Background: an optimization exercise with open tools, aiming at a short achievable clock period and few clock cycles. Do not read the settings as production practice.
In this exercise RTL edits were held to simulation tests only and were not proved equivalent to the original.
Not every run is shown, and edits may drop behaviour that the tests do not exercise.

File: flow/config.mk
export PLATFORM = sky130hd
export DESIGN_NAME = CHIP
export DESIGN_NICKNAME = CHIP
export VERILOG_FILES = /design/flow/design.v
export SDC_FILE = /design/flow/constraint.sdc
export NUM_CORES = 4
export LEC_CHECK = 0
export ABC_CLOCK_PERIOD_IN_PS = 9000
export CAP_MARGIN = 20
export CELL_PAD_IN_SITES_DETAIL_PLACEMENT = 1
export CELL_PAD_IN_SITES_GLOBAL_PLACEMENT = 2
export CORE_MARGIN = 2
export CORE_UTILIZATION = 30
export PLACE_DENSITY = 0.4
export SETUP_SLACK_MARGIN = 0.3
export SLEW_MARGIN = 20
File: flow/constraint.sdc
create_clock -name core_clock -period 13.0 [get_ports {clk}]
set_input_delay 2.6000 -clock core_clock [delete_from_list [all_inputs] [get_ports {clk}]]
set_output_delay 2.6000 -clock core_clock [all_outputs]
set_load 0.01 [all_outputs]
File: flow/design.v
module CHIP(clk,
            rst_n,
            mem_wen_D,
            mem_addr_D,
            mem_wdata_D,
            mem_rdata_D,
            mem_addr_I,
            mem_rdata_I);
    input         clk, rst_n ;
    output        mem_wen_D  ;
    output [31:0] mem_addr_D ;
    output [31:0] mem_wdata_D;
    input  [31:0] mem_rdata_D;
    output [31:0] mem_addr_I ;
    input  [31:0] mem_rdata_I;
    reg    [31:0] PC          ;              
    reg    [31:0] PC_nxt      ;              
    wire          regWrite    ;              
    wire   [ 4:0] rs1, rs2, rd;              
    wire   [31:0] rs1_data    ;              
    wire   [31:0] rs2_data    ;              
    wire   [31:0] rd_data     ;              
	wire [31 : 0] PC_nxt_wire;
	wire[31 : 0] mux_for_jump;  
	reg [31 : 0] PC_plusfour;
	reg [31 : 0] PC_shift;
	reg [31 : 0] jump_address;
	integer i;
    wire Branch_control;
    wire MemRead_control;
    wire MemWrite_control;
	wire  [1 : 0] MemtoReg_control;
    wire  [1 : 0] MemtoReg_control_reg;
    wire  [1 : 0] ALUOp_control;
    wire ALUSrc_control_1;
    wire ALUSrc_control_2;
    wire jump_select;
    wire [31 : 0] imm_gen_output;
    wire [3 : 0]  ALU_operation;
    wire [31 : 0] ALU_input_1;
    wire [31 : 0] ALU_input_2;
    wire ALU_zero;
    wire [31 : 0] ALU_output;
    wire muldiv_ready;
	reg muldiv_valid;
	assign rs1 = mem_rdata_I[19 : 15];
    assign rs2 = mem_rdata_I[24 : 20];
    assign rd = mem_rdata_I[11 : 7];
	assign mem_wen_D = MemWrite_control;
    assign mem_addr_D = ALU_output; 
    assign mem_wdata_D = rs2_data;
    reg [31 : 0] mem_addr_I_reg;
    assign mem_addr_I = mem_addr_I_reg;
    reg [1 : 0] state;
    reg [1 : 0] state_nxt;
	always @(*)
    begin
        if ((state == 2'd2))
        begin
            mem_addr_I_reg = PC - 4;
			PC_nxt = PC_nxt_wire;
            PC_nxt = PC_nxt - 4;
        end
        else
        begin
            mem_addr_I_reg = PC;
			PC_nxt = PC_nxt_wire;
        end
    end
    reg_file reg0(                           
        .clk(clk),                           
        .rst_n(rst_n),                       
        .wen(regWrite),                      
        .a1(rs1),                            
        .a2(rs2),                            
        .aw(rd),                             
        .d(rd_data),                         
        .q1(rs1_data),                       
        .q2(rs2_data));                      
    Control Control (
        .rst_n(rst_n),
        .Op_input(mem_rdata_I[6 : 0]),
        .Branch_output(Branch_control),
        .MemRead_output(MemRead_control),
        .MemWrite_output(MemWrite_control),
        .MemtoReg_output(MemtoReg_control),
        .ALUOp_output(ALUOp_control),
        .ALUSrc_output_1(ALUSrc_control_1),
        .ALUSrc_output_2(ALUSrc_control_2),
        .RegWrite_output(regWrite),
        .jump_select_output(jump_select)
    );
    Sign_Extend Sign_Extend(
        .rst_n(rst_n),
        .inst_input (mem_rdata_I[31 : 0]),
        .imm_output (imm_gen_output)
    );
    MUX_2_to_1 MUX_reg_to_ALU(
        .data1_input(rs1_data),
        .data2_input(PC),
        .select_input(ALUSrc_control_1),
        .data_output(ALU_input_1)                 
    );
    MUX_2_to_1 MUX_reg_to_ALU_1(
        .data1_input(rs2_data),
        .data2_input(imm_gen_output),
        .select_input(ALUSrc_control_2),
        .data_output(ALU_input_2)                 
    );
    ALU_Control ALU_Control(
        .rst_n(rst_n),
        .ALUControl_op_input(ALUOp_control),
        .ALUControl_instruction_input(mem_rdata_I[31 : 0]),
        .ALUControl_output(ALU_operation)    
    );
    ALU ALU(
        .clk(clk),
        .rst_n(rst_n),
        .ALU_input_1(ALU_input_1),
        .ALU_input_2(ALU_input_2),
        .ALU_control_op_input(ALU_operation),
        .muldiv_valid(muldiv_valid),
        .muldiv_ready(muldiv_ready),
        .ALU_zero(ALU_zero),
        .ALU_output(ALU_output)
    );
    MUX_3_to_1 MUX_mem_to_reg(
        .data1_input(ALU_output),
        .data2_input(mem_rdata_D),
        .data3_input(PC_plusfour),                  
        .select_input(MemtoReg_control),
        .data_output(rd_data)            
    );
    wire branch_select;
    assign branch_select = Branch_control & ALU_zero;
	MUX_2_to_1 MUX_branch(
        .data1_input(PC_plusfour),
        .data2_input(PC_shift),
        .select_input(branch_select),
        .data_output(mux_for_jump)               
    );
	MUX_2_to_1 MUX_jump(
        .data1_input(mux_for_jump),
        .data2_input(ALU_output),
        .select_input(jump_select),
        .data_output(PC_nxt_wire)               
    );
	reg [5 : 0] counter;
	reg [5 : 0] counter_nxt;
	parameter IDLE = 2'd0;
    parameter SINGLE  = 2'd1;
    parameter MULTIPLE  = 2'd2;
    parameter OUT = 2'd3;
	always @(*) begin
		case(state)
			IDLE : begin
				case(ALU_operation)
					1 : begin
						state_nxt = SINGLE;
						muldiv_valid = 0;
					end
					2 : begin
						state_nxt = SINGLE;
						muldiv_valid = 0;
					end
					3 : begin
						state_nxt = SINGLE;
						muldiv_valid = 0;
					end
					4 : begin
						state_nxt = SINGLE;
						muldiv_valid = 0;
					end
					5 : begin
						state_nxt = SINGLE;
						muldiv_valid = 0;
					end
					6 : begin
						state_nxt = MULTIPLE;
						muldiv_valid = 1;
					end
					7 : begin
						state_nxt = MULTIPLE;
						muldiv_valid = 1;
					end
					default : begin
						state_nxt = state;
						muldiv_valid = 0;
					end
				endcase
			end
			SINGLE : begin
				case(ALU_operation)
					1 : begin
						state_nxt = IDLE;
						muldiv_valid = 0;
					end
					2 : begin
						state_nxt = IDLE;
						muldiv_valid = 0;
					end
					3 : begin
						state_nxt = IDLE;
						muldiv_valid = 0;
					end
					4 : begin
						state_nxt = IDLE;
						muldiv_valid = 0;
					end
					5 : begin
						state_nxt = IDLE;
						muldiv_valid = 0;
					end
					6 : begin
						state_nxt = MULTIPLE;
						muldiv_valid = 1;
					end
					7 : begin
						state_nxt = MULTIPLE;
						muldiv_valid = 1;
					end
					default : begin
						state_nxt = state;
						muldiv_valid = 0;
					end
				endcase
			end
			MULTIPLE : begin
				if(counter == 33)begin
					state_nxt = IDLE;
					muldiv_valid = 0;
				end
				else begin
					state_nxt = MULTIPLE;
					muldiv_valid = 0;
				end
			end
			default : begin
				state_nxt = state;
				muldiv_valid = 0;
			end
		endcase
	end
	always@(*)begin
		case(state_nxt)
			MULTIPLE : begin
				counter_nxt = counter+1;
			end
			default:begin
				counter_nxt = 0;
			end
		endcase
	end
	always@(*)begin
		PC_plusfour = PC + 4;
		PC_shift = PC + imm_gen_output;
	end
	always@(*)begin
		for(i=28; i<=31; i=i+1)begin
			jump_address[i] = PC_plusfour[i];
		end
		for(i=0; i<=25; i=i+1)begin
			jump_address[i+2] = mem_rdata_I[i];
		end
		for(i=0; i<=1; i=i+1)begin
			jump_address[i] = 0;
		end
	end
    always @(posedge clk or negedge rst_n) begin
        if (!rst_n) begin
            PC <= 32'h00010000;  
            state <= IDLE;
			counter <= 0;
        end
        else begin
            PC <= PC_nxt;
            state <= state_nxt;
			counter <= counter_nxt;
        end
    end
endmodule
module reg_file(clk, rst_n, wen, a1, a2, aw, d, q1, q2);
    parameter BITS = 32;
    parameter word_depth = 32;
    parameter addr_width = 5;  
    input clk, rst_n, wen;  
    input [BITS-1:0] d;
    input [addr_width-1:0] a1, a2, aw;
    output [BITS-1:0] q1, q2;
    reg [BITS-1:0] mem [0:word_depth-1];
    reg [BITS-1:0] mem_nxt [0:word_depth-1];
    integer i;
    assign q1 = mem[a1];
    assign q2 = mem[a2];
    always @(*) begin
        for (i=0; i<word_depth; i=i+1)
            mem_nxt[i] = (wen && (aw == i)) ? d : mem[i];
    end
    always @(posedge clk or negedge rst_n) begin
        if (!rst_n) begin
            mem[0] <= 0;
            for (i=1; i<word_depth; i=i+1) begin
                case(i)
                    32'd2: mem[i] <= 32'hbffffff0;
                    32'd3: mem[i] <= 32'h10008000;
                    default: mem[i] <= 32'h0;
                endcase
            end
        end
        else begin
            mem[0] <= 0;
            for (i=1; i<word_depth; i=i+1)
                mem[i] <= mem_nxt[i];
        end
    end
endmodule
module Control
(   rst_n,
    Op_input,
    Branch_output,
    MemRead_output,
    MemWrite_output,
    MemtoReg_output,
    ALUOp_output,
    ALUSrc_output_1,
	ALUSrc_output_2,
	RegWrite_output,
    jump_select_output
);
input rst_n;
input  [6 : 0] Op_input;
output reg [1 : 0] ALUOp_output;
output reg ALUSrc_output_1;
output reg ALUSrc_output_2;
output reg Branch_output;
output reg MemRead_output;
output reg MemWrite_output;
output reg [1 : 0] MemtoReg_output;
output reg RegWrite_output;
output reg jump_select_output;
always @(*)
begin
    ALUSrc_output_1 = (Op_input == 7'b0010111 || Op_input == 7'b1101111)? 1'b1 : 1'b0;  
    ALUSrc_output_2 = (Op_input == 7'b0000011 || Op_input == 7'b0100011 || Op_input == 7'b0010011 || Op_input == 7'b0010111 || Op_input == 7'b1100111 || Op_input == 7'b1101111)? 1'b1 : 1'b0;  
    Branch_output = (Op_input == 7'b1100011)? 1'b1 : 1'b0;                                                                                                                                       
    MemRead_output = (Op_input == 7'b0000011)? 1'b1 : 1'b0;                                                                                                                                      
    MemWrite_output = (Op_input == 7'b0100011)? 1'b1 : 1'b0;
    RegWrite_output = (Op_input == 7'b0000011 || Op_input == 7'b0110011 || Op_input == 7'b0010011 || Op_input == 7'b0010111 || Op_input == 7'b1100111 || Op_input == 7'b1101111)? 1'b1 : 1'b0;  
    jump_select_output = (Op_input == 7'b1100111 || Op_input == 7'b1101111)? 1'b1 : 1'b0;  
    if (Op_input == 7'b0110011)  
    begin
        ALUOp_output = 2'b10; 
        MemtoReg_output = 2'b00;  
    end
    else if (Op_input == 7'b0010011 || Op_input == 7'b0010111)  
    begin
        ALUOp_output = 2'b11;
        MemtoReg_output = 2'b00;  
    end
    else if (Op_input == 7'b0000011)  
    begin
        ALUOp_output = 2'b00;
        MemtoReg_output = 2'b01;  
    end
    else if (Op_input == 7'b0100011)  
    begin
        ALUOp_output = 2'b00;
		MemtoReg_output = 2'b00;
    end
    else if (Op_input == 7'b1100011)  
    begin
        ALUOp_output = 2'b01;
		MemtoReg_output = 2'b00;
    end
	else
    begin
        ALUOp_output = 2'b11;    
        MemtoReg_output = 2'b10;  
    end
end
endmodule
module Sign_Extend   
(   
    rst_n,
	inst_input,
	imm_output
);
    input rst_n;
	input  [31 : 0] inst_input;
	output [31 : 0] imm_output;
	reg [11 : 0] imm_reg;
    reg [19 : 0] imm_21_reg;
	reg [31 : 0] imm_output_reg;
    reg [31 : 0] imm_output_reg_temp;
	assign imm_output = imm_output_reg;
	always @(inst_input)
	begin
		imm_reg = 12'b0;
		imm_21_reg = 20'b0;
		imm_output_reg_temp = 32'b0;
		if (inst_input[6 : 0] == 7'b0010011 || inst_input[6 : 0] == 7'b0000011 || inst_input[6 : 0] == 7'b1100111)  
		begin
			imm_reg[11 : 0] = inst_input[31 : 20];
			imm_output_reg = {{20{imm_reg[11]}} , imm_reg[11 : 0]};
		end
		else if (inst_input[6 : 0] == 7'b0100011)  
		begin
			imm_reg[4 : 0] = inst_input[11 : 7];
			imm_reg[11 : 5] = inst_input[31 : 25];
			imm_output_reg = {{20{imm_reg[11]}} , imm_reg[11 : 0]};
		end
		else if (inst_input[6 : 0] == 7'b1100011)  
		begin
			imm_reg[3 : 0] = inst_input[11 : 8];
			imm_reg[9 : 4] = inst_input[30 : 25];
			imm_reg[10] = inst_input[7];
			imm_reg[11] = inst_input[31];
			imm_output_reg_temp = {{20{imm_reg[11]}} , imm_reg[11 : 0]};
            imm_output_reg = imm_output_reg_temp << 1;
		end
		else if (inst_input[6 : 0] == 7'b0010111)  
		begin
			imm_output_reg = {inst_input[31 : 12] , {12'b0}};
		end
		else if (inst_input[6 : 0] == 7'b1101111)  
		begin
            imm_21_reg[9 : 0] = inst_input[30 : 21];
			imm_21_reg[10] = inst_input[20];
			imm_21_reg[18 : 11] = inst_input[19 : 12];
			imm_21_reg[19] = inst_input[31];
			imm_output_reg_temp = {{12{imm_21_reg[19]}} , imm_21_reg[19 : 0] };
            imm_output_reg = imm_output_reg_temp << 1;
		end
        else
        begin
            imm_output_reg = 0;
        end
	end
endmodule
module MUX_2_to_1
(
	data1_input,
	data2_input,
	select_input,
	data_output
);
	input  [31 : 0] data1_input;
	input  [31 : 0] data2_input;
	input           select_input;
	output [31 : 0] data_output;
	assign data_output = (select_input == 1'b0)? data1_input : data2_input;
endmodule
module ALU_Control(
    rst_n,
    ALUControl_op_input,
    ALUControl_instruction_input,
    ALUControl_output
);
    input   rst_n;
    input  [1 : 0] ALUControl_op_input;
    input  [31 : 0] ALUControl_instruction_input;
    output [3 : 0] ALUControl_output;
    reg  [3 : 0] ALUControl_output_reg;
    assign ALUControl_output = ALUControl_output_reg;
    always @(ALUControl_op_input or ALUControl_instruction_input)
    begin
        case(ALUControl_op_input)
            2'b00: ALUControl_output_reg = 4'b0001; 
            2'b01: ALUControl_output_reg = 4'b0010; 
            2'b10: begin
                if      ({ALUControl_instruction_input[31:25],ALUControl_instruction_input[14:12]} == 10'b0000000000) ALUControl_output_reg = 4'b0001; 
                else if ({ALUControl_instruction_input[31:25],ALUControl_instruction_input[14:12]} == 10'b0100000000) ALUControl_output_reg = 4'b0010; 
                else if ({ALUControl_instruction_input[31:25],ALUControl_instruction_input[14:12]} == 10'b0000000111) ALUControl_output_reg = 4'b0011; 
                else if ({ALUControl_instruction_input[31:25],ALUControl_instruction_input[14:12]} == 10'b0000000110) ALUControl_output_reg = 4'b0100; 
                else if ({ALUControl_instruction_input[31:25],ALUControl_instruction_input[14:12]} == 10'b0000000100) ALUControl_output_reg = 4'b0101; 
                else if ({ALUControl_instruction_input[31:25],ALUControl_instruction_input[14:12]} == 10'b0000001000) ALUControl_output_reg = 4'b0110; 
				else  ALUControl_output_reg = 4'b0111; 
            end
            2'b11: begin
                if      ({ALUControl_instruction_input[14:12],ALUControl_instruction_input[6:0]} == 10'b0100010011)   ALUControl_output_reg = 4'b1000; 
                else if ({ALUControl_instruction_input[31:25],ALUControl_instruction_input[14:12]} == 10'b0100000101 && ALUControl_instruction_input[6:0] == 7'b0010011) ALUControl_output_reg = 4'b1001; 
                else if ({ALUControl_instruction_input[31:25],ALUControl_instruction_input[14:12]} == 10'b0000000001 && ALUControl_instruction_input[6:0] == 7'b0010011) ALUControl_output_reg = 4'b1010; 
                else ALUControl_output_reg = 4'b0001; 
            end
            default:
                ALUControl_output_reg = 4'b0;
        endcase
    end
endmodule
module mulDiv(clk, rst_n, valid, ready, mode, in_A, in_B, out);
    input         clk, rst_n;
    input         valid;
    input  [3:0]  mode;  
    output        ready;
    input  [31:0] in_A, in_B;
    output [31:0] out;
    parameter IDLE = 2'd0;
    parameter MUL  = 2'd1;
    parameter DIV  = 2'd2;
    parameter OUT  = 2'd3;
    reg  [ 2:0] state, state_nxt;
    reg  [ 4:0] counter, counter_nxt;
    reg  [63:0] shreg, shreg_nxt;
    reg  [31:0] alu_in, alu_in_nxt;
    reg  [32:0] alu_out;
    assign ready = (state == OUT) ? 1 : 0;
    assign out = (state == OUT) ? shreg[31:0] : 0;
    always @(*) begin
        case(state)
            IDLE: begin
                if (valid == 0) state_nxt = state;
                else begin
                    case(mode)
                        4'b0110: state_nxt = MUL;
                        4'b0111: state_nxt = DIV;
                        default: state_nxt = IDLE;
                    endcase
                end
            end
            MUL : begin
                if (counter != 31) state_nxt = MUL;
                else               state_nxt = OUT;
            end
            DIV : begin
                if (counter != 31) state_nxt = DIV;
                else               state_nxt = OUT;
            end
            OUT : state_nxt = IDLE;
            default : state_nxt = state;
        endcase
    end
    always @(*) begin
        if (state == MUL || state == DIV) counter_nxt = counter + 1;
        else                              counter_nxt = 0;
    end
    always @(*) begin
        case(state)
            IDLE: begin
                if (valid) alu_in_nxt = in_B;
                else       alu_in_nxt = 0;
            end
            OUT : alu_in_nxt = 0;
            default: alu_in_nxt = alu_in;
        endcase
    end
    always @(*) begin
        case(state)
            IDLE: alu_out = 0;
            MUL: begin
                if (shreg[0] == 1) alu_out = {33'b0} + (alu_in + shreg[63:32]);
                else               alu_out = {1'b0,shreg[63:32]};
            end
            DIV: begin
                if (shreg[63:32] >= alu_in) alu_out = {1'b1,shreg[63:32]-alu_in};
                else                        alu_out = {1'b0,shreg[63:32]};
            end
            OUT: alu_out = 0;
            default: alu_out = 0;
        endcase
    end
    always @(*) begin
        case(state)
            IDLE: begin
                if (valid) shreg_nxt = {32'b0,in_A};
                else       shreg_nxt = 0;
            end
            MUL: shreg_nxt = ({32'b0,shreg[31:0]} >> 1) + {alu_out,31'b0};
            DIV: begin
                if (alu_out[32] == 0) shreg_nxt = shreg << 1;
                else                  shreg_nxt = ({alu_out[31:0],shreg[31:0]} << 1) + {64'b1};
                if (counter == 31) begin
                    if (shreg_nxt[63:32] >= alu_in) begin
                        shreg_nxt[63:32] = shreg_nxt[63:32] - alu_in;
                        shreg_nxt[31:0] = (shreg_nxt[31:0] << 1) + {32'b1};
                    end
                    else shreg_nxt[31:0] = (shreg_nxt[31:0] << 1) + {32'b0};
                end
            end
            OUT: shreg_nxt = 0;
            default: shreg_nxt = 0;
        endcase
    end
    always @(posedge clk or negedge rst_n) begin
        if (!rst_n) begin
            state <= IDLE;
            counter <= 0;
            shreg <= 0;
        end
        else begin
            state <= state_nxt;
            counter <= counter_nxt;
            alu_in <= alu_in_nxt;
            shreg <= shreg_nxt;
        end
    end
endmodule
module ALU(
    clk,
    rst_n,
    ALU_input_1,
    ALU_input_2,
    ALU_control_op_input,
    muldiv_valid,
    muldiv_ready,
    ALU_zero,
    ALU_output
);
    input clk, rst_n;    
    input  [31 : 0] ALU_input_1;
    input  [31 : 0] ALU_input_2;
    input  [3 : 0] ALU_control_op_input;
    input  muldiv_valid;
    output muldiv_ready;
    output ALU_zero;
    output [31 : 0] ALU_output;
    reg ALU_zero_reg;
    reg  [31 : 0] ALU_output_reg;
    wire [31 : 0] ALU_output_wire;
    wire muldiv_ready_wire;
    assign ALU_zero = ALU_zero_reg;  
    assign muldiv_ready = muldiv_ready_wire;
    assign ALU_output = (muldiv_ready) ? ALU_output_wire : ALU_output_reg;
    mulDiv mulDiv(
        .clk(clk), 
        .rst_n(rst_n), 
        .valid(muldiv_valid),            
        .ready(muldiv_ready_wire), 
        .mode(ALU_control_op_input),   
        .in_A(ALU_input_1), 
        .in_B(ALU_input_2), 
        .out(ALU_output_wire)
    );
    always @(ALU_input_1, ALU_input_2, ALU_control_op_input)
    begin
        case(ALU_control_op_input)
            4'b0001: begin 
                ALU_output_reg = ALU_input_1 + ALU_input_2;
                ALU_zero_reg = 0;
            end
            4'b0010: begin
                ALU_output_reg = ALU_input_1 - ALU_input_2;
                if (ALU_output_reg == 32'b0) ALU_zero_reg = 1;
                else                         ALU_zero_reg = 0;
            end
            4'b0011: begin
                ALU_output_reg = ALU_input_1 & ALU_input_2;
                ALU_zero_reg = 0;
            end
            4'b0100: begin
                ALU_output_reg = ALU_input_1 | ALU_input_2;
                ALU_zero_reg = 0;
            end
            4'b0101: begin
                ALU_output_reg = ALU_input_1 ^ ALU_input_2;
                ALU_zero_reg = 0;
            end
            4'b1000: begin
                ALU_output_reg = ($signed(ALU_input_1) < $signed(ALU_input_2)) ? 32'd1 : 0;
                ALU_zero_reg = 0;
            end
            4'b1001: begin
                ALU_output_reg = $signed(ALU_input_1) >>> ALU_input_2[4:0];    
                ALU_zero_reg = 0;
            end
            4'b1010: begin
                ALU_output_reg = ALU_input_1 << ALU_input_2;
                ALU_zero_reg = 0;
            end
            default: begin
                ALU_output_reg = 0;
                ALU_zero_reg = 0;
            end
        endcase
    end
endmodule
module MUX_3_to_1(
    data1_input,
    data2_input,
    data3_input,
    select_input,
    data_output
);
    input  [31 : 0] data1_input;
    input  [31 : 0] data2_input;
    input  [31 : 0] data3_input;
    input  [1 : 0]  select_input;
    output [31 : 0] data_output;
    reg [31 : 0] data_output_reg;
    assign data_output = data_output_reg;
    always @(data1_input, data2_input, data3_input, select_input) begin
        case(select_input)
            2'b00: data_output_reg = data1_input;
            2'b01: data_output_reg = data2_input;
            2'b10: data_output_reg = data3_input;
            2'b11: data_output_reg = 0;
        endcase
    end
endmodule
File: flow/run.sh
#!/bin/bash
# synth_recipe.tcl (not shown) runs the flow's synth.tcl, then flattens the netlist and writes it again
# the make line also repeats each setting of config.mk as NAME=value (left out here)
make -C /OpenROAD-flow-scripts/flow DESIGN_CONFIG=/design/flow/config.mk WORK_HOME=/design/flow/orfs CLKGATE_MAP_FILE= SYNTH_SCRIPT=/design/flow/synth_recipe.tcl finish
**Run 1: PDN straps and rails**

Pins as bars on the die edge.
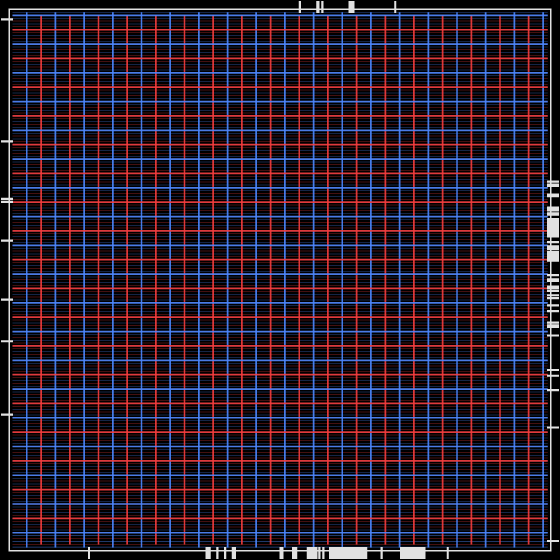
legend:
  red:
    net: VDD
  blue:
    net: VSS
met4 straps: 37
rows: 186
signal pins: 163
met1 rails: 187

**Run 1: placement by cell class**

Fill, decap, tap and diode cells in gray.
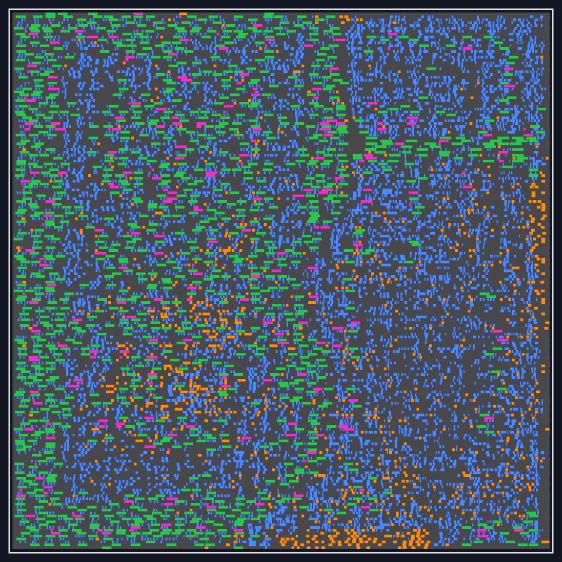
legend:
  blue:
    class: combinational and other logic
    cells: 7493
    share_of_their_area: 53%
  magenta:
    class: clock drivers and dummy loads
    cells: 263
    share_of_their_area: 6.0%
  green:
    class: sequential cells
    cells: 1135
    share_of_their_area: 32%
  orange:
    class: remaining buffers and delay cells
    cells: 913
    share_of_their_area: 8.8%

**Run 1: clock network drawn from the DEF**

Bar = 200 um.
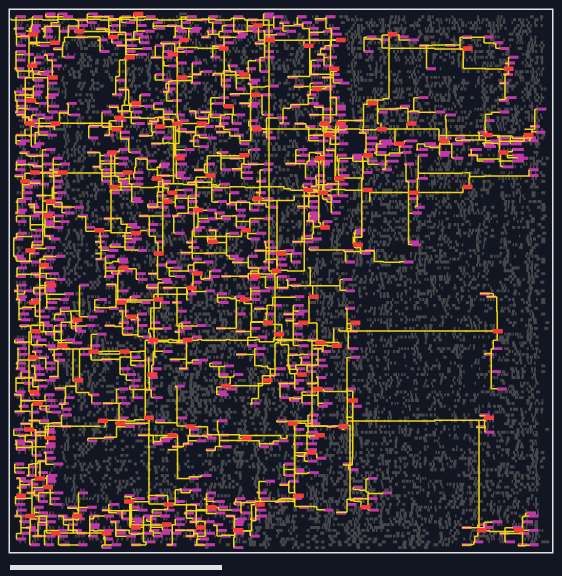
legend:
  red:
    item: clock drivers
    count: 147
  yellow:
    item: clock wires
    length: 19800 um
  magenta:
    item: flip-flops
    count: 1135
routed clock nets: 148

==> impl_metrics.py, run 1 <==
metrics = {
    "final_layout": {
        "multiInputGateArea_mm2": 0.0458,
        "final-seq-area_mm2": 0.0286,
        "utilization": 0.361,
        "final_nets": 9997,
        "finalNonFillerCells": 13200,
        "post_route_cells_drive_above_1_share": 0.142,
        "final.fill_count": 29900,
        "area_growth_pct": 20.0,
    },
    "cts": {
        "cts.hold.buffers_added": 0,
        "clock-sinks": 1135,
        "worst_skew_pair.late_latency_ps": 870,
        "tritoncts": "built",
        "cts_made_buffers": 147,
        "htree_num_levels": 4,
        "clk_transition_reported_paths_ps": 60,
        "cts.root.buffer_cell": "sky130_fd_sc_hd__clkbuf_16",
        "clk_path_buf_depth": 3,
    },
    "timing": {
        "transition_time_of_the_tightest_slew_check_pin_ps": 1230,
        "fin_hold_ws_ps": 493,
        "fmaxAchievable_ghz": 0.0790,
        "final_hold_viol_count": 0,
        "finalWorstPathRequiredPeriod_ps": 12650,
        "worst_clock_skew_on_the_final_layout_ps": 62.7,
        "grt_setup_unrepaired": "true",
        "max_slew_headroom_at_the_worst_pin": 0.176,
        "timing_max_transition_violations_final": 0,
        "finalSetupViolCount": 0,
        "finalCritPeriodShare": 0.973,
    },
    "route": {
        "first_iter_violations": 10400,
        "routed_via_density": 6.51,
        "dr_total_vias": 86100,
        "postRouteAntennaNets": 0,
        "drcViolationCount": 0,
        "overall_routed_net_length_um": 561000,
        "drtPass1Iterations": 7,
        "route.detailed.wl_per_inst_um": 42.5,
    },
    "placement": {
        "hpwlAfterDp_um": 405000,
        "port_buffers": 162,
        "gp_congestion": 1.03,
        "placedCellCount": 12900,
    },
    "global_route": {
        "grt_overflow": 0,
        "first_pass_grt_wire_length_um": 756000,
        "largest_net_degree_at_the_start_of_global_routing": 158,
        "first_global_vias": 84200,
        "antenna_violations_before_repair": 44,
        "track_usage": 0.416,
    },
    "floorplanning": {
        "die_area_mm2": 0.261,
        "fp-row-count": 186,
        "number_of_top_level_design_ports": 163,
        "design.core.area_mm2": 0.256,
        "die_h_um": 511,
        "chipWidth_um": 511,
        "initial_core_util": 0.301,
    },
    "worst_setup_path": {
        "critPathBufInv": 8,
        "critical_path_required_ps": 10400,
        "worst_ep_arrival_time_ps": 10050,
        "cp_common_cell": "sky130_fd_sc_hd__buf_4",
        "worst_path_max_delay_cell": "sky130_fd_sc_hd__buf_4",
        "critPathMaxStageDelay_ps": 580,
        "worst_path_dominant_cell_family": "compound AO/OA/AOI/OAI gates",
        "critical_path_class": "in2out",
        "crit_start_category": "primary input",
        "cp_max_fo": 25,
        "timing.critical_path.to_type": "primary output",
    },
    "synthesis": {
        "sequential_share_of_the_synthesized_area": 0.371,
        "ys_seq_elements": 1135,
        "net_count_of_the_mapped_netlist": 9753,
        "ys_warn_count": 10,
        "syn_inst": 9446,
        "netlist_area_before_placement_mm2": 0.0771,
        "synth-async-reset-ratio": 0.972,
        "synth_area_leaders": "sky130_fd_sc_hd__dfrtp_1 (35%), sky130_fd_sc_hd__o21ai_0 (7.7%), sky130_fd_sc_hd__nand2_1 (6.6%)",
        "synth_top_area_cell": "sky130_fd_sc_hd__dfrtp_1",
        "syn_avg_cell_area_um2": 8.16,
        "postSynth.topFlopCell": "sky130_fd_sc_hd__dfrtp_1",
        "synthDominantCellAreaShare": 0.348,
        "synth_cell_types": 120,
        "synth-edff-count": 32,
    },
    "run_status": {
        "run_status": "no timing/DRC/antenna violations",
    },
    "worst_hold_path": {
        "min-delay-path-class": "reg2reg",
    },
    "job": {
        "cap_viol_max_count": 0,
    },
}
Testbench counts for the RTL of run 1, summed over its fixed seeds: cycles 77,798.
run 1: what timing repair did:
item | 4_1_cts | 5_1_grt
setup buffers | 3 | 11
resized for setup | 13 | 37
pin swaps | 2 | 8
endpoints found under the setup margin | 8 | 9
run 1: cells by family after synthesis:
family,Yosys count,synth area share
xor+xnor,230,0.0261
fa+ha+maj,241,0.0397
compound gates,3124,0.266
flops,1135,0.371
simple gates,3499,0.218
buf+inv,1033,0.0542
mux,184,0.0260
run 1: final cells by class:
type	instances	share of cell area
multi-input cells	7278	0.495
flip-flops and latches	1135	0.309
repair buffers	913	0.0842
well taps	3384	0.0458
clock buffers	199	0.0442
clock inverters	64	0.0125
inverters	215	0.00875
diodes	27	0.000730
run 1: layout by cell type (no fill, tap or decap), drive strengths merged, types with 30 or more instances in the layout:
master         instances
o21ai               1208
nand2               1353
xor2                  85
a22oi                438
clkinv                38
or2                   31
and2                  55
dfstp                 30
edfxtp                32
nand4                171
mux2                  69
clkdlybuf4s50        151
a221oi               115
nand3b                37
a211oi                90
and3                 323
a31oi                 42
a21o                  73
a21oi                418
o21bai                33
nor3                 227
a221o                 37
o21a                  34
buf                  758
mux2i                109
a2111oi               98
nor2b                 44
dfrtp               1073
nand3                323
clkbuf               203
xnor2                145
or3                   47
inv                  215
nand2b                60
o31ai                 39
ha                   235
nor4                  76
nor2                 614
a22o                 105
o211ai                60
run 1: layer usage:
metal | part of all wire | GRT usage | up-vias
li1 | - | - | 35200
met1 | 0.40 | 0.527 | 44200
met2 | 0.43 | 0.639 | 5066
met3 | 0.080 | 0.0776 | 1508
met4 | 0.084 | 0.292 | 28
met5 | 0.00034 | 0 | -
run 1: sequential cells by signal (all words and copies together), names as in the netlist:
signal and count:
reg0.mem 992, ALU.mulDiv.shreg 64, counter 6, PC 32, ALU.mulDiv.alu_in 32, ALU.mulDiv.state 2
ALU.mulDiv.counter 5, state 2
run 1: per-stage QoR:
stage,setup TNS [ps],setup WS (ps),cell area [um^2]
final,0,346,92500
after detailed placement,-498,-498,87000
after global placement,-650,-647,86900
after global routing,0,299,92500
after CTS,0,296,92300
after floorplan,0,2040,77100
run 1: cells in the mapped netlist (all sizes together), types with 37 or more instances:
| cell | n |
|---|---|
| nand2 | 1353 |
| o21ai | 1208 |
| dfrtp | 1073 |
| clkbuf | 629 |
| nor2 | 614 |
| a22oi | 438 |
| a21oi | 418 |
| and3 | 323 |
| nand3 | 323 |
| ha | 235 |
| nor3 | 227 |
| inv | 212 |
| buf | 189 |
| nand4 | 171 |
| xnor2 | 145 |
| a221oi | 115 |
| mux2i | 109 |
| a22o | 105 |
| a2111oi | 98 |
| a211oi | 90 |
| xor2 | 85 |
| nor4 | 76 |
| a21o | 73 |
| mux2 | 69 |
| nand2b | 60 |
| o211ai | 60 |
| and2 | 55 |
| or3 | 47 |
| nor2b | 44 |
| a31oi | 42 |
| o31ai | 39 |
| a221o | 37 |
| nand3b | 37 |
run 1: path summary, 6_finish.rpt:
kind                                              end                  start  slack, ps  cells after the start
worst max register to register   ALU.mulDiv.shreg[62]   ALU.mulDiv.alu_in[0]       2140                     31
worst max-delay path                    mem_addr_D[0]        mem_rdata_I[15]        350                     28
min in group asynchronous                  counter[2]                  rst_n       1620                      1
max in group asynchronous            reg0.mem[13][15]                  rst_n       8680                      3
worst min register to register  ALU.mulDiv.counter[0]  ALU.mulDiv.counter[0]        490                      1
worst min-delay path            ALU.mulDiv.counter[0]  ALU.mulDiv.counter[0]        490                      1
--- run 2 (changed files replaced; the others as in run 1) ---
==> flow/design.v <==
module CHIP(clk,
            rst_n,
            mem_wen_D,
            mem_addr_D,
            mem_wdata_D,
            mem_rdata_D,
            mem_addr_I,
            mem_rdata_I);
    input         clk, rst_n ;
    output        mem_wen_D  ;
    output [31:0] mem_addr_D ;
    output [31:0] mem_wdata_D;
    input  [31:0] mem_rdata_D;
    output [31:0] mem_addr_I ;
    input  [31:0] mem_rdata_I;
    integer i;
    function [5:0] clz32;
        input [31:0] v;
        integer k;
        begin
            clz32 = 6'd32;
            for (k = 0; k < 32; k = k + 1)
                if (v[k]) clz32 = 31 - k;
        end
    endfunction
    reg  [31:0] pc;                  
    reg  [31:0] rf [1:31];           
    reg         x_valid;
    reg  [31:0] x_pc, x_link, x_imm;
    reg  [31:0] x_a, x_b, x_sd;      
    reg         x_fwa, x_fwb;        
    reg  [4:0]  x_rd, x_rs2;
    reg         x_we;
    reg         x_lw, x_sw, x_mul, x_div, x_beq, x_jal, x_jalr;
    reg         x_radd, x_rsub, x_rand, x_ror, x_rxor, x_rslt, x_rsra, x_rsll, x_rpci, x_rlink;
    reg         m_valid;
    reg  [31:0] m_res, m_sd, m_ms, m_mc;
    reg  [4:0]  m_rd;
    reg         m_we, m_lw, m_sw, m_mul, m_sfw;
    reg  [31:0] w_data;
    reg         d_busy;
    reg  [31:0] d_r, d_q;
    reg  [34:0] d_d1, d_d3, d_d5, d_d7;
    reg  [3:0]  d_cnt;
    wire        m_rfwe  = m_valid & m_we & (m_rd != 5'd0);
    wire [31:0] m_prod  = m_ms + m_mc;
    wire [31:0] m_wdata = m_lw ? mem_rdata_D : (m_mul ? m_prod : m_res);
    assign mem_wen_D   = m_valid & m_sw;
    assign mem_addr_D  = m_res;
    assign mem_wdata_D = m_sfw ? w_data : m_sd;
    wire [31:0] ins = mem_rdata_I;
    assign mem_addr_I = pc;
    wire [6:0]  op  = ins[6:0];
    wire [2:0]  f3  = ins[14:12];
    wire [4:0]  f_rs1 = ins[19:15];
    wire [4:0]  f_rs2 = ins[24:20];
    wire [4:0]  f_rd  = ins[11:7];
    wire f_opr  = (op == 7'b0110011);
    wire f_opi  = (op == 7'b0010011);
    wire f_aui  = (op == 7'b0010111);
    wire f_lw   = (op == 7'b0000011);
    wire f_sw   = (op == 7'b0100011);
    wire f_beq  = (op == 7'b1100011);
    wire f_jal  = (op == 7'b1101111);
    wire f_jalr = (op == 7'b1100111);
    wire f_md   = f_opr & ins[25];
    wire f_mul  = f_md & ~f3[2];
    wire f_div  = f_md & f3[2];
    wire f_alur = f_opr & ~ins[25];
    wire f_use1 = f_opr | f_opi | f_lw | f_sw | f_beq | f_jalr;
    wire f_use2 = f_opr | f_beq;
    wire f_useimm = f_opi | f_lw | f_sw | f_jalr;
    wire f_we   = f_opr | f_opi | f_aui | f_lw | f_jal | f_jalr;
    reg [31:0] f_imm;
    always @(*) begin
        if (f_sw)       f_imm = {{20{ins[31]}}, ins[31:25], ins[11:7]};
        else if (f_beq) f_imm = {{20{ins[31]}}, ins[7], ins[30:25], ins[11:8], 1'b0};
        else if (f_jal) f_imm = {{12{ins[31]}}, ins[19:12], ins[20], ins[30:21], 1'b0};
        else if (f_aui) f_imm = {ins[31:12], 12'b0};
        else            f_imm = {{20{ins[31]}}, ins[31:20]};
    end
    wire [31:0] rf1 = (f_rs1 == 5'd0) ? 32'd0 : rf[f_rs1];
    wire [31:0] rf2 = (f_rs2 == 5'd0) ? 32'd0 : rf[f_rs2];
    wire [31:0] f_v1 = (m_rfwe && m_rd == f_rs1) ? m_wdata : rf1;
    wire [31:0] f_v2 = (m_rfwe && m_rd == f_rs2) ? m_wdata : rf2;
    wire x_wr   = x_valid & x_we & (x_rd != 5'd0);
    wire hit1   = x_wr & (x_rd == f_rs1);
    wire hit2   = x_wr & (x_rd == f_rs2);
    wire ld_use = (x_lw | x_mul) & ((f_use1 & hit1) | (f_use2 & hit2));
    wire [31:0] pc4 = pc + 32'd4;
    wire [31:0] a_v = x_fwa ? m_res : x_a;
    wire [31:0] b_v = x_fwb ? m_res : x_b;
    wire [31:0] sum  = a_v + b_v;
    wire [31:0] diff = a_v - b_v;
    wire        slt  = (a_v[31] ^ b_v[31]) ? a_v[31] : diff[31];
    wire [31:0] sra  = $signed(a_v) >>> x_b[4:0];
    wire [31:0] sll  = a_v << x_b[4:0];
    wire [31:0] pci  = x_pc + x_imm;
    wire        eq   = (a_v == b_v);
    wire        redirect = x_valid & (x_jal | x_jalr | (x_beq & eq));
    wire [31:0] target   = x_jalr ? sum : pci;
    wire [31:0] mul_a = a_v;
    wire [31:0] mul_b = b_v;
    wire [31:0] mt_p0 = {32{mul_b[0]}} & {mul_a[31:0]};
    wire [31:0] mt_p1 = {32{mul_b[1]}} & {mul_a[30:0], 1'b0};
    wire [31:0] mt_p2 = {32{mul_b[2]}} & {mul_a[29:0], 2'b0};
    wire [31:0] mt_p3 = {32{mul_b[3]}} & {mul_a[28:0], 3'b0};
    wire [31:0] mt_p4 = {32{mul_b[4]}} & {mul_a[27:0], 4'b0};
    wire [31:0] mt_p5 = {32{mul_b[5]}} & {mul_a[26:0], 5'b0};
    wire [31:0] mt_p6 = {32{mul_b[6]}} & {mul_a[25:0], 6'b0};
    wire [31:0] mt_p7 = {32{mul_b[7]}} & {mul_a[24:0], 7'b0};
    wire [31:0] mt_p8 = {32{mul_b[8]}} & {mul_a[23:0], 8'b0};
    wire [31:0] mt_p9 = {32{mul_b[9]}} & {mul_a[22:0], 9'b0};
    wire [31:0] mt_p10 = {32{mul_b[10]}} & {mul_a[21:0], 10'b0};
    wire [31:0] mt_p11 = {32{mul_b[11]}} & {mul_a[20:0], 11'b0};
    wire [31:0] mt_p12 = {32{mul_b[12]}} & {mul_a[19:0], 12'b0};
    wire [31:0] mt_p13 = {32{mul_b[13]}} & {mul_a[18:0], 13'b0};
    wire [31:0] mt_p14 = {32{mul_b[14]}} & {mul_a[17:0], 14'b0};
    wire [31:0] mt_p15 = {32{mul_b[15]}} & {mul_a[16:0], 15'b0};
    wire [31:0] mt_p16 = {32{mul_b[16]}} & {mul_a[15:0], 16'b0};
    wire [31:0] mt_p17 = {32{mul_b[17]}} & {mul_a[14:0], 17'b0};
    wire [31:0] mt_p18 = {32{mul_b[18]}} & {mul_a[13:0], 18'b0};
    wire [31:0] mt_p19 = {32{mul_b[19]}} & {mul_a[12:0], 19'b0};
    wire [31:0] mt_p20 = {32{mul_b[20]}} & {mul_a[11:0], 20'b0};
    wire [31:0] mt_p21 = {32{mul_b[21]}} & {mul_a[10:0], 21'b0};
    wire [31:0] mt_p22 = {32{mul_b[22]}} & {mul_a[9:0], 22'b0};
    wire [31:0] mt_p23 = {32{mul_b[23]}} & {mul_a[8:0], 23'b0};
    wire [31:0] mt_p24 = {32{mul_b[24]}} & {mul_a[7:0], 24'b0};
    wire [31:0] mt_p25 = {32{mul_b[25]}} & {mul_a[6:0], 25'b0};
    wire [31:0] mt_p26 = {32{mul_b[26]}} & {mul_a[5:0], 26'b0};
    wire [31:0] mt_p27 = {32{mul_b[27]}} & {mul_a[4:0], 27'b0};
    wire [31:0] mt_p28 = {32{mul_b[28]}} & {mul_a[3:0], 28'b0};
    wire [31:0] mt_p29 = {32{mul_b[29]}} & {mul_a[2:0], 29'b0};
    wire [31:0] mt_p30 = {32{mul_b[30]}} & {mul_a[1:0], 30'b0};
    wire [31:0] mt_p31 = {32{mul_b[31]}} & {mul_a[0:0], 31'b0};
    wire [31:0] mt_s0_0 = mt_p0 ^ mt_p1 ^ mt_p2;
    wire [31:0] mt_c0_0 = {((mt_p0[30:0] & mt_p1[30:0]) | (mt_p0[30:0] & mt_p2[30:0]) | (mt_p1[30:0] & mt_p2[30:0])), 1'b0};
    wire [31:0] mt_s0_1 = mt_p3 ^ mt_p4 ^ mt_p5;
    wire [31:0] mt_c0_1 = {((mt_p3[30:0] & mt_p4[30:0]) | (mt_p3[30:0] & mt_p5[30:0]) | (mt_p4[30:0] & mt_p5[30:0])), 1'b0};
    wire [31:0] mt_s0_2 = mt_p6 ^ mt_p7 ^ mt_p8;
    wire [31:0] mt_c0_2 = {((mt_p6[30:0] & mt_p7[30:0]) | (mt_p6[30:0] & mt_p8[30:0]) | (mt_p7[30:0] & mt_p8[30:0])), 1'b0};
    wire [31:0] mt_s0_3 = mt_p9 ^ mt_p10 ^ mt_p11;
    wire [31:0] mt_c0_3 = {((mt_p9[30:0] & mt_p10[30:0]) | (mt_p9[30:0] & mt_p11[30:0]) | (mt_p10[30:0] & mt_p11[30:0])), 1'b0};
    wire [31:0] mt_s0_4 = mt_p12 ^ mt_p13 ^ mt_p14;
    wire [31:0] mt_c0_4 = {((mt_p12[30:0] & mt_p13[30:0]) | (mt_p12[30:0] & mt_p14[30:0]) | (mt_p13[30:0] & mt_p14[30:0])), 1'b0};
    wire [31:0] mt_s0_5 = mt_p15 ^ mt_p16 ^ mt_p17;
    wire [31:0] mt_c0_5 = {((mt_p15[30:0] & mt_p16[30:0]) | (mt_p15[30:0] & mt_p17[30:0]) | (mt_p16[30:0] & mt_p17[30:0])), 1'b0};
    wire [31:0] mt_s0_6 = mt_p18 ^ mt_p19 ^ mt_p20;
    wire [31:0] mt_c0_6 = {((mt_p18[30:0] & mt_p19[30:0]) | (mt_p18[30:0] & mt_p20[30:0]) | (mt_p19[30:0] & mt_p20[30:0])), 1'b0};
    wire [31:0] mt_s0_7 = mt_p21 ^ mt_p22 ^ mt_p23;
    wire [31:0] mt_c0_7 = {((mt_p21[30:0] & mt_p22[30:0]) | (mt_p21[30:0] & mt_p23[30:0]) | (mt_p22[30:0] & mt_p23[30:0])), 1'b0};
    wire [31:0] mt_s0_8 = mt_p24 ^ mt_p25 ^ mt_p26;
    wire [31:0] mt_c0_8 = {((mt_p24[30:0] & mt_p25[30:0]) | (mt_p24[30:0] & mt_p26[30:0]) | (mt_p25[30:0] & mt_p26[30:0])), 1'b0};
    wire [31:0] mt_s0_9 = mt_p27 ^ mt_p28 ^ mt_p29;
    wire [31:0] mt_c0_9 = {((mt_p27[30:0] & mt_p28[30:0]) | (mt_p27[30:0] & mt_p29[30:0]) | (mt_p28[30:0] & mt_p29[30:0])), 1'b0};
    wire [31:0] mt_s1_10 = mt_s0_0 ^ mt_c0_0 ^ mt_s0_1;
    wire [31:0] mt_c1_10 = {((mt_s0_0[30:0] & mt_c0_0[30:0]) | (mt_s0_0[30:0] & mt_s0_1[30:0]) | (mt_c0_0[30:0] & mt_s0_1[30:0])), 1'b0};
    wire [31:0] mt_s1_11 = mt_c0_1 ^ mt_s0_2 ^ mt_c0_2;
    wire [31:0] mt_c1_11 = {((mt_c0_1[30:0] & mt_s0_2[30:0]) | (mt_c0_1[30:0] & mt_c0_2[30:0]) | (mt_s0_2[30:0] & mt_c0_2[30:0])), 1'b0};
    wire [31:0] mt_s1_12 = mt_s0_3 ^ mt_c0_3 ^ mt_s0_4;
    wire [31:0] mt_c1_12 = {((mt_s0_3[30:0] & mt_c0_3[30:0]) | (mt_s0_3[30:0] & mt_s0_4[30:0]) | (mt_c0_3[30:0] & mt_s0_4[30:0])), 1'b0};
    wire [31:0] mt_s1_13 = mt_c0_4 ^ mt_s0_5 ^ mt_c0_5;
    wire [31:0] mt_c1_13 = {((mt_c0_4[30:0] & mt_s0_5[30:0]) | (mt_c0_4[30:0] & mt_c0_5[30:0]) | (mt_s0_5[30:0] & mt_c0_5[30:0])), 1'b0};
    wire [31:0] mt_s1_14 = mt_s0_6 ^ mt_c0_6 ^ mt_s0_7;
    wire [31:0] mt_c1_14 = {((mt_s0_6[30:0] & mt_c0_6[30:0]) | (mt_s0_6[30:0] & mt_s0_7[30:0]) | (mt_c0_6[30:0] & mt_s0_7[30:0])), 1'b0};
    wire [31:0] mt_s1_15 = mt_c0_7 ^ mt_s0_8 ^ mt_c0_8;
    wire [31:0] mt_c1_15 = {((mt_c0_7[30:0] & mt_s0_8[30:0]) | (mt_c0_7[30:0] & mt_c0_8[30:0]) | (mt_s0_8[30:0] & mt_c0_8[30:0])), 1'b0};
    wire [31:0] mt_s1_16 = mt_s0_9 ^ mt_c0_9 ^ mt_p30;
    wire [31:0] mt_c1_16 = {((mt_s0_9[30:0] & mt_c0_9[30:0]) | (mt_s0_9[30:0] & mt_p30[30:0]) | (mt_c0_9[30:0] & mt_p30[30:0])), 1'b0};
    wire [31:0] mt_s2_17 = mt_s1_10 ^ mt_c1_10 ^ mt_s1_11;
    wire [31:0] mt_c2_17 = {((mt_s1_10[30:0] & mt_c1_10[30:0]) | (mt_s1_10[30:0] & mt_s1_11[30:0]) | (mt_c1_10[30:0] & mt_s1_11[30:0])), 1'b0};
    wire [31:0] mt_s2_18 = mt_c1_11 ^ mt_s1_12 ^ mt_c1_12;
    wire [31:0] mt_c2_18 = {((mt_c1_11[30:0] & mt_s1_12[30:0]) | (mt_c1_11[30:0] & mt_c1_12[30:0]) | (mt_s1_12[30:0] & mt_c1_12[30:0])), 1'b0};
    wire [31:0] mt_s2_19 = mt_s1_13 ^ mt_c1_13 ^ mt_s1_14;
    wire [31:0] mt_c2_19 = {((mt_s1_13[30:0] & mt_c1_13[30:0]) | (mt_s1_13[30:0] & mt_s1_14[30:0]) | (mt_c1_13[30:0] & mt_s1_14[30:0])), 1'b0};
    wire [31:0] mt_s2_20 = mt_c1_14 ^ mt_s1_15 ^ mt_c1_15;
    wire [31:0] mt_c2_20 = {((mt_c1_14[30:0] & mt_s1_15[30:0]) | (mt_c1_14[30:0] & mt_c1_15[30:0]) | (mt_s1_15[30:0] & mt_c1_15[30:0])), 1'b0};
    wire [31:0] mt_s2_21 = mt_s1_16 ^ mt_c1_16 ^ mt_p31;
    wire [31:0] mt_c2_21 = {((mt_s1_16[30:0] & mt_c1_16[30:0]) | (mt_s1_16[30:0] & mt_p31[30:0]) | (mt_c1_16[30:0] & mt_p31[30:0])), 1'b0};
    wire [31:0] mt_s3_22 = mt_s2_17 ^ mt_c2_17 ^ mt_s2_18;
    wire [31:0] mt_c3_22 = {((mt_s2_17[30:0] & mt_c2_17[30:0]) | (mt_s2_17[30:0] & mt_s2_18[30:0]) | (mt_c2_17[30:0] & mt_s2_18[30:0])), 1'b0};
    wire [31:0] mt_s3_23 = mt_c2_18 ^ mt_s2_19 ^ mt_c2_19;
    wire [31:0] mt_c3_23 = {((mt_c2_18[30:0] & mt_s2_19[30:0]) | (mt_c2_18[30:0] & mt_c2_19[30:0]) | (mt_s2_19[30:0] & mt_c2_19[30:0])), 1'b0};
    wire [31:0] mt_s3_24 = mt_s2_20 ^ mt_c2_20 ^ mt_s2_21;
    wire [31:0] mt_c3_24 = {((mt_s2_20[30:0] & mt_c2_20[30:0]) | (mt_s2_20[30:0] & mt_s2_21[30:0]) | (mt_c2_20[30:0] & mt_s2_21[30:0])), 1'b0};
    wire [31:0] mt_s4_25 = mt_s3_22 ^ mt_c3_22 ^ mt_s3_23;
    wire [31:0] mt_c4_25 = {((mt_s3_22[30:0] & mt_c3_22[30:0]) | (mt_s3_22[30:0] & mt_s3_23[30:0]) | (mt_c3_22[30:0] & mt_s3_23[30:0])), 1'b0};
    wire [31:0] mt_s4_26 = mt_c3_23 ^ mt_s3_24 ^ mt_c3_24;
    wire [31:0] mt_c4_26 = {((mt_c3_23[30:0] & mt_s3_24[30:0]) | (mt_c3_23[30:0] & mt_c3_24[30:0]) | (mt_s3_24[30:0] & mt_c3_24[30:0])), 1'b0};
    wire [31:0] mt_s5_27 = mt_s4_25 ^ mt_c4_25 ^ mt_s4_26;
    wire [31:0] mt_c5_27 = {((mt_s4_25[30:0] & mt_c4_25[30:0]) | (mt_s4_25[30:0] & mt_s4_26[30:0]) | (mt_c4_25[30:0] & mt_s4_26[30:0])), 1'b0};
    wire [31:0] mt_s6_28 = mt_s5_27 ^ mt_c5_27 ^ mt_c4_26;
    wire [31:0] mt_c6_28 = {((mt_s5_27[30:0] & mt_c5_27[30:0]) | (mt_s5_27[30:0] & mt_c4_26[30:0]) | (mt_c5_27[30:0] & mt_c4_26[30:0])), 1'b0};
    wire [31:0] mt_s7_29 = mt_s6_28 ^ mt_c6_28 ^ mt_c2_21;
    wire [31:0] mt_c7_29 = {((mt_s6_28[30:0] & mt_c6_28[30:0]) | (mt_s6_28[30:0] & mt_c2_21[30:0]) | (mt_c6_28[30:0] & mt_c2_21[30:0])), 1'b0};
    wire [31:0] mt_s = mt_s7_29;
    wire [31:0] mt_c = mt_c7_29;
    wire        dv_zero = (b_v == 32'd0);
    wire        dv_lt   = (a_v < b_v);
    wire        dv_triv = dv_zero | dv_lt;
    wire        dv_start = x_valid & x_div & ~d_busy & ~dv_triv;
    wire [5:0]  clza = clz32(a_v);
    wire [5:0]  clzb = clz32(b_v);
    wire [4:0]  dv_s = clzb[4:0] - clza[4:0];
    reg  [4:0]  dv_low;
    reg  [3:0]  dv_n;
    always @(*) begin
        dv_low = 5'd0; dv_n = 4'd1;
        for (i = 0; i < 32; i = i + 1)
            if (dv_s == i) begin dv_low = (i / 3) * 3; dv_n = i / 3 + 1; end
    end
    wire [34:0] b3 = {3'b0, b_v} + {2'b0, b_v, 1'b0};
    wire [34:0] b5 = {3'b0, b_v} + {1'b0, b_v, 2'b0};
    wire [34:0] b7 = {b_v, 3'b0} - {3'b0, b_v};
    wire [35:0] dr1 = {4'b0, d_r} - {1'b0, d_d1};
    wire [35:0] dr2 = {4'b0, d_r} - {d_d1, 1'b0};
    wire [35:0] dr3 = {4'b0, d_r} - {1'b0, d_d3};
    wire [35:0] dr4 = {4'b0, d_r} - {d_d1[33:0], 2'b0};
    wire [35:0] dr5 = {4'b0, d_r} - {1'b0, d_d5};
    wire [35:0] dr6 = {4'b0, d_r} - {d_d3, 1'b0};
    wire [35:0] dr7 = {4'b0, d_r} - {1'b0, d_d7};
    reg  [2:0]  dq;
    reg  [31:0] dr_n;
    always @(*) begin
        if (!dr7[35])      begin dq = 3'd7; dr_n = dr7[31:0]; end
        else if (!dr6[35]) begin dq = 3'd6; dr_n = dr6[31:0]; end
        else if (!dr5[35]) begin dq = 3'd5; dr_n = dr5[31:0]; end
        else if (!dr4[35]) begin dq = 3'd4; dr_n = dr4[31:0]; end
        else if (!dr3[35]) begin dq = 3'd3; dr_n = dr3[31:0]; end
        else if (!dr2[35]) begin dq = 3'd2; dr_n = dr2[31:0]; end
        else if (!dr1[35]) begin dq = 3'd1; dr_n = dr1[31:0]; end
        else               begin dq = 3'd0; dr_n = d_r;        end
    end
    wire [31:0] dq_n  = {d_q[28:0], dq};
    wire        d_last = d_busy & (d_cnt == 4'd1);
    wire        x_stall = dv_start | (d_busy & ~d_last);
    wire [31:0] div_res = d_busy ? dq_n : (dv_zero ? 32'hffffffff : 32'd0);
    wire [31:0] x_res =
          ({32{x_radd}}  & sum)
        | ({32{x_rsub}}  & diff)
        | ({32{x_rand}}  & (a_v & b_v))
        | ({32{x_ror}}   & (a_v | b_v))
        | ({32{x_rxor}}  & (a_v ^ b_v))
        | ({32{x_rslt}}  & {31'd0, slt})
        | ({32{x_rsra}}  & sra)
        | ({32{x_rsll}}  & sll)
        | ({32{x_rpci}}  & pci)
        | ({32{x_rlink}} & x_link)
        | ({32{x_div}}   & div_res);
    wire x_sfw = (x_rs2 == m_rd) & m_rfwe;
    always @(posedge clk or negedge rst_n) begin
        if (!rst_n) begin
            pc      <= 32'h00010000;
            x_valid <= 1'b0;
            m_valid <= 1'b0;
            d_busy  <= 1'b0;
        end else begin
            if (redirect)                 pc <= target;
            else if (!(x_stall | ld_use)) pc <= pc4;
            if (!x_stall) x_valid <= ~(redirect | ld_use);
            m_valid <= x_valid & ~x_stall;
            if (dv_start)    d_busy <= 1'b1;
            else if (d_last) d_busy <= 1'b0;
        end
    end
    always @(posedge clk) begin
        if (!x_stall) begin
            x_pc   <= pc;
            x_link <= pc4;
            x_imm  <= f_imm;
            x_a    <= f_v1;
            x_b    <= f_useimm ? f_imm : f_v2;
            x_sd   <= f_v2;
            x_fwa  <= hit1;
            x_fwb  <= hit2 & ~f_useimm;
            x_rd   <= f_rd;
            x_rs2  <= f_rs2;
            x_we   <= f_we;
            x_lw   <= f_lw;
            x_sw   <= f_sw;
            x_mul  <= f_mul;
            x_div  <= f_div;
            x_beq  <= f_beq;
            x_jal  <= f_jal;
            x_jalr <= f_jalr;
            x_radd <= (f_alur & (f3 == 3'b000) & ~ins[30]) | (f_opi & (f3 == 3'b000)) | f_lw | f_sw;
            x_rsub <= f_alur & (f3 == 3'b000) & ins[30];
            x_rand <= f_alur & (f3 == 3'b111);
            x_ror  <= f_alur & (f3 == 3'b110);
            x_rxor <= f_alur & (f3 == 3'b100);
            x_rslt <= f_opi & (f3 == 3'b010);
            x_rsra <= f_opi & (f3 == 3'b101);
            x_rsll <= f_opi & (f3 == 3'b001);
            x_rpci <= f_aui;
            x_rlink <= f_jal | f_jalr;
        end
        m_res <= x_res;
        m_sd  <= x_sd;
        m_sfw <= x_sfw;
        m_ms  <= mt_s;
        m_mc  <= mt_c;
        m_rd  <= x_rd;
        m_we  <= x_we;
        m_lw  <= x_lw;
        m_sw  <= x_sw;
        m_mul <= x_mul;
        w_data <= m_wdata;
        if (dv_start) begin
            d_r   <= a_v;
            d_q   <= 32'd0;
            d_d1  <= {3'b0, b_v} << dv_low;
            d_d3  <= b3 << dv_low;
            d_d5  <= b5 << dv_low;
            d_d7  <= b7 << dv_low;
            d_cnt <= dv_n;
        end else if (d_busy) begin
            d_r   <= dr_n;
            d_q   <= dq_n;
            d_d1  <= d_d1 >> 3;
            d_d3  <= d_d3 >> 3;
            d_d5  <= d_d5 >> 3;
            d_d7  <= d_d7 >> 3;
            d_cnt <= d_cnt - 4'd1;
        end
    end
    always @(posedge clk or negedge rst_n) begin
        if (!rst_n) begin
            for (i = 1; i < 32; i = i + 1)
                rf[i] <= (i == 2) ? 32'hbffffff0 : (i == 3) ? 32'h10008000 : 32'd0;
        end else begin
            for (i = 1; i < 32; i = i + 1)
                if (m_rfwe && m_rd == i) rf[i] <= m_wdata;
        end
    end
endmodule
==> flow/config.mk <==
export PLATFORM = sky130hd
export DESIGN_NAME = CHIP
export DESIGN_NICKNAME = CHIP
export VERILOG_FILES = /design/flow/design.v
export SDC_FILE = /design/flow/constraint.sdc
export NUM_CORES = 4
export LEC_CHECK = 0
export ABC_CLOCK_PERIOD_IN_PS = 3000
export CAP_MARGIN = 20
export CELL_PAD_IN_SITES_DETAIL_PLACEMENT = 1
export CELL_PAD_IN_SITES_GLOBAL_PLACEMENT = 2
export CORE_MARGIN = 2
export CORE_UTILIZATION = 30
export PLACE_DENSITY = 0.4
export SETUP_SLACK_MARGIN = 0.3
export SLEW_MARGIN = 20
**Run 2: clock network drawn from the DEF**

Bar = 200 um.
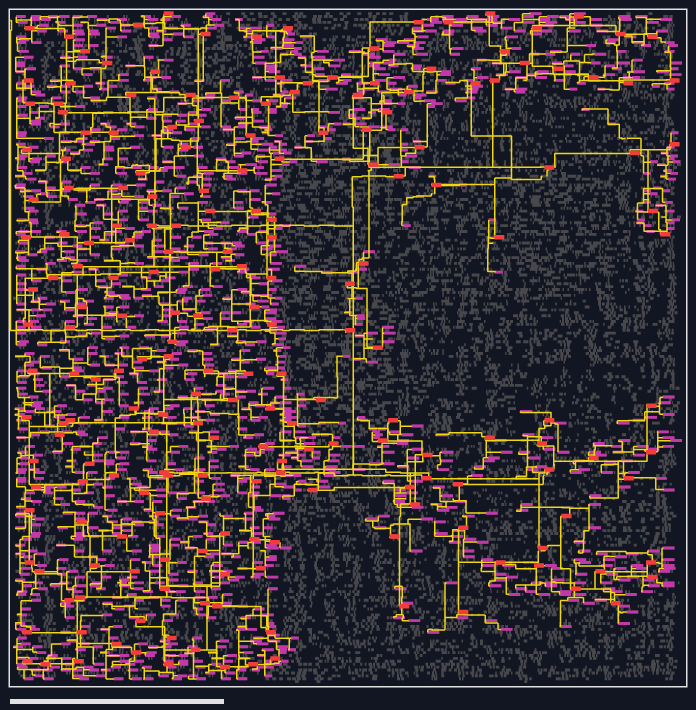
legend:
  yellow:
    item: clock wires
    length: 29.3 mm
  magenta:
    item: flip-flops
    count: 1613
  red:
    item: clock drivers
    count: 210
routed clock nets: 211

**Run 2: placement by cell class**

Fill, decap, tap and diode cells in gray.
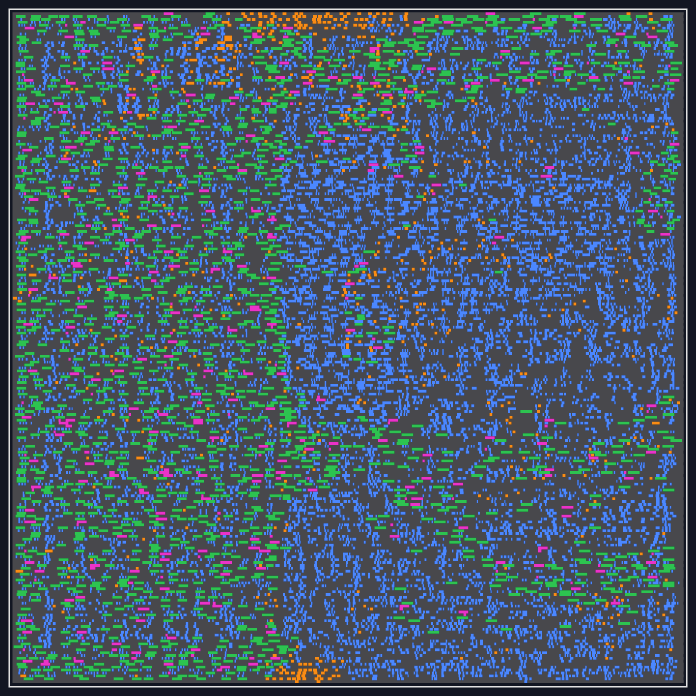
legend:
  green:
    class: sequential cells
    cells: 1613
    share_of_their_area: 32%
  magenta:
    class: clock drivers and dummy loads
    cells: 388
    share_of_their_area: 5.5%
  orange:
    class: remaining buffers and delay cells
    cells: 617
    share_of_their_area: 4.1%
  blue:
    class: combinational and other logic
    cells: 10762
    share_of_their_area: 58%

==> run 2 against run 1 <==
Compared with the run above: wire length increased by 37%; register-to-register slack improved by 760 ps; critical path depth decreased by 2; synthesized cell count increased by 41%; first-iteration DRC count increased by 18%; largest cell class unchanged; via count increased by 33%; critical endpoint is now d_d3[18]; count of clock-buffer cells in the layout increased by 88.
==> impl_metrics.py, run 2 <==
metrics = {
    "cts": {
        "post_cts_buffers": 0,
        "clk_transition_reported_paths_ps": 70,
        "worst_skew_pair.late_latency_ps": 980,
        "clk_path_buf_depth": 4,
        "cts.hold.buffers_added": 0,
        "cts_made_buffers": 210,
        "htree_num_levels": 4,
        "clock-sinks": 1613,
        "tritoncts": "built",
        "cts_repair_resize_count": 0,
        "cts.root.buffer_cell": "sky130_fd_sc_hd__clkbuf_16",
    },
    "synthesis": {
        "post_synth_most_frequent_cells": "sky130_fd_sc_hd__nand2_1 (1626), sky130_fd_sc_hd__o21ai_0 (1516), sky130_fd_sc_hd__dfrtp_1 (997)",
        "net_count_of_the_mapped_netlist": 14400,
        "ys_seq_elements": 1613,
        "synth_area_leaders": "sky130_fd_sc_hd__dfrtp_1 (21%), sky130_fd_sc_hd__edfxtp_1 (10%), sky130_fd_sc_hd__fa_1 (7.2%)",
        "syn_inst": 13300,
        "ys_warn_count": 34,
        "synthDominantCellAreaShare": 0.210,
        "synth-async-reset-ratio": 0.637,
        "netlist_area_before_placement_mm2": 0.119,
        "synth_top_area_cell": "sky130_fd_sc_hd__dfrtp_1",
        "postSynth.topFlopCell": "sky130_fd_sc_hd__dfrtp_1",
        "syn_avg_cell_area_um2": 8.91,
        "sequential_share_of_the_synthesized_area": 0.349,
        "yosys.cell_count.top_type": "sky130_fd_sc_hd__nand2_1",
        "synth_cell_types": 105,
        "synth-edff-count": 396,
    },
    "final_layout": {
        "largest_register_ff_count": 992,
        "final_nets": 14300,
        "post_route_cells_drive_above_1_share": 0.0962,
        "final_cell_mix": "sky130_fd_sc_hd__nand2_1 (1590), sky130_fd_sc_hd__o21ai_0 (1515), sky130_fd_sc_hd__dfrtp_1 (996), sky130_fd_sc_hd__nor2_1 (861), sky130_fd_sc_hd__inv_1 (722)",
        "area_growth_pct": 14.3,
        "mostFrequentLayoutCell": "sky130_fd_sc_hd__nand2_1",
        "regMostFlops": "rf",
        "final.fill_count": 45200,
    },
    "placement": {
        "dpl_worst_slack_ps": 3210,
        "hpwlAfterDp_um": 546000,
        "gp_congestion": 0.967,
        "port_buffers": 162,
    },
    "run_status": {
        "run_status": "no timing/DRC/antenna violations",
    },
    "worst_hold_path": {
        "min_to": "m_sd[5]",
        "min-delay-path-class": "reg2reg",
        "worstHoldStart": "x_sd[5]",
        "hold-path-cell-count": 0,
    },
    "global_route": {
        "antenna_violations_before_repair": 57,
        "first_global_vias": 117000,
        "grt_overflow": 0,
        "largest_net_degree_at_the_start_of_global_routing": 158,
        "first_pass_grt_wire_length_um": 1040000,
        "track_usage": 0.375,
    },
    "worst_setup_path": {
        "timing.rr.start": "x_b[4]",
        "worst_ep_arrival_time_ps": 10810,
        "r2r_end": "d_d3[18]",
        "reg2regPathDepth": 26,
        "critical_path_required_ps": 13710,
        "timing.critical_path.to_type": "flop",
        "critical_path_class": "reg2reg",
        "crit_start_category": "flop",
        "cp_max_fo": 95,
    },
    "route": {
        "drcViolationCount": 0,
        "first_iter_violations": 12200,
        "drtPass1Iterations": 9,
        "dr_total_vias": 115000,
        "routed_via_density": 6.15,
        "postRouteAntennaNets": 0,
        "overall_routed_net_length_um": 769000,
    },
    "timing": {
        "fmaxAchievable_ghz": 0.0990,
        "finalSetupViolCount": 0,
        "fin_hold_ws_ps": 340,
        "finalWorstPathRequiredPeriod_ps": 10100,
        "finalCritPeriodShare": 0.777,
        "final_hold_viol_count": 0,
        "post-route-worst-setup-slack_ps": 2900,
        "final.setup.tns_ps": 0,
        "grt_setup_unrepaired": "false",
        "transition_time_of_the_tightest_slew_check_pin_ps": 1250,
        "worst_clock_skew_on_the_final_layout_ps": 90.6,
        "max_slew_headroom_at_the_worst_pin": 0.158,
        "timing_max_transition_violations_final": 0,
    },
    "floorplanning": {
        "chipWidth_um": 633,
        "fp-row-count": 231,
        "die_h_um": 633,
        "die_area_mm2": 0.401,
        "design.core.area_mm2": 0.395,
        "initial_core_util": 0.301,
        "number_of_top_level_design_ports": 163,
    },
    "job": {
        "cap_viol_max_count": 0,
    },
}
Testbench counts for the RTL of run 2, summed over its fixed seeds: cycles 20,906.
**Run 2: PDN straps and rails**

Pins as bars on the die edge.
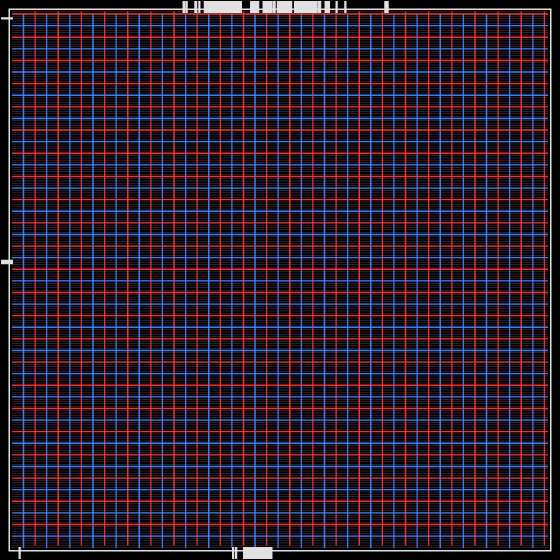
legend:
  blue:
    net: VSS
  red:
    net: VDD
met1 rails: 232
signal pins: 163
met5 straps: 46
met4 straps: 46

**Run 2: routing congestion**

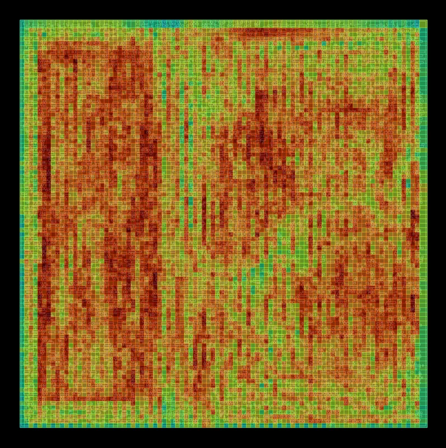
most utilized layer in the global route result: met2
WL/cell: 41.2 um
met3 Use GR: 0.0690
Core Util, Final: 0.344
GRT met1 Usage: 0.478

[run 2: cell count changes in the layout (fill, tap and decap cells not counted), moves of 269 or more]
cell                       change
sky130_fd_sc_hd__o21ai_0     +331
sky130_fd_sc_hd__and3_1      -274
sky130_fd_sc_hd__fa_1        +422
sky130_fd_sc_hd__buf_4       -277
sky130_fd_sc_hd__ha_1        +351
sky130_fd_sc_hd__nor2_1      +323
sky130_fd_sc_hd__inv_1       +515
sky130_fd_sc_hd__mux2i_1     +269
sky130_fd_sc_hd__edfxtp_1    +364
[run 2: per-layer routing]
metal,GRT usage,vias up,wire (um)
met4,0.208,28,50400
met1,0.478,60200,319000
met5,0,-,191
met2,0.597,5010,348000
met3,0.0690,1544,51800
li1,-,48000,-
[run 2: logic make-up after synthesis]
kind of cell,synth area share
DFF,0.349
and+or+nand+nor,0.132
AOI/OAI and AO/OA,0.237
muxes,0.0561
xor gates and xnor gates,0.0371
buffers and inverters,0.0553
adders and majority gates,0.134
[run 2: worst max-delay path by stage]
stage           start       end  depth (start not counted)  slack, ps
2_1_floorplan   x_fwa    x_a[0]                         20       3910
3_5_place_dp    x_fwa  d_d5[25]                         28       3210
5_1_grt        x_b[4]  d_d1[26]                         29       2540
6_report       x_b[4]  d_d3[18]                         26       2900
4_1_cts         x_fwa  d_d5[25]                         28       3110
3_3_place_gp    x_fwa  d_d1[26]                         29       3050
[run 2: cell type report]
class | count | area (um^2) | share of cell area
clock inverter | 101 | 1080 | 0.00793
multi-input combinational | 10000 | 72400 | 0.534
sequential | 1613 | 41400 | 0.305
timing repair buffer | 617 | 5350 | 0.0394
inverter | 744 | 2800 | 0.0206
antenna | 26 | 65.1 | 0.000479
tap | 5242 | 6560 | 0.0483
clock buffer | 287 | 6020 | 0.0444
[run 2: worst max-delay path, stage by stage, from the launching register on]
cell and delay, ps:
sky130_fd_sc_hd__edfxtp_1 330, sky130_fd_sc_hd__buf_4 580, sky130_fd_sc_hd__mux2_2 320, sky130_fd_sc_hd__buf_4 340, sky130_fd_sc_hd__clkinv_1 690, sky130_fd_sc_hd__a21oi_1 320
sky130_fd_sc_hd__o21ai_0 100, sky130_fd_sc_hd__a21oi_1 190, sky130_fd_sc_hd__o21ai_0 120, sky130_fd_sc_hd__a21oi_1 190, sky130_fd_sc_hd__o21ai_0 100, sky130_fd_sc_hd__a21oi_1 500
sky130_fd_sc_hd__o31ai_1 120, sky130_fd_sc_hd__a41oi_1 250, sky130_fd_sc_hd__o21ai_0 140, sky130_fd_sc_hd__ha_1 330, sky130_fd_sc_hd__fa_1 520, sky130_fd_sc_hd__nor2b_1 150
sky130_fd_sc_hd__o21ai_0 80, sky130_fd_sc_hd__nand2b_1 170, sky130_fd_sc_hd__xnor3_1 700, sky130_fd_sc_hd__and2_1 290, sky130_fd_sc_hd__o31ai_4 490, sky130_fd_sc_hd__nand2_8 530
sky130_fd_sc_hd__o21ai_0 1050, sky130_fd_sc_hd__nand3_1 820, sky130_fd_sc_hd__o221ai_1 290
[run 2: metrics by stage]
stage | util | instance area [um^2] | std cells
floorplan | - | 119000 | 13300
global placement | 0.326 | 129000 | 18200
detailed placement | 0.326 | 129000 | 18200
CTS | 0.344 | 136000 | 18600
global route | 0.344 | 136000 | 18600
finish | 0.344 | 136000 | 18600
--- run 3: outline of the changes from run 2 ---
flow/design.v: 335 -> 428 lines; modules unchanged: 0
  CHIP: edited, 335 -> 428 lines
==> flow/flow/run.sh (new file) <==
#!/bin/bash
# Standard ORFS layout (standard.sh, standard synthesis unchanged),
# with timing repair asked to leave more setup slack than the default.
set -euo pipefail
bash standard.sh SETUP_SLACK_MARGIN=8 finish > run_make.log 2>&1
==> flow/standard.sh (new file) <==
#!/bin/bash
# synth_recipe.tcl (not shown) runs the flow's synth.tcl, then flattens the netlist and writes it again
# the make line also repeats each setting of config.mk as NAME=value (left out here)
make -C /OpenROAD-flow-scripts/flow DESIGN_CONFIG=/design/flow/config.mk WORK_HOME=/design/flow/orfs CLKGATE_MAP_FILE= SYNTH_SCRIPT=/design/flow/synth_recipe.tcl "${@:-finish}"
--- a/flow/config.mk
+++ b/flow/config.mk
@@ -13,4 +13,3 @@
 export CORE_UTILIZATION = 30
 export PLACE_DENSITY = 0.4
-export SETUP_SLACK_MARGIN = 0.3
 export SLEW_MARGIN = 20
removed: flow/run.sh
**Run 3: metal layers overlaid**

Bar = 200 um. Only two layers are drawn.
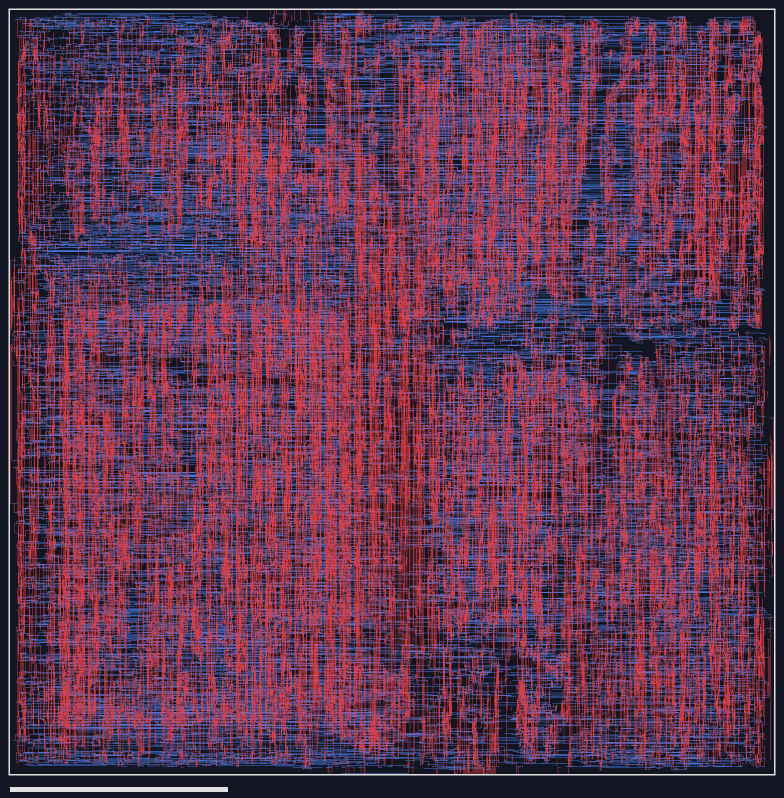
legend:
  red:
    layer: metal 2
    wire_length: 408 mm
  blue:
    layer: metal 1
    wire_length: 401 mm

**Run 3: routing congestion**

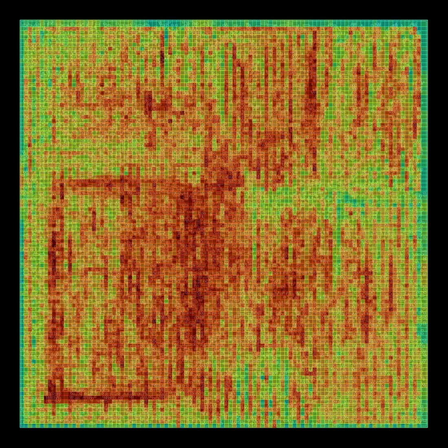
Core Util, Final: 0.368
GRT met1 Usage: 0.496
met2 Resource Use GR: 0.565
met3 Use GR: 0.0696

==> run 3 against run 2 <==
Compared with the run above: wire length is 22% higher; via count grew 21%; design area increased by 32%; non-clock buffer count grew 537; area after synthesis up 23%; fmax is 69% higher; utilization increased by 2.5 points; register-to-register slack better by 4100 ps; sequential cell count up 719; critical endpoint is now pc[3].
==> impl_metrics.py, run 3 <==
metrics = {
    "cts": {
        "clk_transition_reported_paths_ps": 60,
        "tritoncts": "built",
        "htree_num_levels": 5,
        "clk_path_buf_depth": 4,
        "clock-sinks": 2332,
        "worst_skew_pair.late_latency_ps": 1070,
        "cts.hold.buffers_added": 0,
        "cts_made_buffers": 296,
    },
    "job": {
        "cap_viol_max_count": 0,
    },
    "timing": {
        "grt_setup_unrepaired": "true",
        "finalWorstPathRequiredPeriod_ps": 5970,
        "final_hold_viol_count": 0,
        "worst_clock_skew_on_the_final_layout_ps": 121,
        "fmaxAchievable_ghz": 0.167,
        "finalCritPeriodShare": 0.459,
        "finalSetupViolCount": 0,
        "timing_max_transition_violations_final": 0,
        "final.setup.tns_ps": 0,
        "transition_time_of_the_tightest_slew_check_pin_ps": 1270,
        "max_slew_headroom_at_the_worst_pin": 0.150,
    },
    "worst_hold_path": {
        "hold-path-cell-count": 0,
        "min-delay-path-class": "reg2reg",
    },
    "worst_setup_path": {
        "reg2regPathDepth": 18,
        "critical_path_class": "reg2reg",
        "timing.critical_path.to_type": "flop",
        "critical_path_required_ps": 13890,
        "cp_max_fo": 5,
        "worst_ep_arrival_time_ps": 6860,
        "crit_start_category": "flop",
    },
    "final_layout": {
        "post_route_cells_drive_above_1_share": 0.153,
        "final.fill_count": 53800,
        "layout_top_registers": "rf: 992 flops, bt_tag: 240 flops, bt_tgt: 240 flops",
        "final_nets": 17100,
        "finalNonFillerCells": 22700,
        "mostFrequentLayoutCell": "sky130_fd_sc_hd__nand2_1",
        "regMostFlops": "rf",
        "largest_register_ff_count": 992,
        "final_cell_mix": "sky130_fd_sc_hd__nand2_1 (1802), sky130_fd_sc_hd__o21ai_0 (1532), sky130_fd_sc_hd__nor2_1 (1006), sky130_fd_sc_hd__dfrtp_1 (1005), sky130_fd_sc_hd__inv_1 (790)",
    },
    "route": {
        "routed_via_density": 6.13,
        "drtPass1Iterations": 7,
        "overall_routed_net_length_um": 934000,
        "first_iter_violations": 16700,
        "drcViolationCount": 0,
        "postRouteAntennaNets": 0,
    },
    "synthesis": {
        "sequential_share_of_the_synthesized_area": 0.408,
        "postSynth.topFlopCell": "sky130_fd_sc_hd__dfrtp_1",
        "synth_top_area_cell": "sky130_fd_sc_hd__dfrtp_1",
        "ys_seq_elements": 2332,
        "syn_inst": 15600,
        "synth-async-reset-ratio": 0.446,
        "syn_avg_cell_area_um2": 9.35,
        "synthDominantCellAreaShare": 0.173,
        "yosys.cell_count.top_type": "sky130_fd_sc_hd__nand2_1",
        "ys_warn_count": 2,
        "synth_cell_types": 93,
        "netlist_area_before_placement_mm2": 0.146,
        "synth_area_leaders": "sky130_fd_sc_hd__dfrtp_1 (17%), sky130_fd_sc_hd__edfxtp_1 (15%), sky130_fd_sc_hd__dfxtp_1 (7.4%)",
        "post_synth_most_frequent_cells": "sky130_fd_sc_hd__nand2_1 (1844), sky130_fd_sc_hd__o21ai_0 (1619), sky130_fd_sc_hd__nor2_1 (1036)",
        "synth-edff-count": 753,
        "net_count_of_the_mapped_netlist": 16700,
    },
    "placement": {
        "placedCellCount": 21700,
        "hpwlAfterDp_um": 628000,
        "port_buffers": 162,
        "gp_congestion": 0.937,
    },
    "global_route": {
        "grt_overflow": 0,
        "first_pass_grt_wire_length_um": 1250000,
        "largest_net_degree_at_the_start_of_global_routing": 160,
        "track_usage": 0.367,
        "first_global_vias": 140000,
        "antenna_violations_before_repair": 98,
    },
    "floorplanning": {
        "die_area_mm2": 0.492,
        "initial_core_util": 0.301,
        "design.core.area_mm2": 0.485,
        "chipWidth_um": 701,
    },
    "run_status": {
        "run_status": "no timing/DRC/antenna violations",
    },
}
Testbench counts for the RTL of run 3, summed over its fixed seeds: cycles 21,280.
**Run 3: final layout**

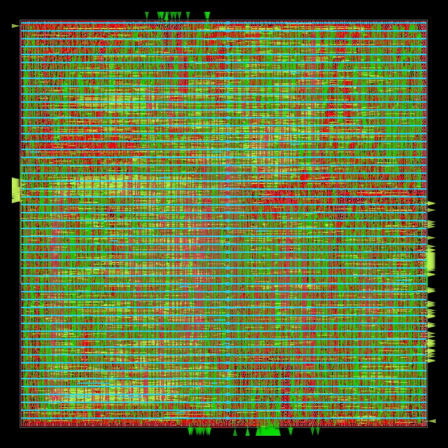
number of top-level design ports: 163
Die Ht: 701 um
final non-filler cell area: 0.179 mm^2
# rows: 256

**Run 3: PDN straps and rails**

Pins as bars on the die edge.
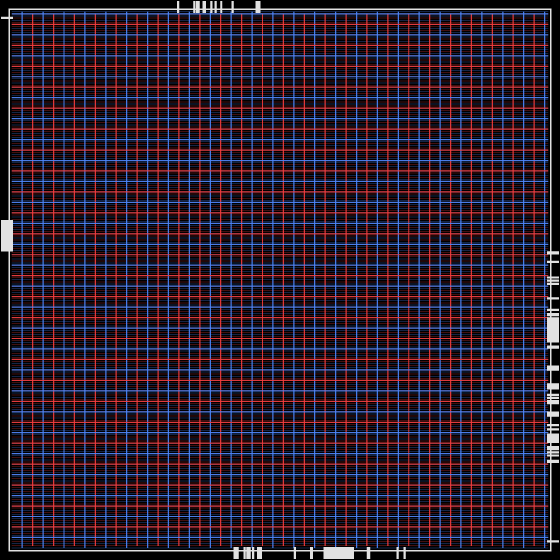
legend:
  red:
    net: VDD
  blue:
    net: VSS
signal pins: 163
met4 straps: 51
rows: 256

## run 3: cell types whose count changed after synthesis, sizes merged, moves of 95 or more
cell    previous run  this run
nand2           1627      1844
inv              729       824
nor2             932      1036
dfxtp            190       538
a22oi            487       743
o21ai           1524      1627
clkbuf           796       954
xnor2            332       527
edfxtp           396       753
## run 3: logic make-up (layout without fill, tap and decap cells)
kind of cell	Yosys count	count (layout)	share of synthesized area
simple gates	4167	4169	0.127
compound gates	4784	4786	0.215
xor+xnor	731	731	0.0442
flops	2332	2332	0.408
buf+inv	1927	2543	0.0498
mux	601	602	0.0442
other cells	0	42	0
fa+ha+maj	1064	1064	0.113
## run 3: what timing repair did
item,4_1_cts,5_1_grt
resized for setup,894,315
pin swaps,80,81
cloned,73,18
endpoints found under the setup margin,1301,934
setup buffers,246,140
## run 3: critical path, cell delays in order, from the launching register on
cell                       delay [ps]
sky130_fd_sc_hd__dfxtp_2          740
sky130_fd_sc_hd__mux2i_4          200
sky130_fd_sc_hd__ha_4             300
sky130_fd_sc_hd__or4_4            560
sky130_fd_sc_hd__and4b_1          340
sky130_fd_sc_hd__a311o_2          260
sky130_fd_sc_hd__a21bo_1          220
sky130_fd_sc_hd__or4_4            420
sky130_fd_sc_hd__a211o_1          240
sky130_fd_sc_hd__a2111o_1         420
sky130_fd_sc_hd__nor3_2           200
sky130_fd_sc_hd__nor4bb_1         250
sky130_fd_sc_hd__or4b_1           480
sky130_fd_sc_hd__or3_4            350
sky130_fd_sc_hd__o31ai_4          200
sky130_fd_sc_hd__buf_6            170
sky130_fd_sc_hd__buf_12           120
sky130_fd_sc_hd__buf_12           130
sky130_fd_sc_hd__mux2i_2          220
## run 3: cell type report
type                    instances  area, um^2  share of cell area
multi-input cells           11400       84700               0.474
flip-flops and latches       2332       59600               0.333
repair buffers               1154       12900              0.0720
clock buffers                 413        8330              0.0466
well taps                    6450        8070              0.0451
inverters                     842        3360              0.0188
clock inverters               131        1740             0.00975
diodes                         42         105            0.000588
repair inverters                3        25.0            0.000140
## run 3: per-stage QoR
step	util	cell area [um^2]	hold slack [ps]	worst slack, ps
after global placement	0.325	158000	318	3820
after global routing	0.368	179000	330	7040
after floorplan	-	147000	310	6720
after detailed placement	0.326	158000	315	5250
final	0.368	179000	321	7030
after CTS	0.362	176000	323	7140
## run 3: path summary, 6_finish.rpt
path                       startpoint  slack (ps)    endpoint
max in group asynchronous       rst_n        8940  rf[10][14]
max reg2reg                 m_res[14]        7030       pc[3]
min reg2reg                  mp_r0[4]         320     m_ms[4]
min                          mp_r0[4]         320     m_ms[4]
max                         m_res[14]        7030       pc[3]
min in group asynchronous       rst_n        1530    bt_rr[2]
## run 3: layer usage
metal | part of all wire | GRT usage
met3 | 0.077 | 0.0696
met1 | 0.43 | 0.496
met2 | 0.44 | 0.565
met5 | 0.00033 | 0.000294
met4 | 0.057 | 0.171
==> inputs of run 4 (changes only) <==
--- a/flow/design.v
+++ b/flow/design.v
@@ -43,18 +43,22 @@
     reg  [31:0] mp_r4;
     reg  [31:0] mp_r5;
     reg  [31:0] mp_r6;
+    reg  [31:0] mp_r7;
+    reg  [31:0] mp_r8;
+    reg  [31:0] mp_r9;
     reg         m_valid;
     reg  [31:0] m_res, m_addr, m_sd, m_ms, m_mc;
     reg  [4:0]  m_rd;
     reg         m_we, m_lw, m_wen, m_mul;
-    localparam NB = 8;
+    localparam NB = 4;
     reg  [NB-1:0] bt_v;
     reg  [31:2] bt_tag [0:NB-1];
     reg  [31:2] bt_tgt [0:NB-1];
-    reg  [2:0]  bt_rr;
+    reg  [1:0]  bt_rr;
     reg         x_pred;
     reg  [31:2] x_ptgt;
-    reg  [2:0]  x_pidx;
+    reg  [1:0]  x_pidx;
+    reg  [31:0] x_pcmp;              
     reg         d_busy, d_setup;
     reg  [4:0]  d_clza, d_clzb;
     reg  [31:0] d_r, d_q;
@@ -125,10 +129,10 @@
     wire [31:0] pc4 = pc + 32'd4;
     reg  [NB-1:0] bt_hit;
     reg  [31:2]   f_ptgt;
-    reg  [2:0]    f_pidx;
+    reg  [1:0]    f_pidx;
     always @(*) begin
         f_ptgt = 30'd0;
-        f_pidx = 3'd0;
+        f_pidx = 2'd0;
         for (i = 0; i < NB; i = i + 1) begin
             bt_hit[i] = bt_v[i] & (bt_tag[i] == pc[31:2]);
             if (bt_hit[i]) begin
@@ -151,7 +155,12 @@
     wire        eq   = (a_v == b_v);
     wire        taken    = x_jal | x_jalr | (x_beq & eq);
     wire [31:0] target   = x_jalr ? sum : pci;
-    wire        pred_ok  = taken ? (x_pred & (target[31:2] == x_ptgt)) : ~x_pred;
+    wire        tgt_ok   = (pci[31:2] == x_ptgt);
+    wire        jr_ok    = (a_v == x_pcmp);
+    wire        pred_ok  = x_jalr ? (x_pred & jr_ok)
+                         : x_jal  ? (x_pred & tgt_ok)
+                         : x_beq  ? (eq ? (x_pred & tgt_ok) : ~x_pred)
+                         : ~x_pred;
     wire        redirect = x_valid & ~pred_ok;
     wire [31:0] rtarget  = taken ? target : x_link;
     wire [31:0] mul_a = ma_v;
@@ -232,24 +241,24 @@
     wire [31:0] mt1_c2_20 = {((mt1_c1_14[30:0] & mt1_s1_15[30:0]) | (mt1_c1_14[30:0] & mt1_c1_15[30:0]) | (mt1_s1_15[30:0] & mt1_c1_15[30:0])), 1'b0};
     wire [31:0] mt1_s2_21 = mt1_s1_16 ^ mt1_c1_16 ^ mt_p31;
     wire [31:0] mt1_c2_21 = {((mt1_s1_16[30:0] & mt1_c1_16[30:0]) | (mt1_s1_16[30:0] & mt_p31[30:0]) | (mt1_c1_16[30:0] & mt_p31[30:0])), 1'b0};
-    wire [31:0] mt1_s3_22 = mt1_s2_17 ^ mt1_c2_17 ^ mt1_s2_18;
-    wire [31:0] mt1_c3_22 = {((mt1_s2_17[30:0] & mt1_c2_17[30:0]) | (mt1_s2_17[30:0] & mt1_s2_18[30:0]) | (mt1_c2_17[30:0] & mt1_s2_18[30:0])), 1'b0};
-    wire [31:0] mt1_s3_23 = mt1_c2_18 ^ mt1_s2_19 ^ mt1_c2_19;
-    wire [31:0] mt1_c3_23 = {((mt1_c2_18[30:0] & mt1_s2_19[30:0]) | (mt1_c2_18[30:0] & mt1_c2_19[30:0]) | (mt1_s2_19[30:0] & mt1_c2_19[30:0])), 1'b0};
-    wire [31:0] mt1_s3_24 = mt1_s2_20 ^ mt1_c2_20 ^ mt1_s2_21;
-    wire [31:0] mt1_c3_24 = {((mt1_s2_20[30:0] & mt1_c2_20[30:0]) | (mt1_s2_20[30:0] & mt1_s2_21[30:0]) | (mt1_c2_20[30:0] & mt1_s2_21[30:0])), 1'b0};
     wire [31:0] mt2_s0_0 = mp_r0 ^ mp_r1 ^ mp_r2;
     wire [31:0] mt2_c0_0 = {((mp_r0[30:0] & mp_r1[30:0]) | (mp_r0[30:0] & mp_r2[30:0]) | (mp_r1[30:0] & mp_r2[30:0])), 1'b0};
     wire [31:0] mt2_s0_1 = mp_r3 ^ mp_r4 ^ mp_r5;
     wire [31:0] mt2_c0_1 = {((mp_r3[30:0] & mp_r4[30:0]) | (mp_r3[30:0] & mp_r5[30:0]) | (mp_r4[30:0] & mp_r5[30:0])), 1'b0};
-    wire [31:0] mt2_s1_2 = mt2_s0_0 ^ mt2_c0_0 ^ mt2_s0_1;
-    wire [31:0] mt2_c1_2 = {((mt2_s0_0[30:0] & mt2_c0_0[30:0]) | (mt2_s0_0[30:0] & mt2_s0_1[30:0]) | (mt2_c0_0[30:0] & mt2_s0_1[30:0])), 1'b0};
-    wire [31:0] mt2_s2_3 = mt2_s1_2 ^ mt2_c1_2 ^ mt2_c0_1;
-    wire [31:0] mt2_c2_3 = {((mt2_s1_2[30:0] & mt2_c1_2[30:0]) | (mt2_s1_2[30:0] & mt2_c0_1[30:0]) | (mt2_c1_2[30:0] & mt2_c0_1[30:0])), 1'b0};
-    wire [31:0] mt2_s3_4 = mt2_s2_3 ^ mt2_c2_3 ^ mp_r6;
-    wire [31:0] mt2_c3_4 = {((mt2_s2_3[30:0] & mt2_c2_3[30:0]) | (mt2_s2_3[30:0] & mp_r6[30:0]) | (mt2_c2_3[30:0] & mp_r6[30:0])), 1'b0};
-    wire [31:0] mt_s = mt2_s3_4;
-    wire [31:0] mt_c = mt2_c3_4;
+    wire [31:0] mt2_s0_2 = mp_r6 ^ mp_r7 ^ mp_r8;
+    wire [31:0] mt2_c0_2 = {((mp_r6[30:0] & mp_r7[30:0]) | (mp_r6[30:0] & mp_r8[30:0]) | (mp_r7[30:0] & mp_r8[30:0])), 1'b0};
+    wire [31:0] mt2_s1_3 = mt2_s0_0 ^ mt2_c0_0 ^ mt2_s0_1;
+    wire [31:0] mt2_c1_3 = {((mt2_s0_0[30:0] & mt2_c0_0[30:0]) | (mt2_s0_0[30:0] & mt2_s0_1[30:0]) | (mt2_c0_0[30:0] & mt2_s0_1[30:0])), 1'b0};
+    wire [31:0] mt2_s1_4 = mt2_c0_1 ^ mt2_s0_2 ^ mt2_c0_2;
+    wire [31:0] mt2_c1_4 = {((mt2_c0_1[30:0] & mt2_s0_2[30:0]) | (mt2_c0_1[30:0] & mt2_c0_2[30:0]) | (mt2_s0_2[30:0] & mt2_c0_2[30:0])), 1'b0};
+    wire [31:0] mt2_s2_5 = mt2_s1_3 ^ mt2_c1_3 ^ mt2_s1_4;
+    wire [31:0] mt2_c2_5 = {((mt2_s1_3[30:0] & mt2_c1_3[30:0]) | (mt2_s1_3[30:0] & mt2_s1_4[30:0]) | (mt2_c1_3[30:0] & mt2_s1_4[30:0])), 1'b0};
+    wire [31:0] mt2_s3_6 = mt2_s2_5 ^ mt2_c2_5 ^ mt2_c1_4;
+    wire [31:0] mt2_c3_6 = {((mt2_s2_5[30:0] & mt2_c2_5[30:0]) | (mt2_s2_5[30:0] & mt2_c1_4[30:0]) | (mt2_c2_5[30:0] & mt2_c1_4[30:0])), 1'b0};
+    wire [31:0] mt2_s4_7 = mt2_s3_6 ^ mt2_c3_6 ^ mp_r9;
+    wire [31:0] mt2_c4_7 = {((mt2_s3_6[30:0] & mt2_c3_6[30:0]) | (mt2_s3_6[30:0] & mp_r9[30:0]) | (mt2_c3_6[30:0] & mp_r9[30:0])), 1'b0};
+    wire [31:0] mt_s = mt2_s4_7;
+    wire [31:0] mt_c = mt2_c4_7;
     wire        dv_zero = (mb_v == 32'd0);
     wire        dv_lt   = (ma_v < mb_v);
     wire        dv_triv = dv_zero | dv_lt;
@@ -290,10 +299,8 @@
     wire        d_last = d_busy & (d_cnt == 4'd1);
     wire        x_stall = dv_start | d_setup | (d_busy & ~d_last) | (x_valid & x_mul & ~x_mp2);
     wire [31:0] div_res = d_busy ? dq_n : (dv_zero ? 32'hffffffff : 32'd0);
-    wire [31:0] x_res =
-          ({32{x_radd}}  & sum)
-        | ({32{x_rsub}}  & diff)
-        | ({32{x_rand}}  & (a_v & b_v))
+    wire [31:0] x_res_e =
+          ({32{x_rand}}  & (a_v & b_v))
         | ({32{x_ror}}   & (a_v | b_v))
         | ({32{x_rxor}}  & (a_v ^ b_v))
         | ({32{x_rslt}}  & {31'd0, slt})
@@ -302,12 +309,13 @@
         | ({32{x_rpci}}  & pci)
         | ({32{x_rlink}} & x_link)
         | ({32{x_div}}   & div_res);
+    wire [31:0] x_res = ({32{x_radd}} & sum) | ({32{x_rsub}} & diff) | x_res_e;
     wire x_sfw = (x_rs2 == m_rd) & m_rfwe;
     always @(posedge clk or negedge rst_n) begin
         if (!rst_n) begin
             pc      <= 32'h00010000;
             bt_v    <= {NB{1'b0}};
-            bt_rr   <= 3'd0;
+            bt_rr   <= 2'd0;
             x_valid <= 1'b0;
             x_mp2   <= 1'b0;
             m_valid <= 1'b0;
@@ -317,7 +325,7 @@
         end else begin
             if (redirect)                 pc <= rtarget;
             else if (!(x_stall | ld_use)) pc <= f_pred ? {f_ptgt, 2'b00} : pc4;
-            if (x_valid & taken & ~pred_ok & ~x_pred) bt_rr <= bt_rr + 3'd1;
+            if (x_valid & taken & ~pred_ok & ~x_pred) bt_rr <= bt_rr + 2'd1;
             if (x_valid & ~pred_ok) begin
                 if (taken & ~x_pred) bt_v[bt_rr] <= 1'b1;
                 if (~taken)          bt_v[x_pidx] <= 1'b0;
@@ -343,6 +351,7 @@
         x_rs2  <= f_rs2;
         x_ptgt <= f_ptgt;
         x_pidx <= f_pidx;
+        x_pcmp <= {f_ptgt, 2'b00} - {{20{ins[31]}}, ins[31:20]};
         if (!x_stall & f_md) begin
             x_ma   <= f_v1;
             x_mb   <= f_v2;
@@ -375,13 +384,16 @@
             bt_tag[x_pred ? x_pidx : bt_rr] <= x_pc[31:2];
             bt_tgt[x_pred ? x_pidx : bt_rr] <= target[31:2];
         end
-        mp_r0 <= mt1_s3_22;
-        mp_r1 <= mt1_c3_22;
-        mp_r2 <= mt1_s3_23;
-        mp_r3 <= mt1_c3_23;
-        mp_r4 <= mt1_s3_24;
-        mp_r5 <= mt1_c3_24;
-        mp_r6 <= mt1_c2_21;
+        mp_r0 <= mt1_s2_17;
+        mp_r1 <= mt1_c2_17;
+        mp_r2 <= mt1_s2_18;
+        mp_r3 <= mt1_c2_18;
+        mp_r4 <= mt1_s2_19;
+        mp_r5 <= mt1_c2_19;
+        mp_r6 <= mt1_s2_20;
+        mp_r7 <= mt1_c2_20;
+        mp_r8 <= mt1_s2_21;
+        mp_r9 <= mt1_c2_21;
         m_res  <= x_res;
         m_addr <= sum;
         m_sd   <= x_sfw ? m_wdata : x_sd;
==> flow/flow/run.sh (replaced) <==
#!/bin/bash
# The standard ORFS layout (standard.sh), with two changes:
#  - the full and half adder cells are added to DONT_USE_CELLS, so synthesis
#    leaves adders as plain gates for ABC to map for delay (the registers and
#    their cell types are the same as in the standard synthesis);
#  - timing repair is asked to leave more setup slack than the default.
set -euo pipefail
W=$(pwd)
cat > "$W/flow_config.mk" <<EOC
include $W/config.mk
export DONT_USE_CELLS += sky130_fd_sc_hd__fa_1 sky130_fd_sc_hd__fa_2 sky130_fd_sc_hd__fa_4 sky130_fd_sc_hd__ha_1 sky130_fd_sc_hd__ha_2 sky130_fd_sc_hd__ha_4
EOC
sed "s|DESIGN_CONFIG=[^ ]*|DESIGN_CONFIG=$W/flow_config.mk|" standard.sh > flow_standard.sh
bash flow_standard.sh SETUP_SLACK_MARGIN=8 finish > run_make.log 2>&1
**Run 4: clock network drawn from the DEF**

Bar = 200 um.
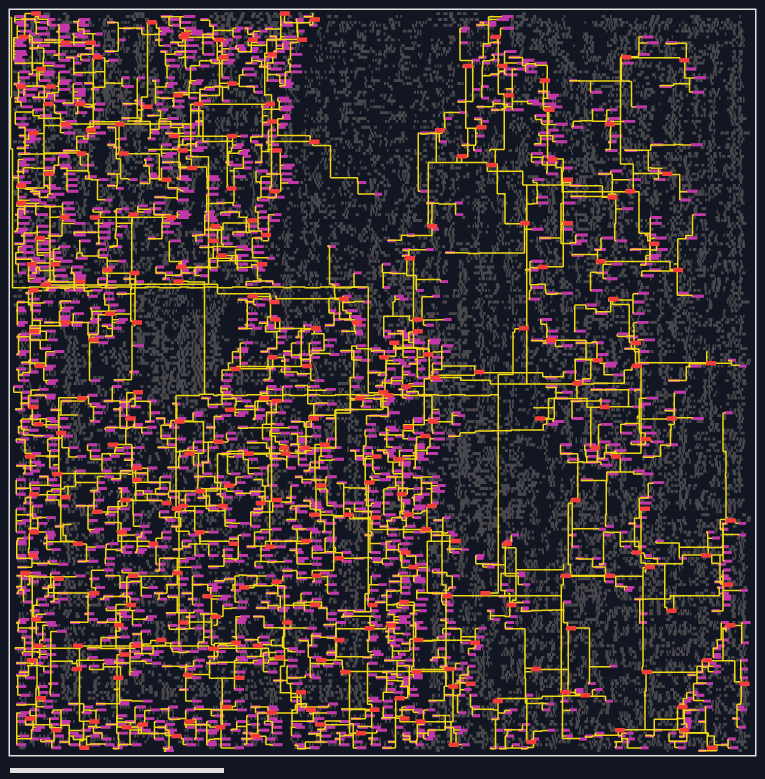
legend:
  red:
    item: clock drivers
    count: 285
  yellow:
    item: clock wires
    length: 39.2 mm
  magenta:
    item: flip-flops
    count: 2165
routed clock nets: 286
flops lie: spread over the die

**Run 4: placement by cell class**

Fill, decap, tap and diode cells in gray.
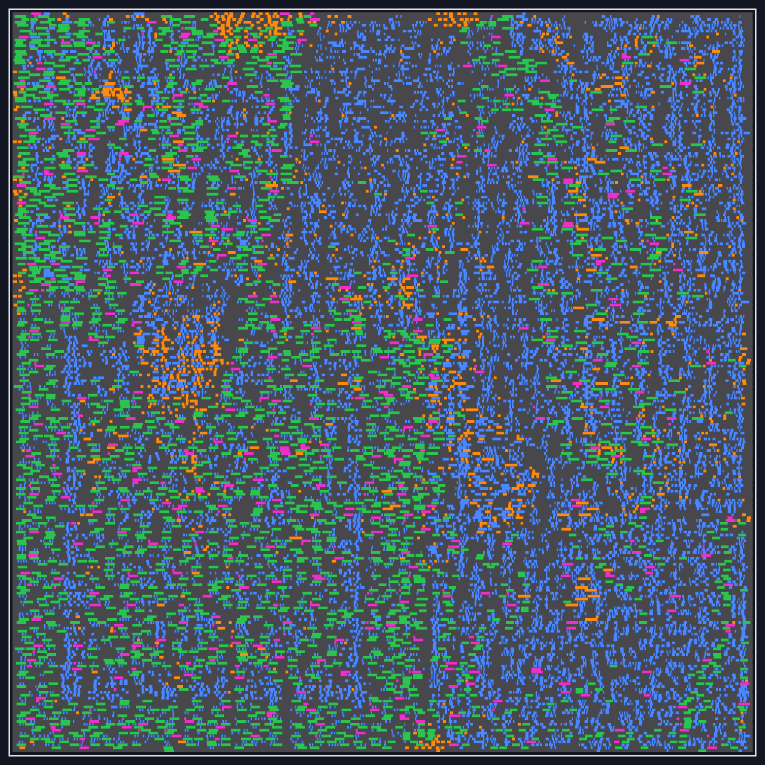
legend:
  orange:
    class: remaining buffers and delay cells
    cells: 1165
    share_of_their_area: 7.5%
  green:
    class: sequential cells
    cells: 2165
    share_of_their_area: 32%
  magenta:
    class: clock drivers and dummy loads
    cells: 520
    share_of_their_area: 5.9%
  blue:
    class: combinational and other logic
    cells: 13186
    share_of_their_area: 54%

==> run 4 against run 3 <==
Compared with the run above: still clean; via count grew 4.9%; final cell count grew 3.4%; non-clock buffer count grew 11; hold slack gained 7.1 ps; clock skew shrank 27 ps; setup slack gained 810 ps; largest cell class unchanged; highest routed layer unchanged.
==> impl_metrics.py, run 4 <==
metrics = {
    "synthesis": {
        "net_count_of_the_mapped_netlist": 16800,
        "ys_warn_count": 2,
        "yosys.cell_count.top_type": "sky130_fd_sc_hd__nand2_1",
        "combinational_family_with_the_most_area_after_synthesis": "compound AO/OA/AOI/OAI gates",
        "sequential_share_of_the_synthesized_area": 0.374,
        "synthAdderAreaFrac": 0.0409,
        "syn_avg_cell_area_um2": 8.60,
        "netlist_area_before_placement_mm2": 0.143,
        "post_synth_most_frequent_cells": "sky130_fd_sc_hd__nand2_1 (2045), sky130_fd_sc_hd__o21ai_0 (1732), sky130_fd_sc_hd__nor2_1 (1436)",
        "ys_seq_elements": 2165,
        "synth-edff-count": 513,
        "postSynth.topFlopCell": "sky130_fd_sc_hd__dfrtp_1",
        "synth_top_area_cell": "sky130_fd_sc_hd__dfrtp_1",
        "synthDominantCellAreaShare": 0.175,
        "syn_inst": 16700,
        "synth_compound_gate_area_share": 0.218,
        "synth_cell_types": 119,
        "synth_simple_gate_area_frac": 0.149,
        "synth_area_leaders": "sky130_fd_sc_hd__dfrtp_1 (18%), sky130_fd_sc_hd__edfxtp_1 (11%), sky130_fd_sc_hd__dfxtp_1 (8.6%)",
        "synth.area.mux_share": 0.0599,
        "synth-async-reset-ratio": 0.479,
        "synthXorXnorAreaFrac": 0.113,
    },
    "worst_setup_path": {
        "critical_path_class": "in2reg",
        "cp_common_cell": "sky130_fd_sc_hd__buf_12",
        "cp_max_fo": 18,
        "timing.critical_path.to_type": "flop",
        "crit_chain": "clkdlybuf4s50_1 > buf_6 > or3b_4 > buf_12 > a211oi_4 > buf_8 > buf_12 > a22o_1 > a221oi_1 > nand4_1 > nor3_2 > buf_4 > o21ai_1",
        "critical_path_required_ps": 13720,
        "timing.rr.start": "x_link[1]",
        "worst_path_max_delay_cell": "sky130_fd_sc_hd__clkdlybuf4s50_1",
        "crit_start_category": "primary input",
        "worst_ep_arrival_time_ps": 5890,
        "worstSetupStartpoint": "mem_rdata_I[19]",
        "critPathMaxStageDelay_ps": 490,
    },
    "cts": {
        "htree_num_levels": 5,
        "tritoncts": "built",
        "cts.root.buffer_cell": "sky130_fd_sc_hd__clkbuf_16",
        "cts.hold.buffers_added": 0,
        "clk_transition_reported_paths_ps": 60,
        "cts_made_buffers": 285,
        "worst_skew_pair.late_latency_ps": 1020,
        "clk_path_buf_depth": 4,
        "clock-sinks": 2165,
    },
    "final_layout": {
        "layout_top_registers": "rf: 992 flops, bt_tag: 120 flops, bt_tgt: 120 flops",
        "final_nets": 16900,
        "post_route_cells_drive_above_1_share": 0.152,
        "final.fill_count": 54000,
        "final_cell_mix": "sky130_fd_sc_hd__nand2_1 (2003), sky130_fd_sc_hd__o21ai_0 (1662), sky130_fd_sc_hd__nor2_1 (1416), sky130_fd_sc_hd__xnor2_1 (1344), sky130_fd_sc_hd__dfrtp_1 (980)",
        "largest_register_ff_count": 992,
        "mostFrequentLayoutCell": "sky130_fd_sc_hd__nand2_1",
        "regMostFlops": "rf",
        "multiInputGateArea_mm2": 0.0892,
        "finalInstanceArea_mm2": 0.174,
        "area_growth_pct": 21.6,
        "final-seq-area_mm2": 0.0538,
    },
    "route": {
        "dr_total_vias": 146000,
        "postRouteAntennaNets": 0,
        "drtPass1Iterations": 10,
        "overall_routed_net_length_um": 961000,
        "first_iter_violations": 15700,
        "routed_via_density": 6.22,
        "route.detailed.wl_per_inst_um": 40.9,
        "drcViolationCount": 0,
    },
    "timing": {
        "max_slew_headroom_at_the_worst_pin": 0.120,
        "finalCritPeriodShare": 0.397,
        "finalSetupViolCount": 0,
        "fin_hold_ws_ps": 328,
        "final.setup.tns_ps": 0,
        "worst_clock_skew_on_the_final_layout_ps": 93.4,
        "finalWorstPathRequiredPeriod_ps": 5160,
        "grt_setup_unrepaired": "true",
        "timing_max_transition_violations_final": 0,
        "transition_time_of_the_tightest_slew_check_pin_ps": 1280,
        "final_hold_viol_count": 0,
        "fmaxAchievable_ghz": 0.194,
    },
    "placement": {
        "postPlaceCellArea_mm2": 0.155,
        "hpwlAfterDp_um": 656000,
        "gp_congestion": 0.952,
        "port_buffers": 162,
    },
    "global_route": {
        "largest_net_degree_at_the_start_of_global_routing": 148,
        "first_global_vias": 146000,
        "antenna_violations_before_repair": 82,
        "first_pass_grt_wire_length_um": 1280000,
        "grt_overflow": 0,
    },
    "floorplanning": {
        "number_of_top_level_design_ports": 163,
        "initial_core_util": 0.301,
        "design.core.area_mm2": 0.477,
        "die_area_mm2": 0.484,
    },
    "run_status": {
        "run_status": "no timing/DRC/antenna violations",
    },
    "job": {
        "cap_viol_max_count": 0,
    },
    "worst_hold_path": {
        "worstHoldStart": "mp_r0[3]",
        "min-delay-path-class": "reg2reg",
    },
}
Testbench counts for the RTL of run 4, summed over its fixed seeds: cycles 21,280.
**Run 4: final layout**

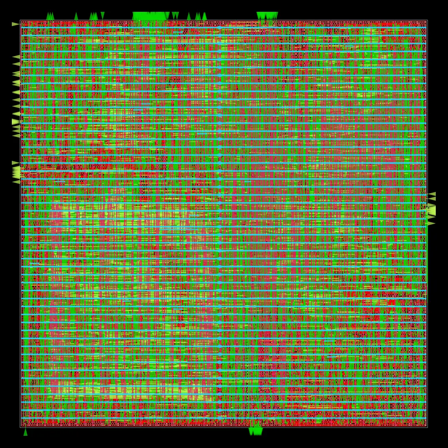
# rows: 254
x dimension of the die: 696 um

**Run 4: routing congestion**

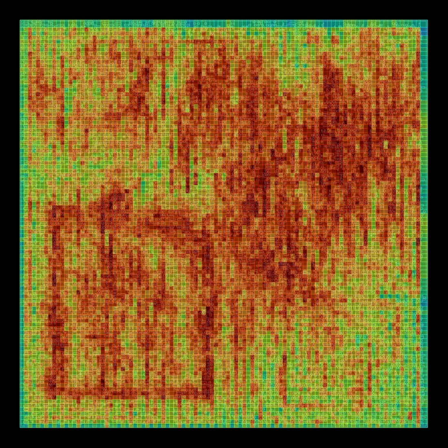
Core Util, Final: 0.366
global-route total usage across every layer: 0.382

==> run 4: area by class of cell <==
type / instances / area share
clock buffer: 392 / 0.0470
multi-input combinational: 12900 / 0.511
antenna: 53 / 0.000760
timing repair inverter: 3 / 0.000151
inverter: 258 / 0.00602
tap: 6400 / 0.0459
timing repair buffer: 1165 / 0.0714
clock inverter: 128 / 0.00910
sequential: 2165 / 0.308
==> run 4: critical path: cells and delay by family <==
family / cells / cell delay (ps)
compound gates: 4 / 730
buf+inv: 6 / 1760
simple gates: 3 / 730
==> run 4: worst paths after layout <==
path / endpoint / slack, ps / cells past startpoint
setup / recovery: x_ma[12] / 7840 / 13
hold / removal: m_ms[3] / 330 / 0
setup reg to reg: bt_tgt[2][1] / 7930 / 17
hold reg to reg: m_ms[3] / 330 / 0
max in group asynchronous: pc[3] / 9010 / 3
min in group asynchronous: rf[30][5] / 1580 / 1
==> run 4: logic make-up (layout without fill, tap and decap cells) <==
family | count (synthesis) | after routing
AOI/OAI and AO/OA | 4822 | 4822
xor gates and xnor gates | 1851 | 1851
adders and majority gates | 585 | 585
buffers and inverters | 1598 | 1946
DFF | 2165 | 2165
muxes | 800 | 800
other | 0 | 53
and+or+nand+nor | 4864 | 4867
==> run 4: timing repair <==
action | 4_1_cts | 5_1_grt
gates resized for setup | 756 | 334
pin swaps | 63 | 78
gates cloned | 46 | 16
setup endpoints to repair | 1254 | 681
buffers inserted | 207 | 129
==> run 4: layer usage <==
layer | wire [um] | global-route usage | part of all wire | vias up
li1 | - | - | - | 60800
met1 | 379000 | 0.465 | 0.39 | 75500
met2 | 432000 | 0.608 | 0.45 | 7272
met3 | 68400 | 0.0725 | 0.071 | 2487
met4 | 81000 | 0.264 | 0.084 | 28
met5 | 234 | 0 | 0.00024 | -
==> run 4: through the flow <==
| step | cells | setup slack, ps |
|---|---|---|
| 2_1_floorplan | 16700 | 7720 |
| 3_3_place_gp | 22500 | 4820 |
| 3_5_place_dp | 22500 | 4890 |
| 4_1_cts | 23300 | 7930 |
| 5_1_grt | 23500 | 7860 |
| 6_report | 23500 | 7840 |
==> inputs of run 5 (changes only) <==
--- a/flow/design.v
+++ b/flow/design.v
@@ -13,7 +13,7 @@
     input  [31:0] mem_rdata_D;
     output [31:0] mem_addr_I ;
     input  [31:0] mem_rdata_I;
-    integer i;
+    integer i, k;
     function [5:0] clz32;
         input [31:0] v;
         integer k;
@@ -28,9 +28,7 @@
     reg         x_valid;
     reg  [31:0] x_pc, x_link, x_imm;
     reg  [31:0] x_a, x_b, x_sd;      
-    reg         x_fwa, x_fwb;        
     reg  [31:0] x_ma, x_mb;          
-    reg         x_mfa, x_mfb;
     reg  [4:0]  x_rd, x_rs2;
     reg         x_we;
     reg         x_lw, x_sw, x_mul, x_div, x_beq, x_jal, x_jalr;
@@ -142,10 +140,10 @@
         end
     end
     wire f_pred = |bt_hit;
-    wire [31:0] a_v = x_fwa ? m_res : x_a;
-    wire [31:0] b_v = x_fwb ? m_res : x_b;
-    wire [31:0] ma_v = x_mfa ? m_res : x_ma;
-    wire [31:0] mb_v = x_mfb ? m_res : x_mb;
+    wire [31:0] a_v = x_a;
+    wire [31:0] b_v = x_b;
+    wire [31:0] ma_v = x_ma;
+    wire [31:0] mb_v = x_mb;
     wire [31:0] sum  = a_v + b_v;
     wire [31:0] diff = a_v - b_v;
     wire        slt  = (a_v[31] ^ b_v[31]) ? a_v[31] : diff[31];
@@ -261,7 +259,22 @@
     wire [31:0] mt_c = mt2_c4_7;
     wire        dv_zero = (mb_v == 32'd0);
     wire        dv_lt   = (ma_v < mb_v);
-    wire        dv_triv = dv_zero | dv_lt;
+    reg  [31:0] dv_any, dv_two;      
+    reg  [31:0] dv_sh;
+    always @(*) begin
+        dv_any = mb_v;
+        dv_two = 32'd0;
+        for (i = 1; i < 32; i = i * 2)
+            for (k = 0; k + i < 32; k = k + 2 * i) begin
+                dv_two[k] = dv_two[k] | dv_two[k + i] | (dv_any[k] & dv_any[k + i]);
+                dv_any[k] = dv_any[k] | dv_any[k + i];
+            end
+        dv_sh = 32'd0;
+        for (k = 0; k < 32; k = k + 1)
+            dv_sh = dv_sh | ({32{mb_v[k]}} & (ma_v >> k));
+    end
+    wire        dv_p2   = ~dv_two[0];
+    wire        dv_triv = dv_zero | dv_lt | dv_p2;
     wire        dv_start = x_valid & x_div & ~d_busy & ~d_setup & ~dv_triv;
     wire [5:0]  clza = clz32(ma_v);
     wire [5:0]  clzb = clz32(mb_v);
@@ -298,7 +311,7 @@
     wire [31:0] dq_n  = {d_q[28:0], dq};
     wire        d_last = d_busy & (d_cnt == 4'd1);
     wire        x_stall = dv_start | d_setup | (d_busy & ~d_last) | (x_valid & x_mul & ~x_mp2);
-    wire [31:0] div_res = d_busy ? dq_n : (dv_zero ? 32'hffffffff : 32'd0);
+    wire [31:0] div_res = d_busy ? dq_n : dv_zero ? 32'hffffffff : dv_lt ? 32'd0 : dv_sh;
     wire [31:0] x_res_e =
           ({32{x_rand}}  & (a_v & b_v))
         | ({32{x_ror}}   & (a_v | b_v))
@@ -343,20 +356,16 @@
         x_pc   <= pc;
         x_link <= pc4;
         x_imm  <= f_imm;
-        x_a    <= f_v1;
-        x_b    <= f_vb;
-        x_sd   <= f_v2;
-        x_fwa  <= hit1;
-        x_fwb  <= hit2 & ~f_useimm;
+        x_a    <= hit1 ? x_res : f_v1;
+        x_b    <= (hit2 & ~f_useimm) ? x_res : f_vb;
+        x_sd   <= hit2 ? x_res : f_v2;
         x_rs2  <= f_rs2;
         x_ptgt <= f_ptgt;
         x_pidx <= f_pidx;
         x_pcmp <= {f_ptgt, 2'b00} - {{20{ins[31]}}, ins[31:20]};
         if (!x_stall & f_md) begin
-            x_ma   <= f_v1;
-            x_mb   <= f_v2;
-            x_mfa  <= hit1;
-            x_mfb  <= hit2;
+            x_ma   <= hit1 ? x_res : f_v1;
+            x_mb   <= hit2 ? x_res : f_v2;
         end
         if (!x_stall) begin
             x_rd   <= f_rd;
**Run 5: final layout**

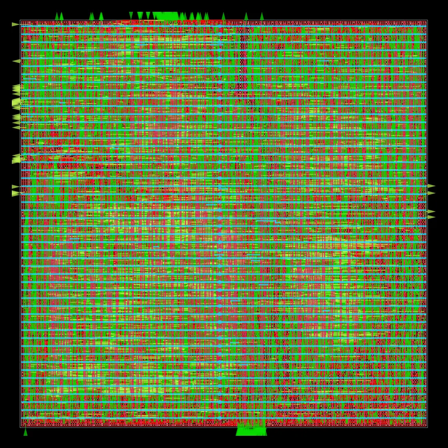
overall routed net length: 969000 um
Core Util, Final: 0.366
number of non-filler instances in the completed layout: 23.4k
# rows: 253
final non-filler cell area: 0.174 mm^2

**Run 5: metal layers overlaid**

Bar = 200 um. Only two layers are drawn.
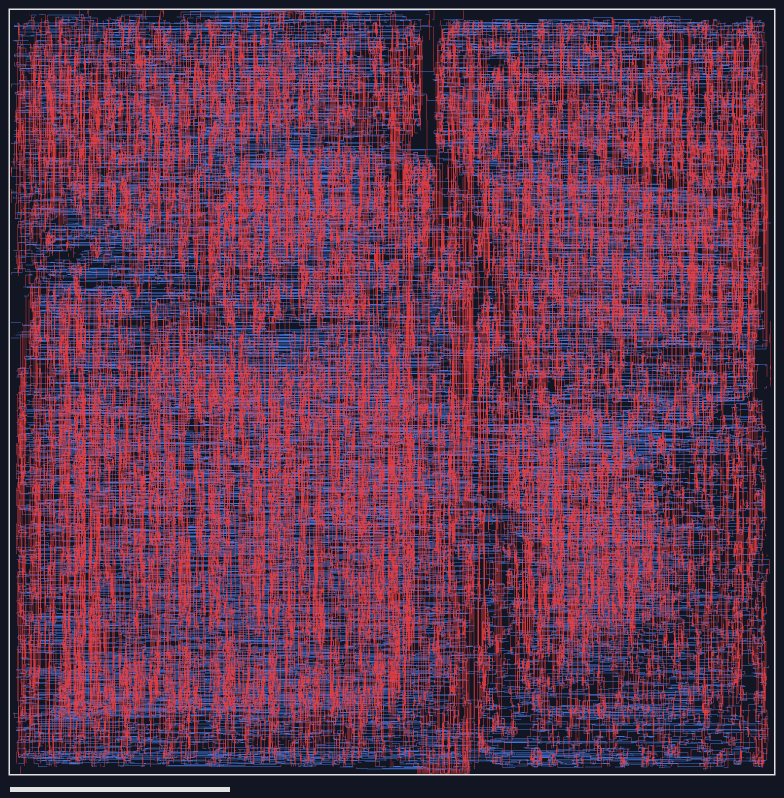
legend:
  blue:
    layer: metal 1
    wire_length: 390 mm
  red:
    layer: metal 2
    wire_length: 431 mm

==> run 5 against run 4 <==
Compared with the run above: utilization is 0.10 points higher; area after synthesis decreased by 0.68%; setup slack improved by 34 ps; global-route usage up 0.51 points; wire length up 0.82%; via count is 0.91% higher; design area fell by 0.45%; count of clock-buffer cells in the layout up 16.
==> impl_metrics.py, run 5 <==
metrics = {
    "final_layout": {
        "mostFrequentLayoutCell": "sky130_fd_sc_hd__nand2_1",
        "layout_top_registers": "rf: 992 flops, bt_tag: 120 flops, bt_tgt: 120 flops",
        "largest_register_ff_count": 992,
        "post_route_cells_drive_above_1_share": 0.153,
        "final.fill_count": 53800,
        "multiInputGateArea_mm2": 0.0881,
        "final_nets": 16900,
    },
    "placement": {
        "placedCellCount": 22400,
        "dpl_worst_slack_ps": 5130,
        "gp_congestion": 0.976,
    },
    "timing": {
        "grt_setup_unrepaired": "true",
        "timing_max_transition_violations_final": 0,
        "fmaxAchievable_ghz": 0.195,
        "worst_clock_skew_on_the_final_layout_ps": 90.9,
        "final_hold_viol_count": 0,
    },
    "cts": {
        "cts_made_buffers": 283,
        "worst_skew_pair.late_latency_ps": 1050,
        "clock-sinks": 2161,
        "clk_path_buf_depth": 4,
        "tritoncts": "built",
        "htree_num_levels": 5,
    },
    "synthesis": {
        "synth-async-reset-ratio": 0.479,
        "synth-edff-count": 511,
        "post_synth_most_frequent_cells": "sky130_fd_sc_hd__nand2_1 (2533), sky130_fd_sc_hd__o21ai_0 (1608), sky130_fd_sc_hd__xnor2_1 (1350)",
        "yosys.cell_count.top_type": "sky130_fd_sc_hd__nand2_1",
        "ys_seq_elements": 2161,
        "syn_inst": 16700,
        "postSynth.topFlopCell": "sky130_fd_sc_hd__dfrtp_1",
        "synth_area_leaders": "sky130_fd_sc_hd__dfrtp_1 (18%), sky130_fd_sc_hd__edfxtp_1 (11%), sky130_fd_sc_hd__dfxtp_1 (8.6%)",
        "synthDominantCellAreaShare": 0.177,
        "synth_top_area_cell": "sky130_fd_sc_hd__dfrtp_1",
        "netlist_area_before_placement_mm2": 0.143,
    },
    "worst_setup_path": {
        "cp_max_fo": 5,
        "worst_ep_arrival_time_ps": 5950,
        "timing.rr.start": "x_b[1]",
        "critical_path_class": "reg2reg",
        "timing.critical_path.to_type": "flop",
        "r2r_end": "x_mb[22]",
        "crit_start_category": "flop",
        "critical_path_required_ps": 13820,
    },
    "global_route": {
        "grt_overflow": 0,
        "track_usage": 0.387,
        "first_pass_grt_wire_length_um": 1300000,
    },
    "route": {
        "routed_via_density": 6.30,
        "drcViolationCount": 0,
        "drtPass1Iterations": 6,
        "dr_total_vias": 147000,
    },
    "floorplanning": {
        "initial_core_util": 0.301,
        "number_of_top_level_design_ports": 163,
        "die_area_mm2": 0.481,
        "chipWidth_um": 693,
        "design.core.area_mm2": 0.474,
    },
    "run_status": {
        "run_status": "no timing/DRC/antenna violations",
    },
    "worst_hold_path": {
        "min-delay-path-class": "reg2reg",
        "worstHoldStart": "mp_r0[3]",
    },
    "job": {
        "cap_viol_max_count": 0,
    },
}
Testbench counts for the RTL of run 5, summed over its fixed seeds: cycles 20,066.
**Run 5: PDN straps and rails**

Pins as bars on the die edge.
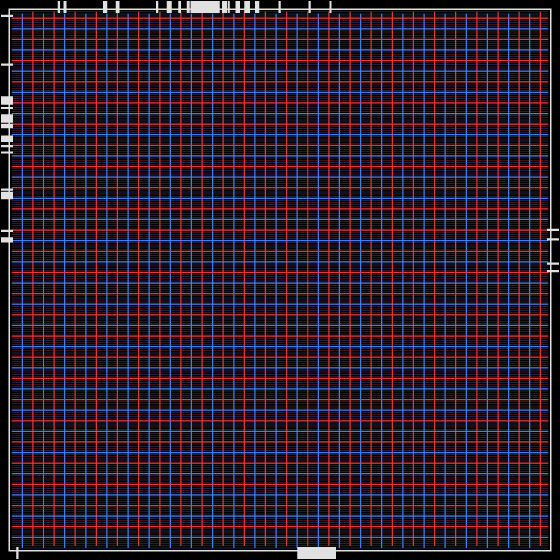
legend:
  blue:
    net: VSS
  red:
    net: VDD
met1 rails: 254
met4 straps: 50
signal pins: 163

**Run 5: placement by cell class**

Fill, decap, tap and diode cells in gray.
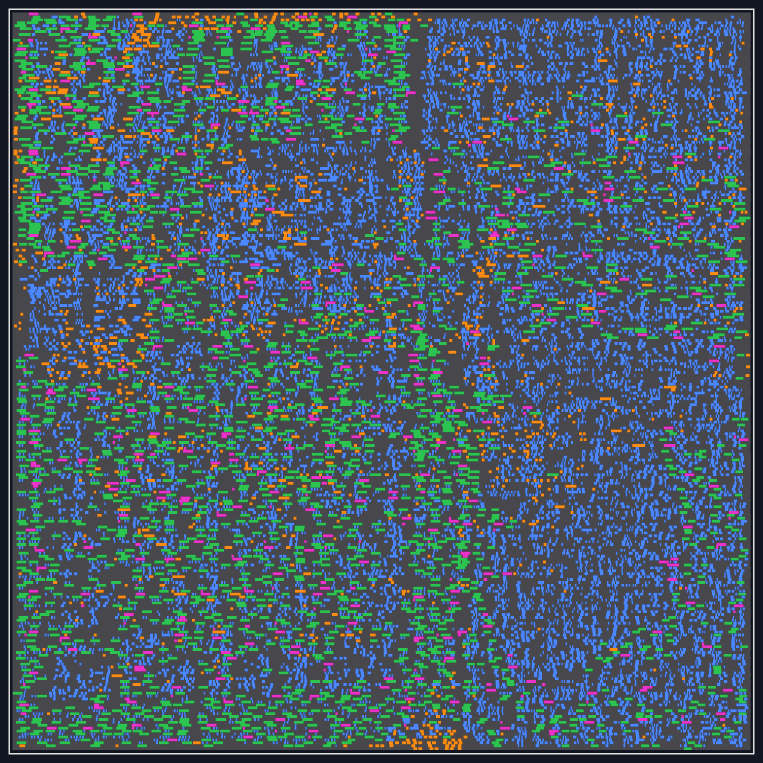
legend:
  orange:
    class: remaining buffers and delay cells
    cells: 1242
    share_of_their_area: 7.9%
  green:
    class: sequential cells
    cells: 2161
    share_of_their_area: 32%
  blue:
    class: combinational and other logic
    cells: 13149
    share_of_their_area: 54%
  magenta:
    class: clock drivers and dummy loads
    cells: 515
    share_of_their_area: 5.6%

-- run 5: logic make-up after synthesis --
logic type	Yosys count	share of synthesized area
buf+inv	1756	0.0475
fa+ha+maj	603	0.0425
xor+xnor	1870	0.115
mux	570	0.0446
compound gates	4793	0.219
simple gates	4979	0.155
flops	2161	0.376
-- run 5: worst max-delay path by stage --
stage                    start            to  slack (ps)  cells after the start
2_1_floorplan        x_link[0]  bt_tag[2][0]        7460                     17
3_3_place_gp   mem_rdata_I[22]      x_mb[18]        3640                     11
3_5_place_dp   mem_rdata_I[23]        x_b[3]        5130                     14
4_1_cts                x_mb[0]      d_d7[28]        7790                     16
5_1_grt                 x_a[6]  bt_tgt[0][0]        7830                     20
6_report                x_b[1]      x_mb[22]        7870                     15
-- run 5: through the flow --
step,instance area [um^2],hold slack (ps),util
floorplan,143000,310,-
global placement,153000,326,0.323
detailed placement,153000,313,0.324
CTS,170000,334,0.359
global route,174000,342,0.366
finish,174000,329,0.366
-- run 5: critical path, cell delays in order (launching register included) --
cell                        delay (ps)
sky130_fd_sc_hd__dfxtp_4           390
sky130_fd_sc_hd__buf_6             140
sky130_fd_sc_hd__o211a_4           260
sky130_fd_sc_hd__o311ai_4          310
sky130_fd_sc_hd__a41oi_2           250
sky130_fd_sc_hd__o211ai_2          200
sky130_fd_sc_hd__nand3b_1          210
sky130_fd_sc_hd__a31oi_4           370
sky130_fd_sc_hd__a21boi_1          230
sky130_fd_sc_hd__maj3_1            450
sky130_fd_sc_hd__xnor2_1           950
sky130_fd_sc_hd__a2111oi_4         210
sky130_fd_sc_hd__buf_4             290
sky130_fd_sc_hd__a22oi_2           240
sky130_fd_sc_hd__buf_6             210
sky130_fd_sc_hd__buf_6             200
-- run 5: layout make-up --
class                   instances  share of cell area
diodes                         93             0.00134
clock buffers                 408              0.0467
clock inverters               107             0.00684
inverters                     325             0.00774
multi-input cells           12800               0.507
flip-flops and latches       2161               0.309
well taps                    6247              0.0450
repair buffers               1242              0.0755
repair inverters                2           0.0000792
-- run 5: per-layer routing --
| metal | global-route usage | wire (um) | vias up |
|---|---|---|---|
| li1 | - | - | 60800 |
| met1 | 0.491 | 390000 | 76400 |
| met2 | 0.607 | 431000 | 7921 |
| met3 | 0.0721 | 76500 | 2342 |
| met4 | 0.240 | 70800 | 40 |
| met5 | 0 | 294 | - |
-- run 5: repair_timing --
action,CTS,global route
buffers inserted,258,121
hold buffers,0,0
endpoints found under the setup margin,1183,761
resized for setup,927,378
pin swaps,119,104
cloned,36,24

==> screenshots <==
Metal layers overlaid.
Bar = 200 um. Only two layers are drawn.
panel A
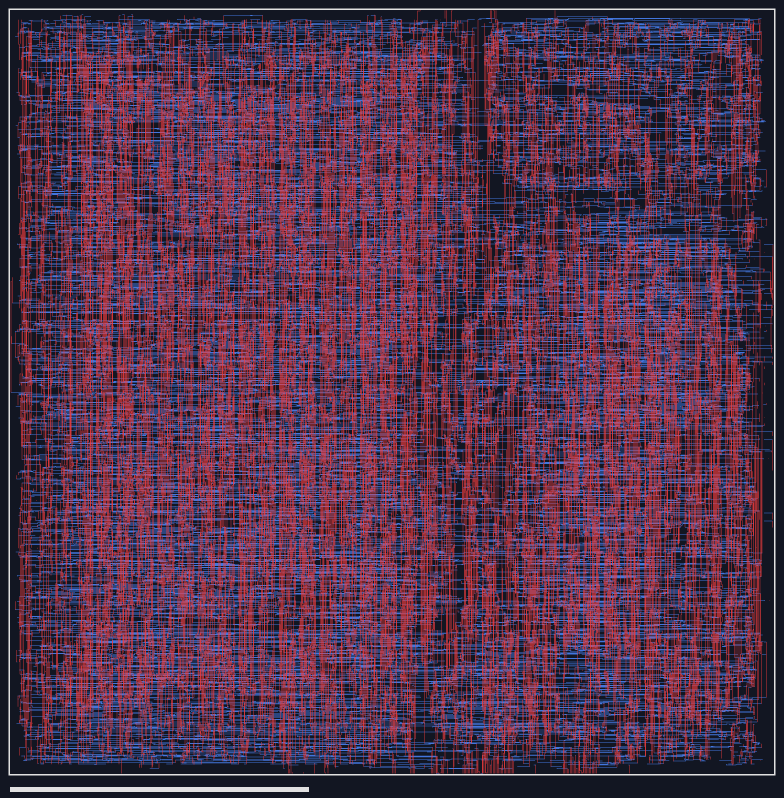
panel B
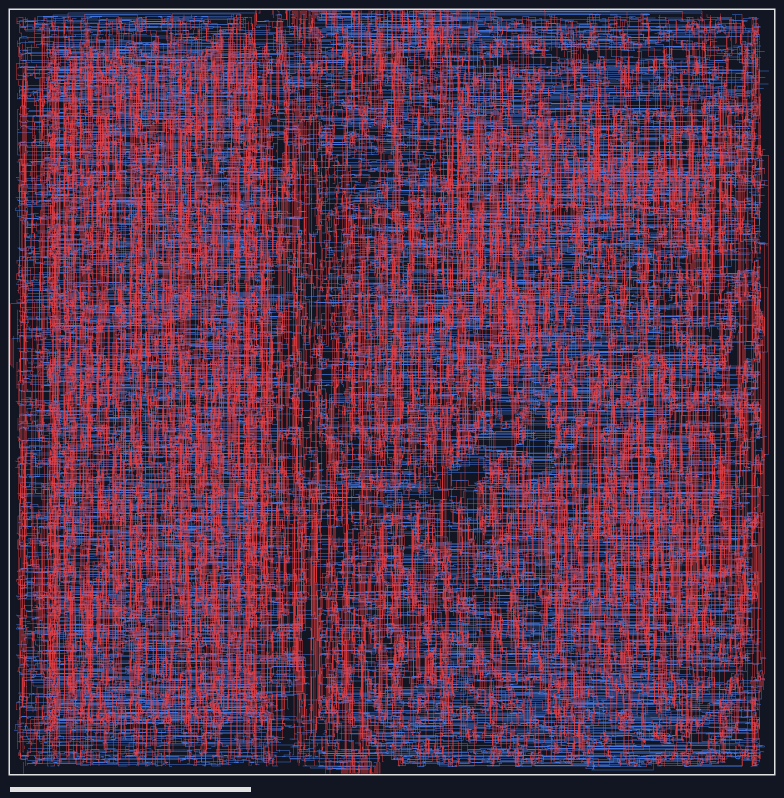
panel C
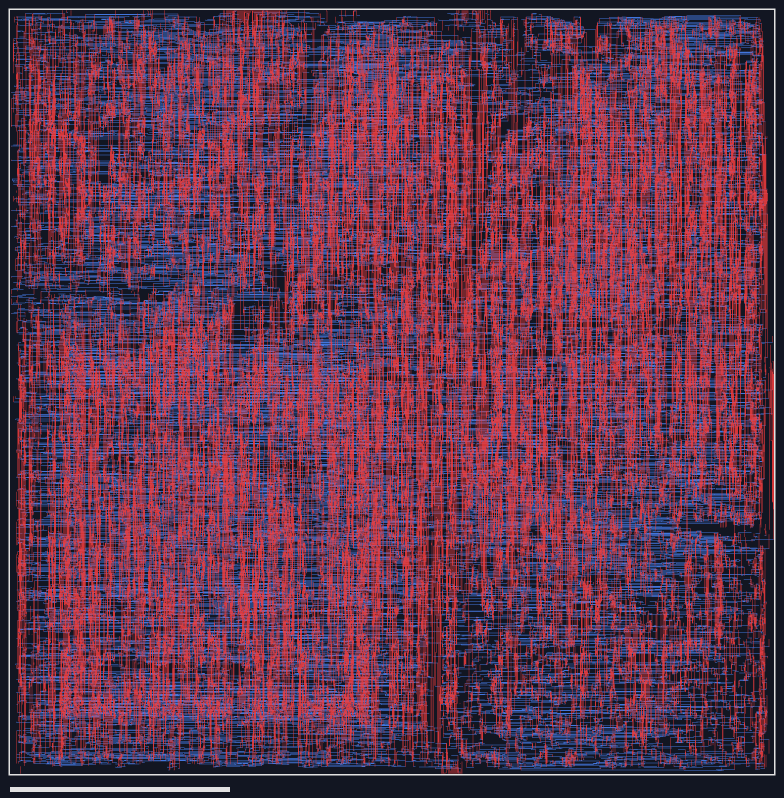
The one with the most wire is panel C.
The one with the least wire is panel A.
Panel A is run 1.
Panel C is run 4.
Panel B is run 2.

separate check: timing with driven ports:
No port has a modelled driver above. Below, the same layouts with a new extraction and two added sets of constraints.
Step 1 (the two cells are an assumption about what drives the block):
set clk [get_ports {clk}]
set_driving_cell -lib_cell sky130_fd_sc_hd__clkbuf_16 $clk
set_driving_cell -lib_cell sky130_fd_sc_hd__buf_2 [delete_from_list [all_inputs] $clk]
Step 2 also shifts input and output timing later by t, the mid clock arrival at the registers, as if the neighbouring blocks saw the same clock.
Slacks: ideal / step 1 / step 2; pairs: ideal / step 1.
| run | t, ns | setup slack, ns | worst setup path at the end | latest minus earliest clock arrival (ns) | cell pins on the clock port's net |
|---|---|---|---|---|---|
| run 1 | 0.948 | 0.346 / 0.308 / 0.308 | input to output | 0.063 / 0.063 | 1 |
| run 2 | 1.040 | 2.900 / 2.900 / 2.900 | register to register | 0.093 / 0.093 | 1 |
| run 3 | 1.127 | 7.029 / 7.029 / 6.833 | input to register | 0.131 / 0.131 | 1 |
| run 4 | 1.104 | 7.836 / 7.927 / 6.836 | input to register | 0.094 / 0.095 | 1 |
| run 5 | 1.124 | 7.870 / 7.822 / 6.698 | input to register | 0.094 / 0.094 | 1 |
After both steps every run listed still meets setup and hold. For run 5, which loses most, drivers alone change the setup slack by -0.048 ns; drivers and shift together by -1.172 ns.
